This design comes from an exercise in tuning for small area on the open sky130 flow, not from production work. RTL that was checked went through simulation tests only; none was proved equivalent to the original. Not every run is shown, and edits may drop behaviour that the tests do not exercise. No functional check of the RTL was part of runs 1 to 5.

run_1/density.png
Scale: 4 px per um. The die is cut into 8 by 8 equal tiles; white is low, dark blue is high, 0 to 100% covered.
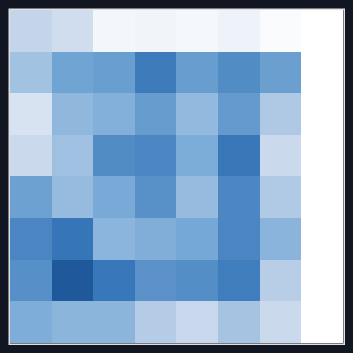
run_1/cell_classes.png
Scale: 6 px per um.
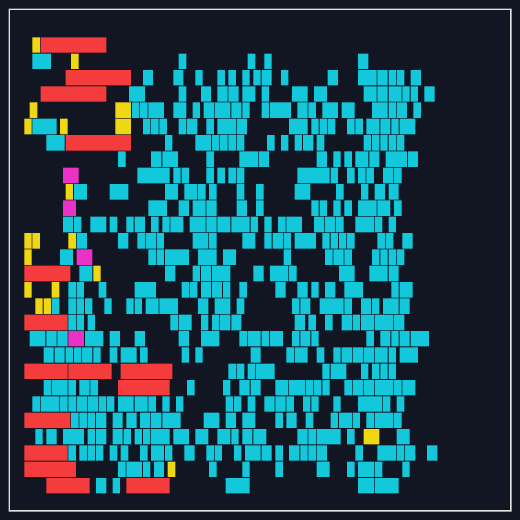
run_1/final_worst_path.png
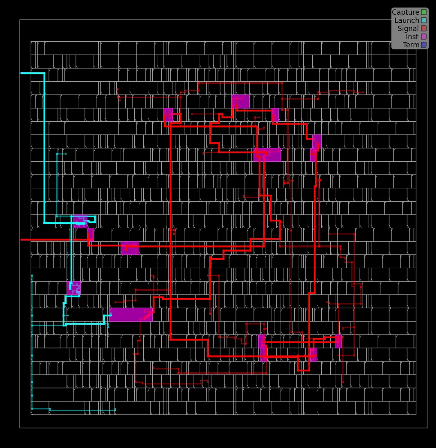
## flow/design.v in outline (module list and top-level ports)
// module h_lcd: 2235 lines
module h_lcd(state, eval, success, clk_in, rst, rs, e, data);
  // ...
==> flow/flow/run.sh <==
#!/bin/bash
# Layout flow: the standard ORFS flow (standard.sh) with these changes,
# all aimed at cell area:
#  - synthesis maps the logic with an area-only ABC script
#    (flow/abc_area.script: strash; dch -f; map -a) in place of ORFS's
#    abc_area.script, which maps for delay and then buffers and upsizes;
#    Yosys's own early ABC run and the half/full-adder extraction are skipped
#    (SYNTH_ARGS=-noabc, ADDER_MAP_FILE empty), so ABC sees the design's
#    logic as written;
#  - the port buffers are sky130_fd_sc_hd__buf_1.
# Every script is ORFS's own, copied unchanged apart from abc_area.script.
# All tool output goes to make.log and to ORFS's logs under orfs/logs.
set -euo pipefail
W=$(pwd)
rm -rf "$W/scripts"
cp -r "$FLOW_HOME/scripts" "$W/scripts"
cp "$W/flow/abc_area.script" "$W/scripts/abc_area.script"
bash "$W/standard.sh" SCRIPTS_DIR="$W/scripts" SYNTH_ARGS=-noabc ADDER_MAP_FILE= \
  BUFFER_PORTS_ARGS="-buffer_cell sky130_fd_sc_hd__buf_1" finish > "$W/make.log" 2>&1
==> flow/flow/abc_area.script <==
strash
dch -f
map -a
topo
==> flow/standard.sh <==
#!/bin/bash
# synth_recipe.tcl (not shown) runs the flow's synth.tcl, then flattens the netlist and writes it again
# the make line also repeats each setting of config.mk as NAME=value (left out here)
make -C /OpenROAD-flow-scripts/flow DESIGN_CONFIG=/design/flow/config.mk WORK_HOME=/design/flow/orfs CLKGATE_MAP_FILE= SYNTH_SCRIPT=/design/flow/synth_recipe.tcl "${@:-finish}"
==> flow/config.mk <==
export PLATFORM = sky130hd
export DESIGN_NAME = h_lcd
export DESIGN_NICKNAME = h_lcd
export VERILOG_FILES = /design/flow/design.v
export SDC_FILE = /design/flow/constraint.sdc
export NUM_CORES = 4
export LEC_CHECK = 0
export ABC_AREA = 1
export CAP_MARGIN = 20
export CORE_MARGIN = 2
export CORE_UTILIZATION = 40
export CTS_BUF_LIST = sky130_fd_sc_hd__clkbuf_4
export CTS_CLUSTER_DIAMETER = 200
export CTS_CLUSTER_SIZE = 30
export GPL_TIMING_DRIVEN = 0
export SETUP_SLACK_MARGIN = 0.4
export SLEW_MARGIN = 20
==> flow/constraint.sdc <==
create_clock -name core_clock -period 5.0 [get_ports {clk_in}]
set_input_delay 1.0000 -clock core_clock [delete_from_list [all_inputs] [get_ports {clk_in}]]
set_output_delay 1.0000 -clock core_clock [all_outputs]
set_load 0.01 [all_outputs]
==> results.json, run 1 <==
{
  "status": "complete, no violations",
  "drtIter0Drc": 881,
  "yosys.area.top_type_share_pct": 17.9,
  "top_usage_layer": "met2",
  "clock_cell_area_share_pct": 1.02,
  "multi_input_area_sq_um": 1970,
  "fin_area_sq_um": 2820,
  "sh_seq_area_pct": 12.6,
  "antennaDiodeCount": 0,
  "yosysMostFrequentCell": "nor2_1",
  "hold_ws_ps": 506,
  "bufAreaShareNonClock_pct": 2.93,
  "grt_pass1_wl_um": 20700,
  "synth-edff-count": 4,
  "io_buffers": 16,
  "grt_max_degree": 19,
  "die_x_um": 83.4,
  "crit_buf_inv": 4,
  "cp_max_fo": 18,
  "dieArea_sq_um": 6950,
  "h-tree-depth": 1,
  "grt_use_met2_pct": 55.2,
  "cts_tree": "done",
  "startpoint_type": "register",
  "max_freq_ghz": 0.219
}
About density.png:
The mean over all tiles is 39%. The densest ninth of the die: bottom left. 13% of the tiles are nearly empty. 1.6% of the tiles are over 75% full. The fullest tile reaches 84%. The emptiest ninth of the die: top right.

About cell_classes.png:
Key: flip-flops = red [cells 15]; clock drivers and dummy loads = magenta [cells 4]; all other logic = cyan [cells 445]; other buffers and delay cells = yellow [cells 19]

About final_worst_path.png:
post-route insts no fill: 558
Tmin final: 4560 ps
fin util: 47.0%
Setup TNS: 0 ps
final setup margin: 435 ps

## Run 2: large edit since run 1, in outline
flow/design.v: 2235 -> 2169 lines; modules unchanged: 0
  h_lcd: edited, 2235 -> 2169 lines
run_2/density.png
Scale: 4 px per um. The die is cut into 8 by 8 equal tiles; white is low, dark blue is high, 0 to 100% covered.
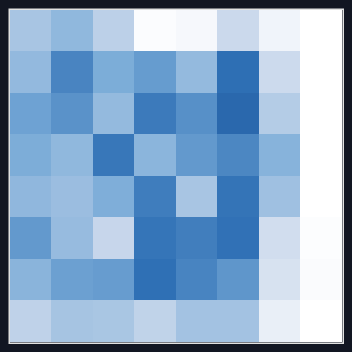
The mean over all tiles is 40%. 1.6% of the tiles are over 75% full. The fullest tile reaches 77%. 13% of the tiles are nearly empty.

==> results.json, run 2 <==
{
  "status": "complete, no violations",
  "cts_tree": "done",
  "cp_max_fo": 11,
  "die_x_um": 83.1,
  "fin_area_sq_um": 2840,
  "grt_pass1_wl_um": 21300,
  "grt_use_met2_pct": 59.3,
  "max_freq_ghz": 0.218,
  "utilization_pct": 47.4,
  "cpPeakStageDelay_ps": 600,
  "tns_ps": 0,
  "sh_seq_area_pct": 12.4,
  "hold_ws_ps": 537,
  "h-tree-depth": 1,
  "design.seq.count": 15,
  "top_usage_layer": "met2",
  "synth_top_family_by_area": "compound AO/OA/AOI/OAI gates",
  "yosysMostFrequentCell": "nor2_1",
  "synthMuxAreaShare_pct": 0.450,
  "fin_crit_ps": 4590,
  "drt_wl_total_um": 14300,
  "startpoint_type": "register",
  "io_buffers": 16,
  "drtIter0Drc": 1010,
  "crit_buf_inv": 4,
  "ys.flop_type": "dfxtp_1",
  "grt_max_degree": 18,
  "multi_input_area_sq_um": 1920,
  "dieArea_sq_um": 6900,
  "antennaDiodeCount": 0,
  "synthTopCellsByArea": "nor2_1 (19%), clkinv_1 (12%), dfxtp_1 (8.8%)",
  "bufAreaShareNonClock_pct": 3.70,
  "setup_ws_ps": 409,
  "synth-edff-count": 4,
  "yosys.area.top_type_share_pct": 19.4
}
run_2/pdn.png
Scale: 6 px per um. Pins as bars on the die edge.
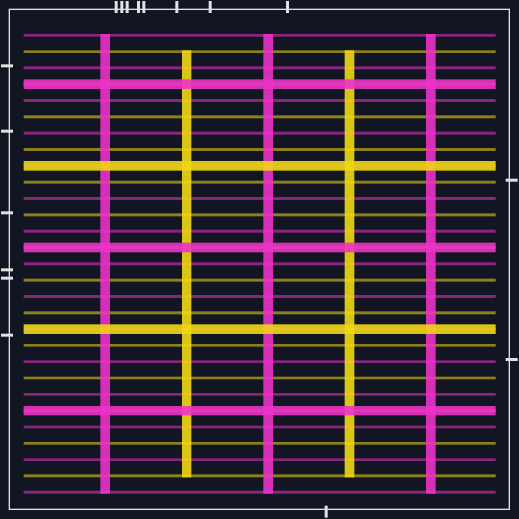
Key: VSS = magenta; VDD = yellow
5 straps on met5. 17 signal pins sit on the boundary.

--- run 3 (diff from run 2) ---
--- a/flow/config.mk
+++ b/flow/config.mk
@@ -15,3 +15,3 @@
 export GPL_TIMING_DRIVEN = 0
-export SETUP_SLACK_MARGIN = 0.4
+export SETUP_SLACK_MARGIN = 0.3
 export SLEW_MARGIN = 20
run_3/cell_classes.png
Scale: 6 px per um.
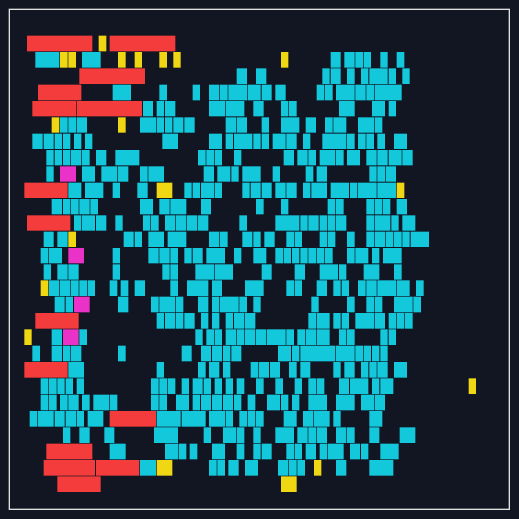
Key: other buffers and delay cells = yellow [cells 19]; flip-flops = red [cells 15]; all other logic = cyan [cells 448]; clock drivers and dummy loads = magenta [cells 4]

==> results.json, run 3 <==
{
  "fin_area_sq_um": 2800,
  "mostFrequentLayoutCell": "nor2_1",
  "synthMuxAreaShare_pct": 0.450,
  "cp_max_fo": 13,
  "top_usage_layer": "met2",
  "setup_ws_ps": 196,
  "yosysMostFrequentCell": "nor2_1",
  "grt_use_met2_pct": 58.8,
  "start_util_pct": 41.8,
  "synth-edff-count": 4,
  "syn_inst": 463,
  "sh_seq_area_pct": 12.4,
  "utilization_pct": 46.7,
  "crit_buf_inv": 4,
  "postCtsHoldBufs": 0,
  "drtIter0Drc": 1013,
  "cts_tree": "done",
  "skew_ps": 0.937,
  "tns_ps": 0,
  "grt_max_degree": 18,
  "cpPeakStageDelay_ps": 780,
  "bufAreaShareNonClock_pct": 2.95,
  "dp_worst_setup_slack_ps": -323,
  "io_buffers": 16,
  "hold_ws_ps": 538,
  "status": "complete, no violations",
  "yosys.area.top_type_share_pct": 19.4,
  "die_x_um": 83.1,
  "fin_crit_ps": 4800,
  "drt_wl_total_um": 14100,
  "setup_violations": 0,
  "rows": 28,
  "synthTopCellsByArea": "nor2_1 (19%), clkinv_1 (12%), dfxtp_1 (8.8%)",
  "clock_latency_ps": 280,
  "synth_area_sq_um": 2500,
  "ys.flop_type": "dfxtp_1",
  "synth_top_family_by_area": "compound AO/OA/AOI/OAI gates",
  "max_freq_ghz": 0.208,
  "grt.overflow.total": 0,
  "maxSlewViolCount": 0,
  "antenna_found_initial": 0,
  "maxCapViolCount": 0,
  "grt_pass1_wl_um": 21100,
  "coreArea_sq_um": 5990,
  "routed_via_density": 7.27,
  "antennaDiodeCount": 0,
  "multi_input_area_sq_um": 1910,
  "h-tree-depth": 1,
  "dominant_cells": "multi-input gates"
}
run_3/port_nets.png
Scale: 6 px per um.
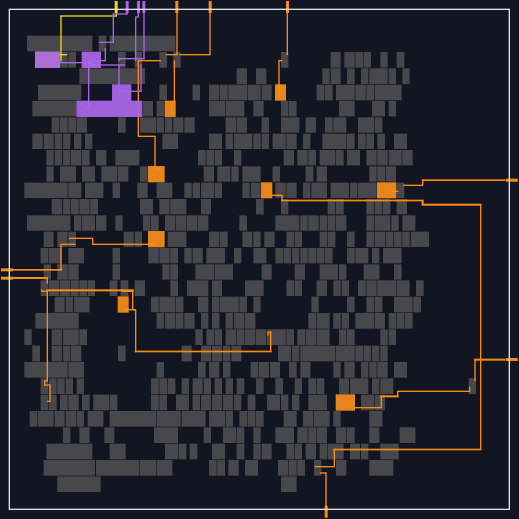
Key: eval = yellow [bits 1, direction input, end cells 1, wire 20.2 um]; state = purple [bits 3, direction input, end cells 4, wire 67.9 um]; data = orange [bits 8, direction output, end cells 8, wire 345 um]

## Run 4: large edit since run 3, in outline
flow/design.v: 2169 -> 2190 lines; modules unchanged: 0
  h_lcd: edited, 2169 -> 2190 lines
run_4/pdn.png
Scale: 6 px per um. Pins as bars on the die edge.
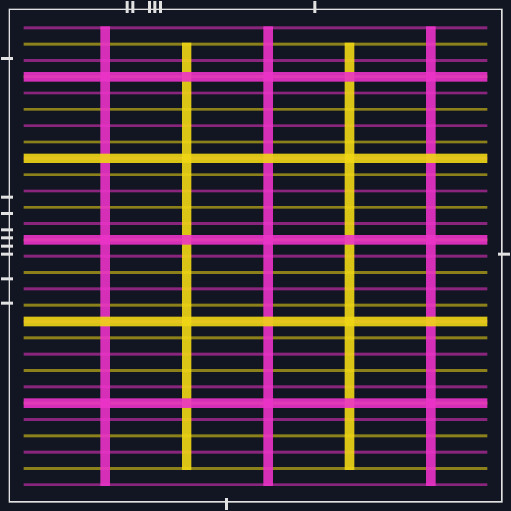
Key: VSS = magenta; VDD = yellow
5 straps on met5. 17 signal pins sit on the boundary. 5 straps on met4. 29 met1 rails follow the rows. The core has 28 rows.

==> results.json, run 4 <==
{
  "ys.flop_type": "dfxtp_1",
  "syn_inst": 448,
  "synth-edff-count": 4,
  "grt_pass1_wl_um": 20300,
  "maxSlewViolCount": 0,
  "drt_wl_total_um": 13400,
  "r2r_slack_ps": 2280,
  "die_x_um": 81.8,
  "syn_avg_cell_area_sq_um": 5.41,
  "clock_latency_ps": 300,
  "yosys.area.top_type_share_pct": 16.9,
  "dominant_cells": "multi-input gates",
  "mostFrequentLayoutCell": "nor2_1",
  "drtIter0Drc": 951,
  "hold_ws_ps": 506,
  "synth_top_family_by_area": "compound AO/OA/AOI/OAI gates",
  "maxCapViolCount": 0,
  "routed_via_density": 7.17,
  "setup_violations": 0,
  "io_buffers": 16,
  "cts_tree": "done",
  "h-tree-depth": 1,
  "postCtsHoldBufs": 0,
  "synthTopCellsByArea": "nor2_1 (17%), clkinv_1 (12%), dfxtp_1 (9.1%)",
  "crit_buf_inv": 5,
  "antennaDiodeCount": 0,
  "cpPeakStageDelay_ps": 560,
  "rows": 28,
  "status": "complete, no violations",
  "tns_ps": 0,
  "grt_max_degree": 24,
  "multi_input_area_sq_um": 1850,
  "top_usage_layer": "met2",
  "yosysMostFrequentCell": "nor2_1",
  "setup_ws_ps": 316,
  "cp_max_fo": 15,
  "antenna_found_initial": 0,
  "grt.overflow.total": 0,
  "max_freq_ghz": 0.214,
  "ant_nets": 0,
  "skew_ps": 1.89,
  "ys_seq_elements": 15,
  "crit_arrival_ps": 3680,
  "coreArea_sq_um": 5890,
  "fin_area_sq_um": 2770,
  "bufAreaShareNonClock_pct": 4.75,
  "drt_pass1_iterations": 12,
  "cts_setup_buffers": 0,
  "start_util_pct": 41.2,
  "synthMuxAreaShare_pct": 0.465,
  "slowest_stage": "dfxtp_2",
  "dp_worst_setup_slack_ps": -596,
  "grt_use_met2_pct": 60.7,
  "fin_crit_ps": 4680
}
run_4/cell_classes.png
Scale: 6 px per um.
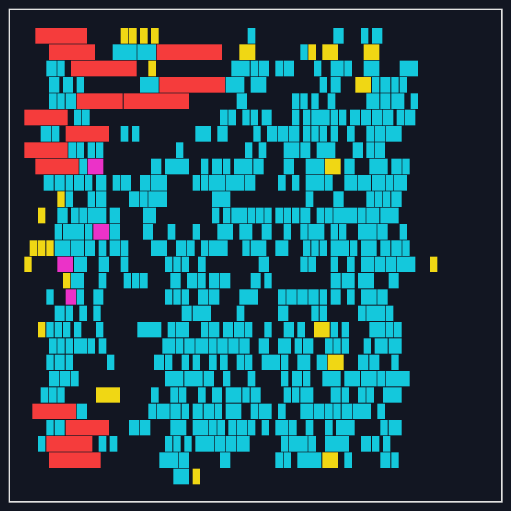
Key: clock drivers and dummy loads = magenta [cells 4]; flip-flops = red [cells 15]; other buffers and delay cells = yellow [cells 25]; all other logic = cyan [cells 433]

==> run 5: too many edits to list; what changed since run 4 <==
flow/design.v: 2190 -> 2180 lines; modules unchanged: 0
  h_lcd: edited, 2190 -> 2180 lines
run_5/density.png
Scale: 4 px per um. The die is cut into 8 by 8 equal tiles; white is low, dark blue is high, 0 to 100% covered.
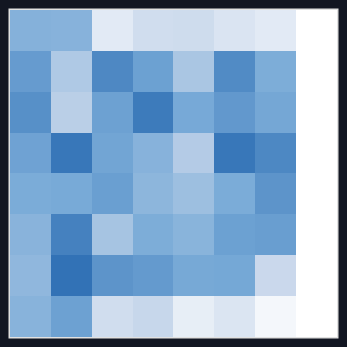
The fullest tile reaches 73%. 13% of the tiles are nearly empty. The mean over all tiles is 39%.

==> results.json, run 5 <==
{
  "maxSlewViolCount": 0,
  "antennaDiodeCount": 0,
  "mostFrequentLayoutCell": "nor2_1",
  "rows": 28,
  "synth-edff-count": 4,
  "skew_ps": 1.17,
  "fin_area_sq_um": 2720,
  "max_freq_ghz": 0.216,
  "postCtsHoldBufs": 0,
  "r2r_slack_ps": 2480,
  "antenna_found_initial": 0,
  "drt_wl_total_um": 13100,
  "ant_nets": 0,
  "dominant_cells": "multi-input gates",
  "syn_inst": 444,
  "crit_buf_inv": 6,
  "tns_ps": 0,
  "multi_input_area_sq_um": 1830,
  "cpPeakStageDelay_ps": 500,
  "crit_arrival_ps": 3620,
  "syn_avg_cell_area_sq_um": 5.44,
  "drt_pass1_iterations": 9,
  "nFillCells": 661,
  "h-tree-depth": 1,
  "top_usage_layer": "met2",
  "grt_pass1_wl_um": 19800,
  "hold_ws_ps": 512,
  "setup_ws_ps": 378,
  "ys_seq_elements": 15,
  "setup_violations": 0,
  "slowest_stage": "dfxtp_4",
  "bufAreaShareNonClock_pct": 4.41,
  "die_x_um": 81.7,
  "io_buffers": 16,
  "synthMuxAreaShare_pct": 0.466,
  "coreArea_sq_um": 5890,
  "status": "complete, no violations",
  "grt_max_degree": 22,
  "cp_max_fo": 14,
  "yosys.area.top_type_share_pct": 18.0,
  "start_util_pct": 41.1,
  "maxCapViolCount": 0,
  "routed_via_density": 7.13,
  "synth_top_family_by_area": "compound AO/OA/AOI/OAI gates",
  "dp_worst_setup_slack_ps": -405,
  "grt.overflow.total": 0,
  "grt_use_met2_pct": 60.7,
  "synthTopCellsByArea": "nor2_1 (18%), clkinv_1 (11%), dfxtp_1 (9.1%)",
  "cts_setup_buffers": 0,
  "yosysMostFrequentCell": "nor2_1",
  "fin_crit_ps": 4620
}
run_5/pdn.png
Scale: 6 px per um. Pins as bars on the die edge.
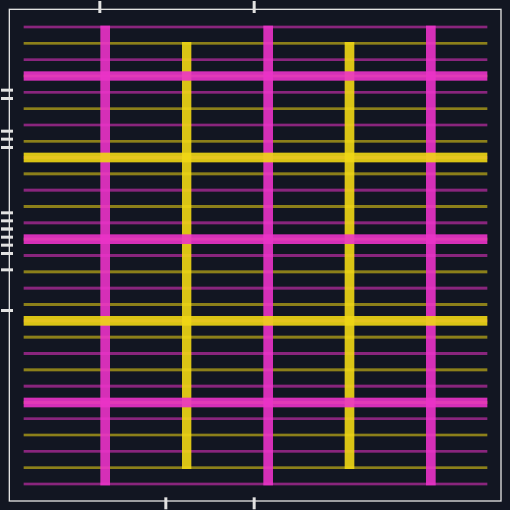
Key: VDD = yellow; VSS = magenta
29 met1 rails follow the rows. 17 signal pins sit on the boundary. 5 straps on met5. The core has 28 rows.

## Run 6: large edit since run 5, in outline
flow/design.v: 2180 -> 2325 lines; modules unchanged: 0
  h_lcd: edited, 2180 -> 2325 lines
==> flow/run.sh (new file) <==
#!/bin/bash
# synth_recipe.tcl (not shown) runs the flow's synth.tcl, then flattens the netlist and writes it again
# the make line also repeats each setting of config.mk as NAME=value (left out here)
make -C /OpenROAD-flow-scripts/flow DESIGN_CONFIG=/design/flow/config.mk WORK_HOME=/design/flow/orfs CLKGATE_MAP_FILE= SYNTH_SCRIPT=/design/flow/synth_recipe.tcl finish
--- a/flow/config.mk
+++ b/flow/config.mk
@@ -10,8 +10,3 @@
 export CORE_MARGIN = 2
 export CORE_UTILIZATION = 40
-export CTS_BUF_LIST = sky130_fd_sc_hd__clkbuf_4
-export CTS_CLUSTER_DIAMETER = 200
-export CTS_CLUSTER_SIZE = 30
-export GPL_TIMING_DRIVEN = 0
-export SETUP_SLACK_MARGIN = 0.3
 export SLEW_MARGIN = 20
removed: flow/flow/run.sh
removed: flow/flow/abc_area.script
removed: flow/standard.sh
run_6/final_worst_path.png
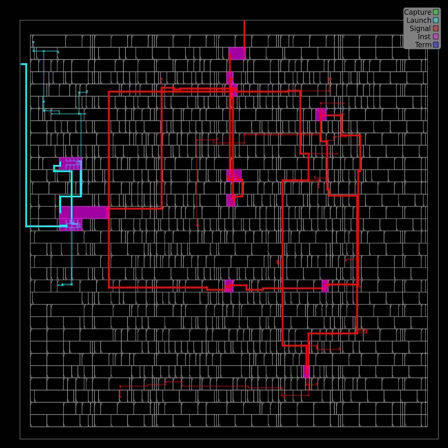
Tmin final: 4490 ps
post-route insts no fill: 708
final setup margin: 511 ps
fin util: 44.9%

==> results.json, run 6 <==
{
  "maxCapViolCount": 0,
  "antenna_found_initial": 0,
  "ant_nets": 0,
  "die_x_um": 93.0,
  "syn_avg_cell_area_sq_um": 5.32,
  "grt_pass1_wl_um": 24800,
  "tightest_slew_ps": 775,
  "r2r_slack_ps": 2380,
  "path_clk_slew_ps": 60,
  "maxSlewViolCount": 0,
  "wl_met2_um": 6830,
  "crit_arrival_ps": 3490,
  "h-tree-depth": 1,
  "cp_max_fo": 13,
  "status": "complete, no violations",
  "yosys.area.top_type_share_pct": 23.0,
  "wl_met1_um": 5620,
  "route.detailed.drc": 0,
  "yosysMostFrequentCell": "nand2_1",
  "grt_max_degree": 35,
  "hold_ws_ps": 517,
  "synth-edff-count": 4,
  "synth_top_family_by_area": "simple AND/OR/NAND/NOR gates",
  "setup_violations": 0,
  "ys_seq_elements": 15,
  "dp_worst_setup_slack_ps": 1080,
  "grt_use_met2_pct": 58.3,
  "start_util_pct": 41.3,
  "io_buffers": 16,
  "multi_input_area_sq_um": 2450,
  "routed_via_density": 6.48,
  "cts_setup_buffers": 0,
  "top_usage_layer": "met2",
  "skew_ps": 1.70,
  "tns_ps": 0,
  "drt_pass1_iterations": 7,
  "crit_buf_inv": 2,
  "antennaDiodeCount": 0,
  "slowest_stage": "edfxtp_1",
  "rows": 32,
  "fin_area_sq_um": 3450,
  "coreArea_sq_um": 7690,
  "synthTopCellsByArea": "nand2_1 (23%), nand3_1 (9.6%), ha_1 (9.1%)",
  "synthMuxAreaShare_pct": 0.355,
  "postCtsHoldBufs": 0,
  "max_freq_ghz": 0.223
}
run_6/cell_classes.png
Scale: 6 px per um.
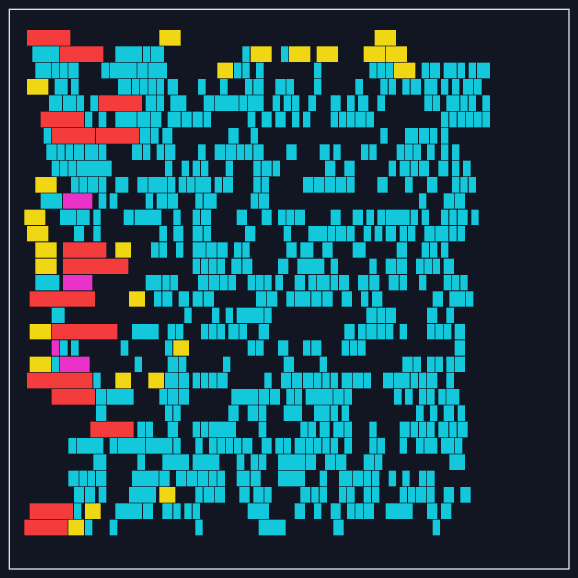
Key: all other logic = cyan [cells 562]; other buffers and delay cells = yellow [cells 25]; flip-flops = red [cells 15]; clock drivers and dummy loads = magenta [cells 4]

--- run 7 (diff from run 6) ---
==> flow/flow/run.sh (new file) <==
#!/bin/bash
# Layout flow: the standard ORFS flow, except that synthesis maps the
# logic with an area-only ABC script (flow/abc_area.script) in place of
# ORFS's abc_area.script, which maps for delay and then buffers and upsizes.
# Every other script is ORFS's own, copied unchanged.
set -euo pipefail
W=$(pwd)
rm -rf "$W/scripts"
cp -r "$FLOW_HOME/scripts" "$W/scripts"
cp "$W/flow/abc_area.script" "$W/scripts/abc_area.script"
bash "$W/standard.sh" SCRIPTS_DIR="$W/scripts" finish > "$W/make.log" 2>&1
==> flow/flow/abc_area.script (new file) <==
strash
dch -f
map -a
topo
==> flow/standard.sh (new file) <==
#!/bin/bash
# synth_recipe.tcl (not shown) runs the flow's synth.tcl, then flattens the netlist and writes it again
# the make line also repeats each setting of config.mk as NAME=value (left out here)
make -C /OpenROAD-flow-scripts/flow DESIGN_CONFIG=/design/flow/config.mk WORK_HOME=/design/flow/orfs CLKGATE_MAP_FILE= SYNTH_SCRIPT=/design/flow/synth_recipe.tcl "${@:-finish}"
removed: flow/run.sh
run_7/final_worst_path.png
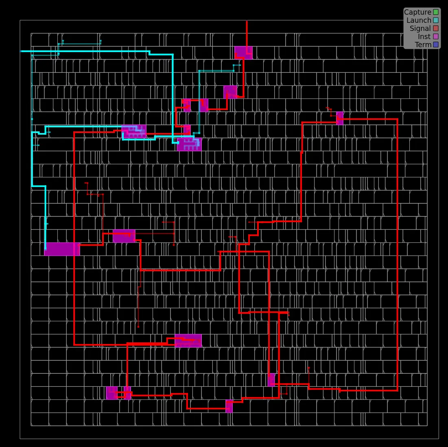
post-route insts no fill: 599
fin util: 48.5%
final setup margin: 121 ps
Tmin final: 4880 ps

==> results.json, run 7 <==
{
  "h-tree-depth": 1,
  "synthMuxAreaShare_pct": 0.408,
  "synthTopCellsByCount": "nor2_1 (75), nand2_1 (71), clkinv_1 (69)",
  "multi_input_area_sq_um": 2160,
  "cts_setup_buffers": 0,
  "tightest_slew_ps": 641,
  "crit_buf_inv": 3,
  "yosysMostFrequentCell": "nor2_1",
  "route.detailed.drc": 0,
  "grt_use_met2_pct": 60.9,
  "grt_pass1_wl_um": 23900,
  "path_clk_slew_ps": 70,
  "maxSlewViolCount": 0,
  "grt_max_degree": 26,
  "maxCapViolCount": 0,
  "synth.largest_area_cell": "ha_1",
  "start_util_pct": 41.0,
  "drt_pass1_iterations": 10,
  "fin_area_sq_um": 3260,
  "syn_avg_cell_area_sq_um": 5.82,
  "die_x_um": 87.0,
  "hold_ws_ps": 517,
  "synth-edff-count": 4,
  "top_usage_layer": "met2",
  "postCtsHoldBufs": 0,
  "dp_worst_setup_slack_ps": 513,
  "antenna_found_initial": 0,
  "yosys.area.top_type_share_pct": 10.4,
  "tns_ps": 0,
  "coreArea_sq_um": 6720,
  "antennaDiodeCount": 0,
  "skew_ps": 2.04,
  "wl_met1_um": 5380,
  "cp_max_fo": 6,
  "synth_top_family_by_area": "compound AO/OA/AOI/OAI gates",
  "syn_nets": 504,
  "ant_nets": 0,
  "ys_seq_elements": 15,
  "crit_arrival_ps": 3880,
  "setup_violations": 0,
  "wl_met2_um": 6220,
  "synthTopCellsByArea": "ha_1 (10%), nor2_1 (10%), nand2_1 (9.7%)",
  "status": "complete, no violations",
  "io_buffers": 16,
  "r2r_slack_ps": 1500,
  "multi_input_gates": 390
}
run_7/density.png
Scale: 4 px per um. The die is cut into 9 by 9 equal tiles; white is low, dark blue is high, 0 to 100% covered.
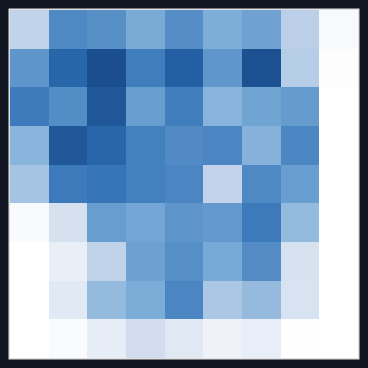
8.6% of the tiles are over 75% full. The fullest tile reaches 88%. 15% of the tiles are nearly empty. The densest ninth of the die: top left.

--- run 8 (diff from run 7) ---
==> flow/flow/run.sh (replaced) <==
#!/bin/bash
# Layout flow: the standard ORFS flow (standard.sh) with these changes,
# all aimed at cell area:
#  - synthesis maps the logic with an area-only ABC script
#    (flow/abc_area.script: strash; dch -f; map -a) in place of ORFS's
#    abc_area.script, which maps for delay and then buffers and upsizes;
#    Yosys's own early ABC run and the half/full-adder extraction are skipped
#    (SYNTH_ARGS=-noabc, ADDER_MAP_FILE empty), so ABC sees the design's
#    logic as written;
#  - the port buffers are sky130_fd_sc_hd__buf_1.
# Every script is ORFS's own, copied unchanged apart from abc_area.script.
# All tool output goes to make.log and to ORFS's logs under orfs/logs.
set -euo pipefail
W=$(pwd)
rm -rf "$W/scripts"
cp -r "$FLOW_HOME/scripts" "$W/scripts"
cp "$W/flow/abc_area.script" "$W/scripts/abc_area.script"
bash "$W/standard.sh" SCRIPTS_DIR="$W/scripts" SYNTH_ARGS=-noabc ADDER_MAP_FILE= \
  BUFFER_PORTS_ARGS="-buffer_cell sky130_fd_sc_hd__buf_1" finish > "$W/make.log" 2>&1
--- a/flow/config.mk
+++ b/flow/config.mk
@@ -11,2 +11,3 @@
 export CORE_UTILIZATION = 40
+export GPL_TIMING_DRIVEN = 0
 export SLEW_MARGIN = 20
run_8/density.png
Scale: 4 px per um. The die is cut into 8 by 8 equal tiles; white is low, dark blue is high, 0 to 100% covered.
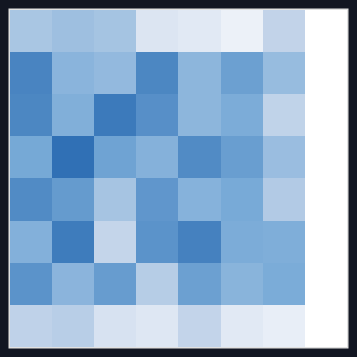
The fullest tile reaches 74%. 13% of the tiles are nearly empty. The mean over all tiles is 38%.

==> results.json, run 8 <==
{
  "top_usage_layer": "met2",
  "coreArea_sq_um": 6280,
  "synth-edff-count": 4,
  "wl_met2_um": 5580,
  "maxSlewViolCount": 0,
  "crit_buf_inv": 3,
  "maxCapViolCount": 0,
  "ys_seq_elements": 15,
  "synth_top_family_by_area": "simple AND/OR/NAND/NOR gates",
  "multi_input_gates": 398,
  "ant_nets": 0,
  "dp_worst_setup_slack_ps": -258,
  "antennaDiodeCount": 0,
  "critical_path_class": "register to output port",
  "setup_violations": 1,
  "drt_pass1_iterations": 7,
  "tightest_slew_ps": 757,
  "syn_nets": 492,
  "synthMuxAreaShare_pct": 0.437,
  "die_x_um": 84.2,
  "grt_use_met2_pct": 58.3,
  "route.detailed.drc": 0,
  "start_util_pct": 41.0,
  "yosys.area.top_type_share_pct": 16.6,
  "cp_max_fo": 32,
  "hold_ws_ps": 535,
  "failed_checks": "negative setup slack",
  "yosysMostFrequentCell": "nor2_1",
  "multi_input_area_sq_um": 1990,
  "wl_met1_um": 5210,
  "grt_max_degree": 33,
  "cts_setup_buffers": 0,
  "syn_avg_cell_area_sq_um": 5.31,
  "setup_ws_ps": -34.3,
  "fin_area_sq_um": 2820,
  "io_buffers": 16,
  "path_clk_slew_ps": 60,
  "status": "finished with violations",
  "antenna_found_initial": 0,
  "synth.largest_area_cell": "nor2_1",
  "postCtsHoldBufs": 0,
  "h-tree-depth": 1
}
run_8/final_worst_path.png
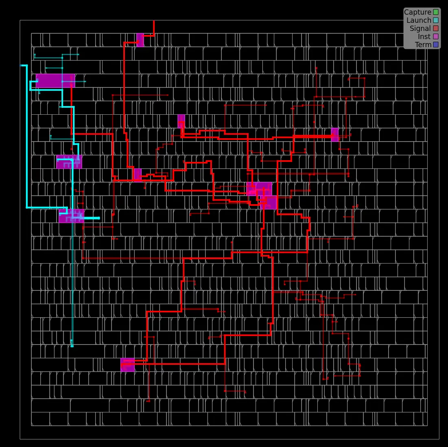
Tmin final: 5030 ps
final setup margin: -34.3 ps
Setup TNS: -34.3 ps
fin util: 44.9%
post-route insts no fill: 582

--- run 9 (diff from run 8) ---
--- a/flow/config.mk
+++ b/flow/config.mk
@@ -12,2 +12,3 @@
 export GPL_TIMING_DRIVEN = 0
+export SETUP_SLACK_MARGIN = 0.4
 export SLEW_MARGIN = 20
run_9/port_nets.png
Scale: 6 px per um.
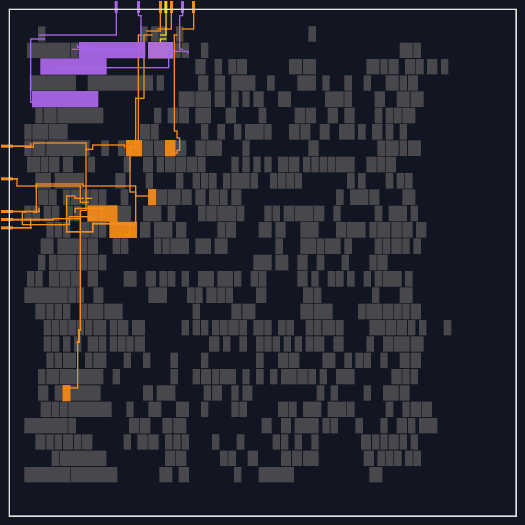
Key: eval = yellow [bits 1, direction input, end cells 1, wire 7.10 um]; state = purple [bits 3, direction input, end cells 4, wire 85.4 um]; data = orange [bits 8, direction output, end cells 8, wire 271 um]

==> results.json, run 9 <==
{
  "status": "complete, no violations",
  "top_usage_layer": "met2",
  "ys_seq_elements": 15,
  "multi_input_gates": 398,
  "grt_max_degree": 33,
  "cts_setup_buffers": 0,
  "setup_violations": 0,
  "maxCapViolCount": 0,
  "route.detailed.drc": 0,
  "postCtsHoldBufs": 0,
  "synth-edff-count": 4,
  "synthMuxAreaShare_pct": 0.437,
  "wl_met2_um": 5810,
  "start_util_pct": 41.0,
  "cp_max_fo": 14,
  "yosys.area.top_type_share_pct": 16.6,
  "coreArea_sq_um": 6280,
  "synth_top_family_by_area": "simple AND/OR/NAND/NOR gates",
  "syn_nets": 492,
  "multi_input_area_sq_um": 2000,
  "tightest_slew_ps": 699,
  "io_buffers": 16,
  "drt_pass1_iterations": 8,
  "clock_latency_ps": 250,
  "grt_use_met2_pct": 58.9,
  "antennaDiodeCount": 0,
  "ant_nets": 0,
  "h-tree-depth": 1,
  "fin_crit_ps": 4670,
  "synth.largest_area_cell": "nor2_1",
  "hold_ws_ps": 535,
  "final_cells": 582,
  "yosysMostFrequentCell": "nor2_1",
  "wl_met1_um": 5120
}
run_9/final_worst_path.png
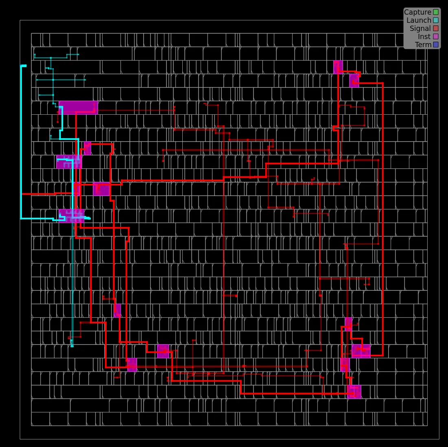
final setup margin: 334 ps
Setup TNS: 0 ps
fin util: 45.0%

==> run 10: too many edits to list; what changed since run 9 <==
flow/design.v: 2325 -> 2206 lines; modules unchanged: 0
  h_lcd: edited, 2325 -> 2206 lines
--- a/flow/config.mk
+++ b/flow/config.mk
@@ -10,5 +10,8 @@
 export CORE_MARGIN = 2
 export CORE_UTILIZATION = 40
+export CTS_BUF_LIST = sky130_fd_sc_hd__clkbuf_4
+export CTS_CLUSTER_DIAMETER = 200
+export CTS_CLUSTER_SIZE = 30
 export GPL_TIMING_DRIVEN = 0
-export SETUP_SLACK_MARGIN = 0.4
+export SETUP_SLACK_MARGIN = 0.2
 export SLEW_MARGIN = 20
run_10/pdn.png
Scale: 6 px per um. Pins as bars on the die edge.
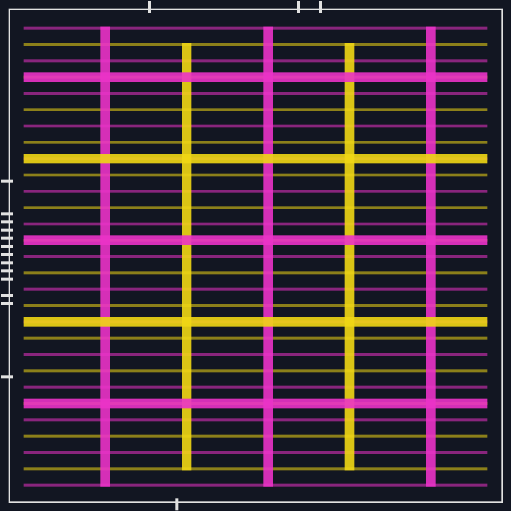
Key: VDD = yellow; VSS = magenta
The core has 28 rows. 5 straps on met5.

==> results.json, run 10 <==
{
  "cp_max_fo": 11,
  "hold_ws_ps": 497,
  "tightest_slew_ps": 1020,
  "antennaDiodeCount": 0,
  "synth_top_family_by_area": "simple AND/OR/NAND/NOR gates",
  "die_x_um": 81.9,
  "multi_input_area_sq_um": 1850,
  "wl_met2_um": 5250,
  "tns_ps": 0,
  "multi_input_gates": 360,
  "start_util_pct": 41.2,
  "synthMuxAreaShare_pct": 0.464,
  "drt_pass1_iterations": 6,
  "maxSlewViolCount": 0,
  "wire_per_inst_um": 23.8,
  "top_usage_layer": "met2",
  "num-nonclk-inverters": 73,
  "clock_latency_ps": 300,
  "grt_use_met2_pct": 62.0,
  "met1_usage_pct": 50.9,
  "synth-edff-count": 4,
  "antenna_found_initial": 0,
  "synthSimpleGateAreaFrac_pct": 38.6,
  "synth.largest_area_cell": "nor2_1",
  "multi_input_area_share_pct": 68.3,
  "synthToLayoutAreaGrowth_pct": 11.6,
  "wl_met1_um": 4560,
  "status": "complete, no violations",
  "maxCapViolCount": 0,
  "route.detailed.drc": 0,
  "fin_crit_ps": 4660,
  "setup_violations": 0,
  "yosysMostFrequentCell": "nor2_1",
  "yosys.area.top_type_share_pct": 19.5,
  "grt_max_degree": 21,
  "routed_via_density": 7.13,
  "ys_seq_elements": 15,
  "h-tree-depth": 1,
  "ant_nets": 0,
  "cts_setup_buffers": 0,
  "postCtsHoldBufs": 0,
  "synthTopCellsByCount": "nor2_1 (126), clkinv_1 (73), nand2_1 (44)",
  "dieArea_sq_um": 6710,
  "crit_arrival_ps": 3660
}
run_10/final_worst_path.png
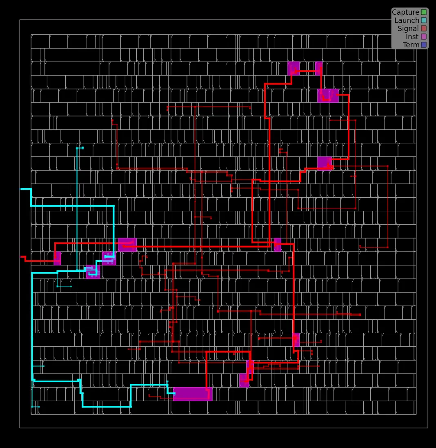
fin util: 46.0%
post-route insts no fill: 547
final setup margin: 340 ps

--- run 11 (diff from run 10) ---
--- a/flow/config.mk
+++ b/flow/config.mk
@@ -14,4 +14,3 @@
 export CTS_CLUSTER_SIZE = 30
-export GPL_TIMING_DRIVEN = 0
-export SETUP_SLACK_MARGIN = 0.2
+export SETUP_SLACK_MARGIN = 0.3
 export SLEW_MARGIN = 20
run_11/density.png
Scale: 4 px per um. The die is cut into 8 by 8 equal tiles; white is low, dark blue is high, 0 to 100% covered.
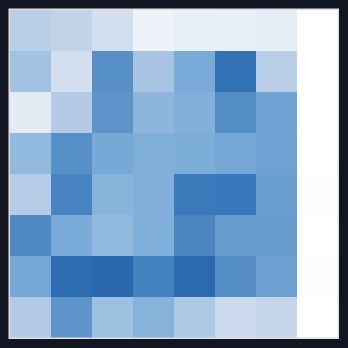
13% of the tiles are nearly empty. The mean over all tiles is 40%. 3.1% of the tiles are over 75% full. The emptiest ninth of the die: top right. The fullest tile reaches 77%.

==> results.json, run 11 <==
{
  "synthSimpleGateAreaFrac_pct": 38.6,
  "antennaDiodeCount": 0,
  "antenna_found_initial": 0,
  "drt_pass1_iterations": 9,
  "num-nonclk-inverters": 73,
  "multi_input_area_share_pct": 65.1,
  "synthMuxAreaShare_pct": 0.464,
  "hold_ws_ps": 504,
  "h-tree-depth": 1,
  "die_x_um": 81.9,
  "start_util_pct": 41.2,
  "synth.largest_area_cell": "nor2_1",
  "hold_path_class": "register to register",
  "postCtsHoldBufs": 0,
  "dieArea_sq_um": 6710,
  "tns_ps": 0,
  "yosys.area.top_type_share_pct": 19.5,
  "setup_violations": 0,
  "drtIter0Drc": 991,
  "cts_setup_buffers": 0,
  "place_area_sq_um": 2750,
  "grt_use_met2_pct": 61.2,
  "synthToLayoutAreaGrowth_pct": 15.0,
  "multi_input_gates": 360,
  "ant_nets": 0,
  "clock_latency_ps": 300,
  "ys_seq_elements": 15,
  "maxCapViolCount": 0,
  "grt_max_degree": 20,
  "synth_top_family_by_area": "simple AND/OR/NAND/NOR gates",
  "maxSlewViolCount": 0,
  "slowest_stage": "dfxtp_1",
  "synth-edff-count": 4,
  "crit_arrival_ps": 3520,
  "route.detailed.drc": 0,
  "wire_per_inst_um": 23.2,
  "tightest_slew_ps": 735,
  "wl_met1_um": 4530,
  "yosysMostFrequentCell": "nor2_1",
  "status": "complete, no violations",
  "final_cells": 566,
  "cpPeakStageDelay_ps": 480,
  "top_usage_layer": "met2"
}
run_11/final_worst_path.png
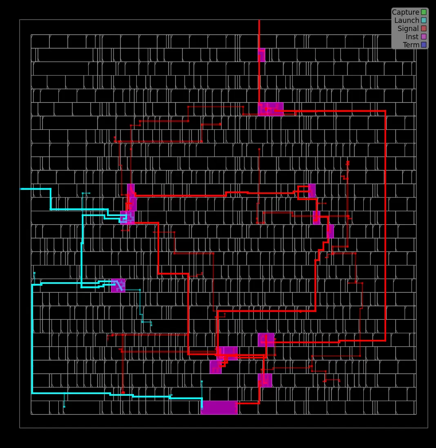
final setup margin: 484 ps
fin util: 47.4%
Tmin final: 4520 ps

--- run 12 (diff from run 11) ---
--- a/flow/config.mk
+++ b/flow/config.mk
@@ -14,2 +14,3 @@
 export CTS_CLUSTER_SIZE = 30
+export GPL_TIMING_DRIVEN = 0
 export SETUP_SLACK_MARGIN = 0.3
run_12/density.png
Scale: 4 px per um. The die is cut into 8 by 8 equal tiles; white is low, dark blue is high, 0 to 100% covered.
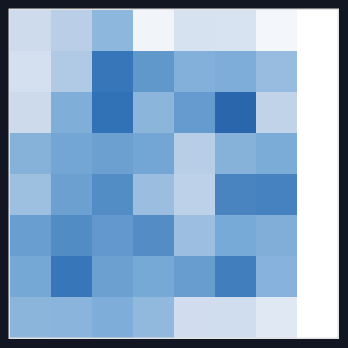
The mean over all tiles is 39%. The emptiest ninth of the die: top right. 13% of the tiles are nearly empty. 1.6% of the tiles are over 75% full. The fullest tile reaches 78%.

==> results.json, run 12 <==
{
  "yosysMostFrequentCell": "nor2_1",
  "grt_use_met2_pct": 62.0,
  "maxCapViolCount": 0,
  "start_util_pct": 41.2,
  "die_x_um": 81.9,
  "cpPeakStageDelay_ps": 710,
  "dieArea_sq_um": 6710,
  "ant_nets": 0,
  "setup_violations": 0,
  "route.detailed.drc": 0,
  "place_area_sq_um": 2580,
  "slowest_stage": "nor2_1",
  "hold_path_class": "register to register",
  "wire_per_inst_um": 23.8,
  "h-tree-depth": 1,
  "ys_seq_elements": 15,
  "grt_max_degree": 21,
  "hold_ws_ps": 495,
  "clock_latency_ps": 290,
  "cts_setup_buffers": 0,
  "multi_input_area_share_pct": 68.4,
  "top_usage_layer": "met2",
  "wl_met1_um": 4540,
  "synthMuxAreaShare_pct": 0.464,
  "wl_met2_um": 5350,
  "synthSimpleGateAreaFrac_pct": 38.6,
  "yosys.area.top_type_share_pct": 19.5,
  "postSynth.asyncResetShare_pct": 0,
  "tightest_slew_ps": 990,
  "drtIter0Drc": 682,
  "postCtsHoldBufs": 0,
  "drt_pass1_iterations": 7,
  "tns_ps": 0,
  "antenna_found_initial": 0,
  "multi_input_gates": 360,
  "status": "complete, no violations",
  "synth.largest_area_cell": "nor2_1",
  "synthToLayoutAreaGrowth_pct": 11.7,
  "num-nonclk-inverters": 73
}
run_12/final_worst_path.png
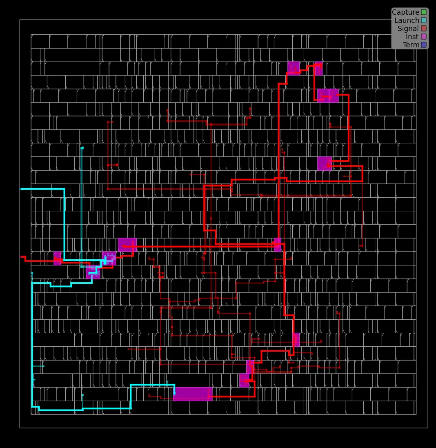
Tmin final: 4640 ps
post-route insts no fill: 546
fin util: 46.1%
final setup margin: 356 ps

--- run 13 (diff from run 12) ---
--- a/flow/config.mk
+++ b/flow/config.mk
@@ -8,3 +8,3 @@
 export ABC_AREA = 1
-export CAP_MARGIN = 20
+export CAP_MARGIN = 0
 export CORE_MARGIN = 2
@@ -16,2 +16,2 @@
 export SETUP_SLACK_MARGIN = 0.3
-export SLEW_MARGIN = 20
+export SLEW_MARGIN = 0
run_13/cell_classes.png
Scale: 6 px per um.
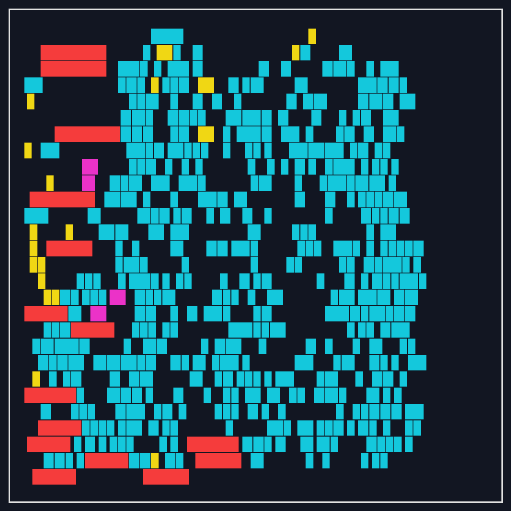
Key: flip-flops = red [cells 15]; other buffers and delay cells = yellow [cells 19]; clock drivers and dummy loads = magenta [cells 4]; all other logic = cyan [cells 433]

==> results.json, run 13 <==
{
  "status": "complete, no violations",
  "tightest_slew_ps": 990,
  "hold_path_class": "register to register",
  "wl_met1_um": 4540,
  "cts_setup_buffers": 0,
  "place_area_sq_um": 2580,
  "multi_input_area_share_pct": 68.4,
  "nNetsFinal": 479,
  "holdPathStages": 1,
  "drt_pass1_iterations": 7,
  "synth_cell_type_count": 34,
  "antenna_found_initial": 0,
  "tns_ps": 0,
  "ys_seq_elements": 15,
  "utilization_pct": 46.1,
  "final_cells": 546,
  "setup_violations": 0,
  "yosysMostFrequentCell": "nor2_1",
  "fin_crit_ps": 4640,
  "mostFrequentLayoutCell": "nor2_1",
  "clock_latency_ps": 290,
  "synthMuxAreaShare_pct": 0.464,
  "cts.sinks": 15,
  "grt_use_met2_pct": 62.0,
  "r2r_slack_ps": 2070,
  "crit_arrival_ps": 3640,
  "drtIter0Drc": 682,
  "maxCapViolCount": 0,
  "postCtsHoldBufs": 0,
  "synth.largest_area_cell": "nor2_1",
  "wire_per_inst_um": 23.8,
  "synthToLayoutAreaGrowth_pct": 11.7,
  "hold_ws_ps": 495,
  "num-nonclk-inverters": 73,
  "synthTopCellsByArea": "nor2_1 (19%), clkinv_1 (11%), dfxtp_1 (9.1%)",
  "grt_max_degree": 21,
  "die_x_um": 81.9,
  "start_util_pct": 41.2,
  "yosys.area.top_type_share_pct": 19.5,
  "clock_cell_area_share_pct": 1.06,
  "met1_usage_pct": 51.0,
  "dieArea_sq_um": 6710,
  "ant_nets": 0,
  "syn_avg_cell_area_sq_um": 5.42,
  "synthSimpleGateAreaFrac_pct": 38.6,
  "multi_input_gates": 360,
  "drive_gt1_share_pct": 7.43
}
run_13/port_nets.png
Scale: 6 px per um.
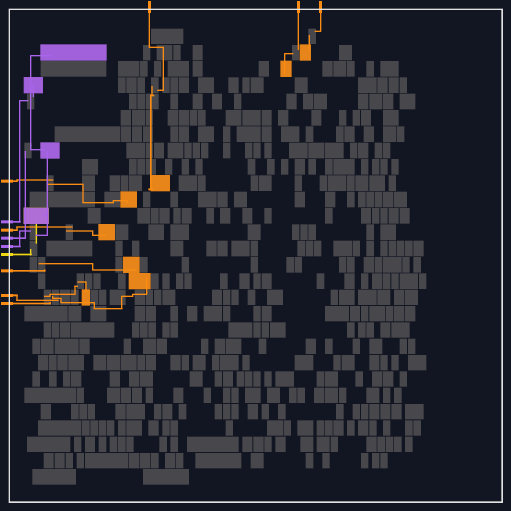
Key: eval = yellow [bits 1, direction input, end cells 1, wire 7.90 um]; state = purple [bits 3, direction input, end cells 4, wire 84.5 um]; data = orange [bits 8, direction output, end cells 8, wire 164 um]

--- run 14 (diff from run 13) ---
--- a/flow/config.mk
+++ b/flow/config.mk
@@ -8,5 +8,5 @@
 export ABC_AREA = 1
-export CAP_MARGIN = 0
+export CAP_MARGIN = 20
 export CORE_MARGIN = 2
-export CORE_UTILIZATION = 40
+export CORE_UTILIZATION = 55
 export CTS_BUF_LIST = sky130_fd_sc_hd__clkbuf_4
@@ -15,3 +15,4 @@
 export GPL_TIMING_DRIVEN = 0
+export PLACE_DENSITY = 0.75
 export SETUP_SLACK_MARGIN = 0.3
-export SLEW_MARGIN = 0
+export SLEW_MARGIN = 20
run_14/cell_classes.png
Scale: 8 px per um.
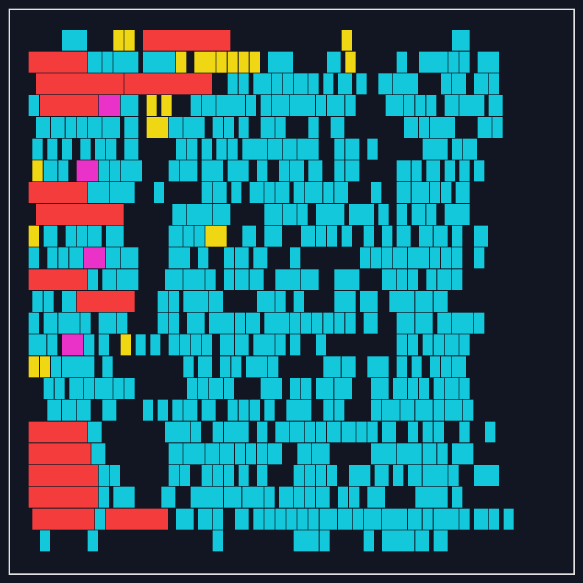
Key: flip-flops = red [cells 15]; all other logic = cyan [cells 433]; clock drivers and dummy loads = magenta [cells 4]; other buffers and delay cells = yellow [cells 19]

==> results.json, run 14 <==
{
  "status": "complete, no violations",
  "setup_violations": 0,
  "mostFrequentLayoutCell": "nor2_1",
  "clock_cell_area_share_pct": 1.12,
  "fin_crit_ps": 4680,
  "met1_usage_pct": 58.0,
  "crit_arrival_ps": 3680,
  "r2r_slack_ps": 2430,
  "tns_ps": 0,
  "synth.largest_area_cell": "nor2_1",
  "coreArea_sq_um": 4290,
  "drt_pass1_iterations": 9,
  "tightest_slew_ps": 829,
  "layout_common_cells": "nor2_1 (118), clkinv_1 (65), nand2_1 (44)",
  "synthTopCellsByArea": "nor2_1 (19%), clkinv_1 (11%), dfxtp_1 (9.1%)",
  "grt_max_degree": 21,
  "maxCapViolCount": 0,
  "grt_use_met2_pct": 74.3,
  "multi_input_area_sq_um": 1850,
  "drtIter0Drc": 1148,
  "start_util_pct": 56.5,
  "clock_latency_ps": 280,
  "fin_crit_sh_pct": 93.7,
  "utilization_pct": 62.3,
  "cts.sinks": 15,
  "nNetsFinal": 479,
  "hold_path_class": "register to register",
  "num-nonclk-inverters": 73,
  "ant_nets": 0,
  "yosysMostFrequentCell": "nor2_1",
  "place_area_sq_um": 2550,
  "cts_buffer_depth": 2,
  "postCtsHoldBufs": 0,
  "wl_met1_um": 3910,
  "synthMuxAreaShare_pct": 0.464,
  "synth_cell_type_count": 34,
  "multi_input_gates": 360,
  "syn_avg_cell_area_sq_um": 5.42,
  "antenna_found_initial": 0,
  "holdPathStages": 1,
  "multi_input_area_share_pct": 69.1,
  "hold_ws_ps": 504,
  "synthSimpleGateAreaFrac_pct": 38.6,
  "die_x_um": 70.4,
  "wire_per_inst_um": 23.5,
  "synthToLayoutAreaGrowth_pct": 10.2,
  "final_cells": 523,
  "nFillCells": 418,
  "cts_setup_buffers": 0,
  "dieArea_sq_um": 4960,
  "ys_seq_elements": 15
}
run_14/port_nets.png
Scale: 6 px per um.
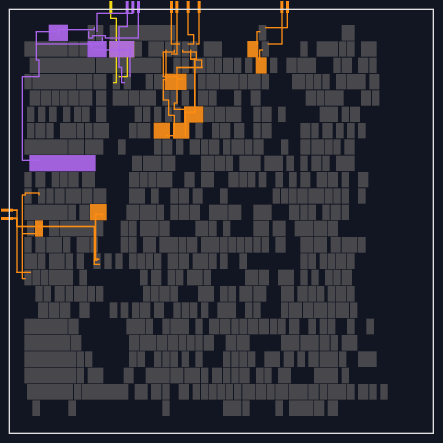
Key: data = orange [bits 8, direction output, end cells 8, wire 176 um]; eval = yellow [bits 1, direction input, end cells 1, wire 19.4 um]; state = purple [bits 3, direction input, end cells 4, wire 98.9 um]

--- run 15 (diff from run 14) ---
--- a/flow/flow/run.sh
+++ b/flow/flow/run.sh
@@ -9,3 +9,6 @@
 #    logic as written;
-#  - the port buffers are sky130_fd_sc_hd__buf_1.
+#  - the port buffers are sky130_fd_sc_hd__buf_1;
+#  - the larger flip-flop sizes (dfxtp_2, dfxtp_4) are added to the
+#    platform's don't-use list, so that timing repair buffers the loads of a
+#    flip-flop instead of upsizing it.
 # Every script is ORFS's own, copied unchanged apart from abc_area.script.
@@ -14,2 +17,4 @@
 W=$(pwd)
+# the platform's don't-use cells (platforms/sky130hd/config.mk) and two more
+DONT_USE="sky130_fd_sc_hd__probe_p_8 sky130_fd_sc_hd__probec_p_8 sky130_fd_sc_hd__lpflow_bleeder_1 sky130_fd_sc_hd__lpflow_clkbufkapwr_1 sky130_fd_sc_hd__lpflow_clkbufkapwr_16 sky130_fd_sc_hd__lpflow_clkbufkapwr_2 sky130_fd_sc_hd__lpflow_clkbufkapwr_4 sky130_fd_sc_hd__lpflow_clkbufkapwr_8 sky130_fd_sc_hd__lpflow_clkinvkapwr_1 sky130_fd_sc_hd__lpflow_clkinvkapwr_16 sky130_fd_sc_hd__lpflow_clkinvkapwr_2 sky130_fd_sc_hd__lpflow_clkinvkapwr_4 sky130_fd_sc_hd__lpflow_clkinvkapwr_8 sky130_fd_sc_hd__lpflow_decapkapwr_12 sky130_fd_sc_hd__lpflow_decapkapwr_3 sky130_fd_sc_hd__lpflow_decapkapwr_4 sky130_fd_sc_hd__lpflow_decapkapwr_6 sky130_fd_sc_hd__lpflow_decapkapwr_8 sky130_fd_sc_hd__lpflow_inputiso0n_1 sky130_fd_sc_hd__lpflow_inputiso0p_1 sky130_fd_sc_hd__lpflow_inputiso1n_1 sky130_fd_sc_hd__lpflow_inputiso1p_1 sky130_fd_sc_hd__lpflow_inputisolatch_1 sky130_fd_sc_hd__lpflow_isobufsrc_1 sky130_fd_sc_hd__lpflow_isobufsrc_16 sky130_fd_sc_hd__lpflow_isobufsrc_2 sky130_fd_sc_hd__lpflow_isobufsrc_4 sky130_fd_sc_hd__lpflow_isobufsrc_8 sky130_fd_sc_hd__lpflow_isobufsrckapwr_16 sky130_fd_sc_hd__lpflow_lsbuf_lh_hl_isowell_tap_1 sky130_fd_sc_hd__lpflow_lsbuf_lh_hl_isowell_tap_2 sky130_fd_sc_hd__lpflow_lsbuf_lh_hl_isowell_tap_4 sky130_fd_sc_hd__lpflow_lsbuf_lh_isowell_4 sky130_fd_sc_hd__lpflow_lsbuf_lh_isowell_tap_1 sky130_fd_sc_hd__lpflow_lsbuf_lh_isowell_tap_2 sky130_fd_sc_hd__lpflow_lsbuf_lh_isowell_tap_4 sky130_fd_sc_hd__dfxtp_2 sky130_fd_sc_hd__dfxtp_4"
 rm -rf "$W/scripts"
@@ -18,2 +23,3 @@
 bash "$W/standard.sh" SCRIPTS_DIR="$W/scripts" SYNTH_ARGS=-noabc ADDER_MAP_FILE= \
-  BUFFER_PORTS_ARGS="-buffer_cell sky130_fd_sc_hd__buf_1" finish > "$W/make.log" 2>&1
+  BUFFER_PORTS_ARGS="-buffer_cell sky130_fd_sc_hd__buf_1" \
+  DONT_USE_CELLS="$DONT_USE" finish > "$W/make.log" 2>&1
--- a/flow/config.mk
+++ b/flow/config.mk
@@ -10,3 +10,3 @@
 export CORE_MARGIN = 2
-export CORE_UTILIZATION = 55
+export CORE_UTILIZATION = 40
 export CTS_BUF_LIST = sky130_fd_sc_hd__clkbuf_4
@@ -15,3 +15,2 @@
 export GPL_TIMING_DRIVEN = 0
-export PLACE_DENSITY = 0.75
 export SETUP_SLACK_MARGIN = 0.3
run_15/final_worst_path.png
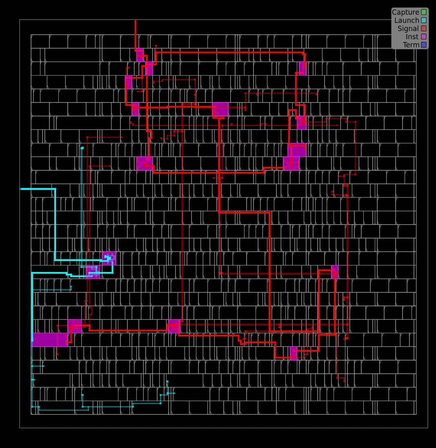
post-route insts no fill: 556
Tmin final: 4640 ps

==> results.json, run 15 <==
{
  "status": "complete, no violations",
  "yosysMostFrequentCell": "nor2_1",
  "multi_input_gates": 360,
  "post_cts_resized": 10,
  "maxCapViolCount": 0,
  "hold_ws_ps": 493,
  "cts_setup_buffers": 5,
  "rsz0062_at_grt": "false",
  "coreArea_sq_um": 5890,
  "place_area_sq_um": 2580,
  "tightest_slew_ps": 1050,
  "utilization_pct": 46.8,
  "setup_violations": 0,
  "wl_met3_um": 1980,
  "layout_common_cells": "nor2_1 (119), clkinv_1 (66), nand2_1 (44)",
  "r2r_slack_ps": 2180,
  "die_x_um": 81.9,
  "met1_usage_pct": 51.0,
  "nNetsFinal": 489,
  "grt_use_met2_pct": 62.2,
  "antenna_found_initial": 0,
  "grt_pass1_wl_um": 20100,
  "dp_worst_setup_slack_ps": -642,
  "mostFrequentLayoutCell": "nor2_1",
  "hold_path_class": "register to register",
  "synth_cell_type_count": 34,
  "drt_pass1_iterations": 7,
  "grt_max_degree": 20,
  "crit_arrival_ps": 3640,
  "clock_cell_area_share_pct": 1.04,
  "ant_nets": 0,
  "dieArea_sq_um": 6710,
  "syn_avg_cell_area_sq_um": 5.42,
  "setup_ws_ps": 359,
  "end_kind": "output port",
  "start_util_pct": 41.2,
  "fin_crit_sh_pct": 92.8,
  "synthMuxAreaShare_pct": 0.464,
  "holdPathStages": 1,
  "synthToLayoutAreaGrowth_pct": 13.5,
  "nFillCells": 658,
  "drtIter0Drc": 739,
  "ys_seq_elements": 15,
  "wl_met1_um": 4590,
  "synthSimpleGateAreaFrac_pct": 38.6,
  "wire_per_inst_um": 23.8,
  "cts_buffer_depth": 2,
  "synthTopCellsByArea": "nor2_1 (19%), clkinv_1 (11%), dfxtp_1 (9.1%)",
  "num-nonclk-inverters": 73,
  "multi_input_area_share_pct": 67.1,
  "multi_input_area_sq_um": 1850
}
run_15/density.png
Scale: 4 px per um. The die is cut into 8 by 8 equal tiles; white is low, dark blue is high, 0 to 100% covered.
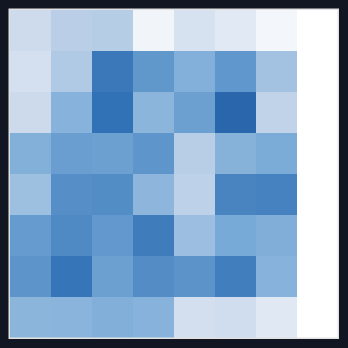
1.6% of the tiles are over 75% full. The emptiest ninth of the die: top right. 13% of the tiles are nearly empty. The fullest tile reaches 78%.


## Gallery

Placement density heat map.
Plate I
Scale: 4 px per um. The die is cut into 8 by 8 equal tiles; white is low, dark blue is high, 0 to 100% covered.
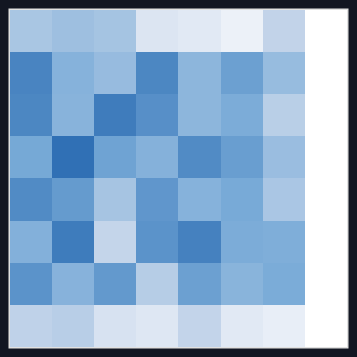
Plate II
Scale: 4 px per um. The die is cut into 8 by 8 equal tiles; white is low, dark blue is high, 0 to 100% covered.
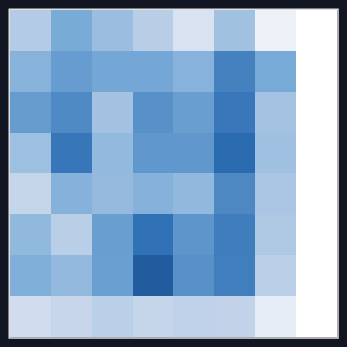
Plate III
Scale: 4 px per um. The die is cut into 8 by 8 equal tiles; white is low, dark blue is high, 0 to 100% covered.
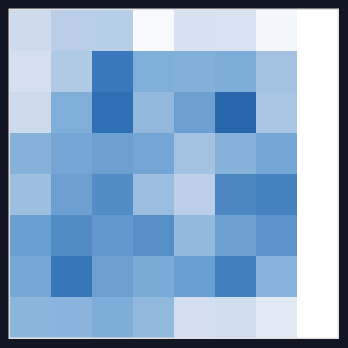
Plate IV
Scale: 4 px per um. The die is cut into 8 by 8 equal tiles; white is low, dark blue is high, 0 to 100% covered.
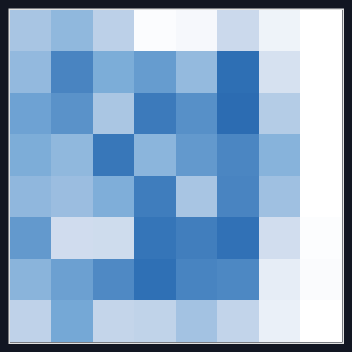
Plate V
Scale: 6 px per um. The die is cut into 7 by 7 equal tiles; white is low, dark blue is high, 0 to 100% covered.
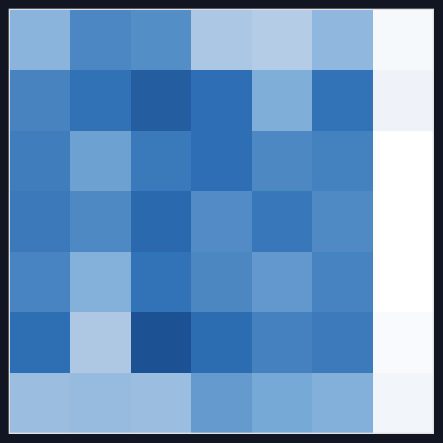
Plate VI
Scale: 4 px per um. The die is cut into 9 by 9 equal tiles; white is low, dark blue is high, 0 to 100% covered.
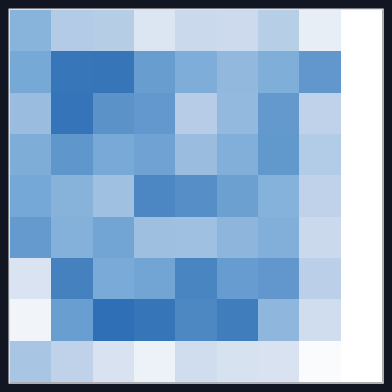
- largest die: Plate VI
- smallest die: Plate V
| from | picture |
|---|---|
| run 3 | Plate IV |
| run 6 | Plate VI |
| run 10 | Plate III |
| run 4 | Plate II |
| run 9 | Plate I |
| run 14 | Plate V |

Key to Plate IV:
The mean over all tiles is 39%. 1.6% of the tiles are over 75% full. 13% of the tiles are nearly empty. The fullest tile reaches 76%.


==> gallery <==
Placed cells, one color a class.
Scale: 6 px per um.
panel A
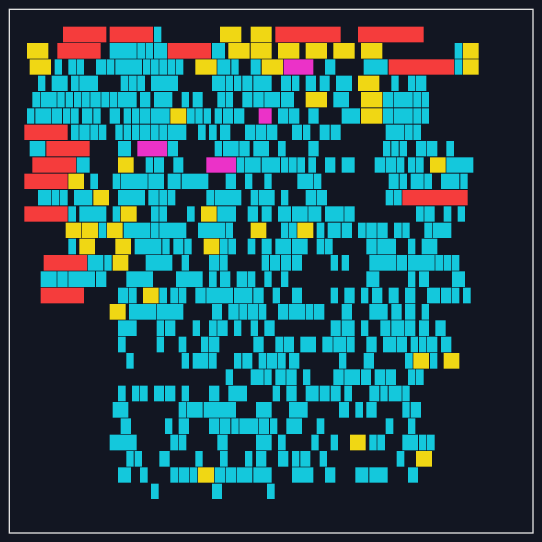
panel B
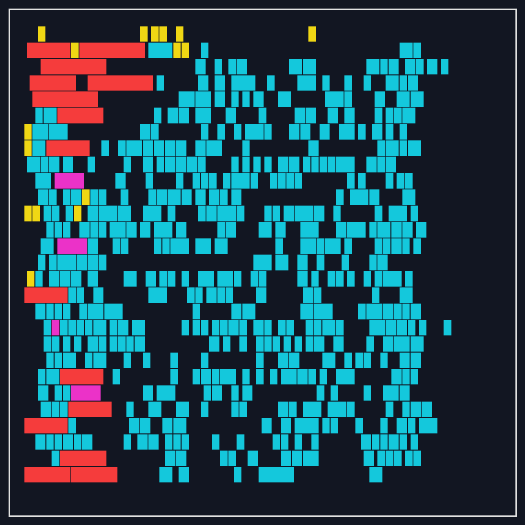
panel C
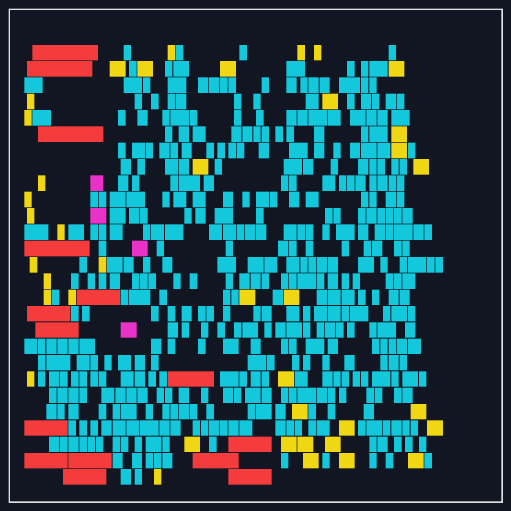
panel D
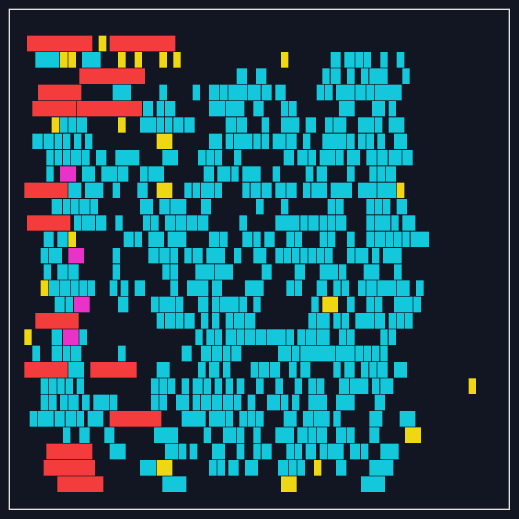
panel E
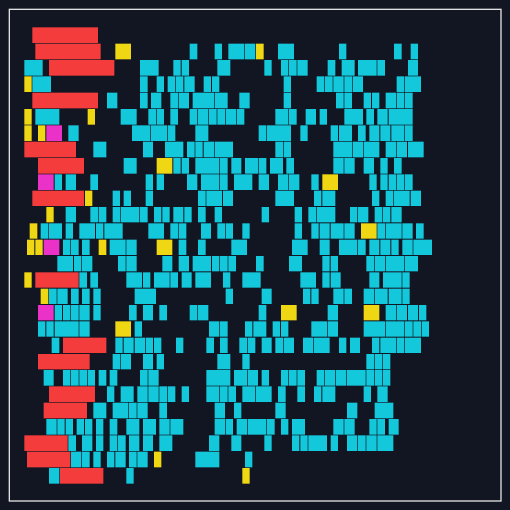
- panel D = run 2
- panel A = run 7
- panel C = run 11
- panel E = run 5
- panel B = run 9

## what the ideal ports hide
How much do the figures lean on ideal ports? The routed layouts below were timed once more, with nothing changed but the port constraints.
Step 1: set_driving_cell puts a clkbuf_16 on clk_in and a buf_2 on each other input, an assumption about the parent block.
Step 2 also shifts input and output timing later by t, the mid clock arrival at the registers, as if the neighbouring blocks saw the same clock.
Slacks: ideal / step 1 / step 2; pairs: ideal / step 1.
| run | t, ns | slack for setup (ns) | worst setup path at the end | clock arrival spread, ns |
|---|---|---|---|---|
| run 1 | 0.315 | 0.435 / 0.413 / 0.728 | register to output | 0.011 / 0.011 |
| run 2 | 0.306 | 0.409 / 0.389 / 0.695 | register to output | 0.004 / 0.005 |
| run 3 | 0.303 | 0.196 / 0.176 / 0.480 | register to output | 0.001 / 0.001 |
| run 4 | 0.321 | 0.316 / 0.290 / 0.611 | register to output | 0.002 / 0.002 |
| run 5 | 0.287 | 0.378 / 0.357 / 0.644 | register to output | 0.001 / 0.002 |
| run 6 | 0.267 | 0.511 / 0.489 / 0.756 | register to output | 0.002 / 0.001 |
| run 7 | 0.287 | 0.121 / 0.095 / 0.382 | register to output | 0.002 / 0.002 |
| run 8 | 0.276 | -0.034 / -0.057 / 0.218 | register to output | 0.003 / 0.003 |
| run 9 | 0.274 | 0.334 / 0.312 / 0.585 | register to output | 0.003 / 0.003 |
| run 10 | 0.310 | 0.340 / 0.320 / 0.630 | register to output | 0.014 / 0.015 |
| run 11 | 0.315 | 0.484 / 0.466 / 0.781 | register to output | 0.009 / 0.009 |
| run 12 | 0.307 | 0.356 / 0.336 / 0.644 | register to output | 0.011 / 0.011 |
| run 13 | 0.307 | 0.356 / 0.336 / 0.644 | register to output | 0.011 / 0.011 |
| run 14 | 0.300 | 0.316 / 0.296 / 0.596 | register to output | 0.001 / 0.001 |
| run 15 | 0.308 | 0.359 / 0.339 / 0.648 | register to output | 0.012 / 0.013 |
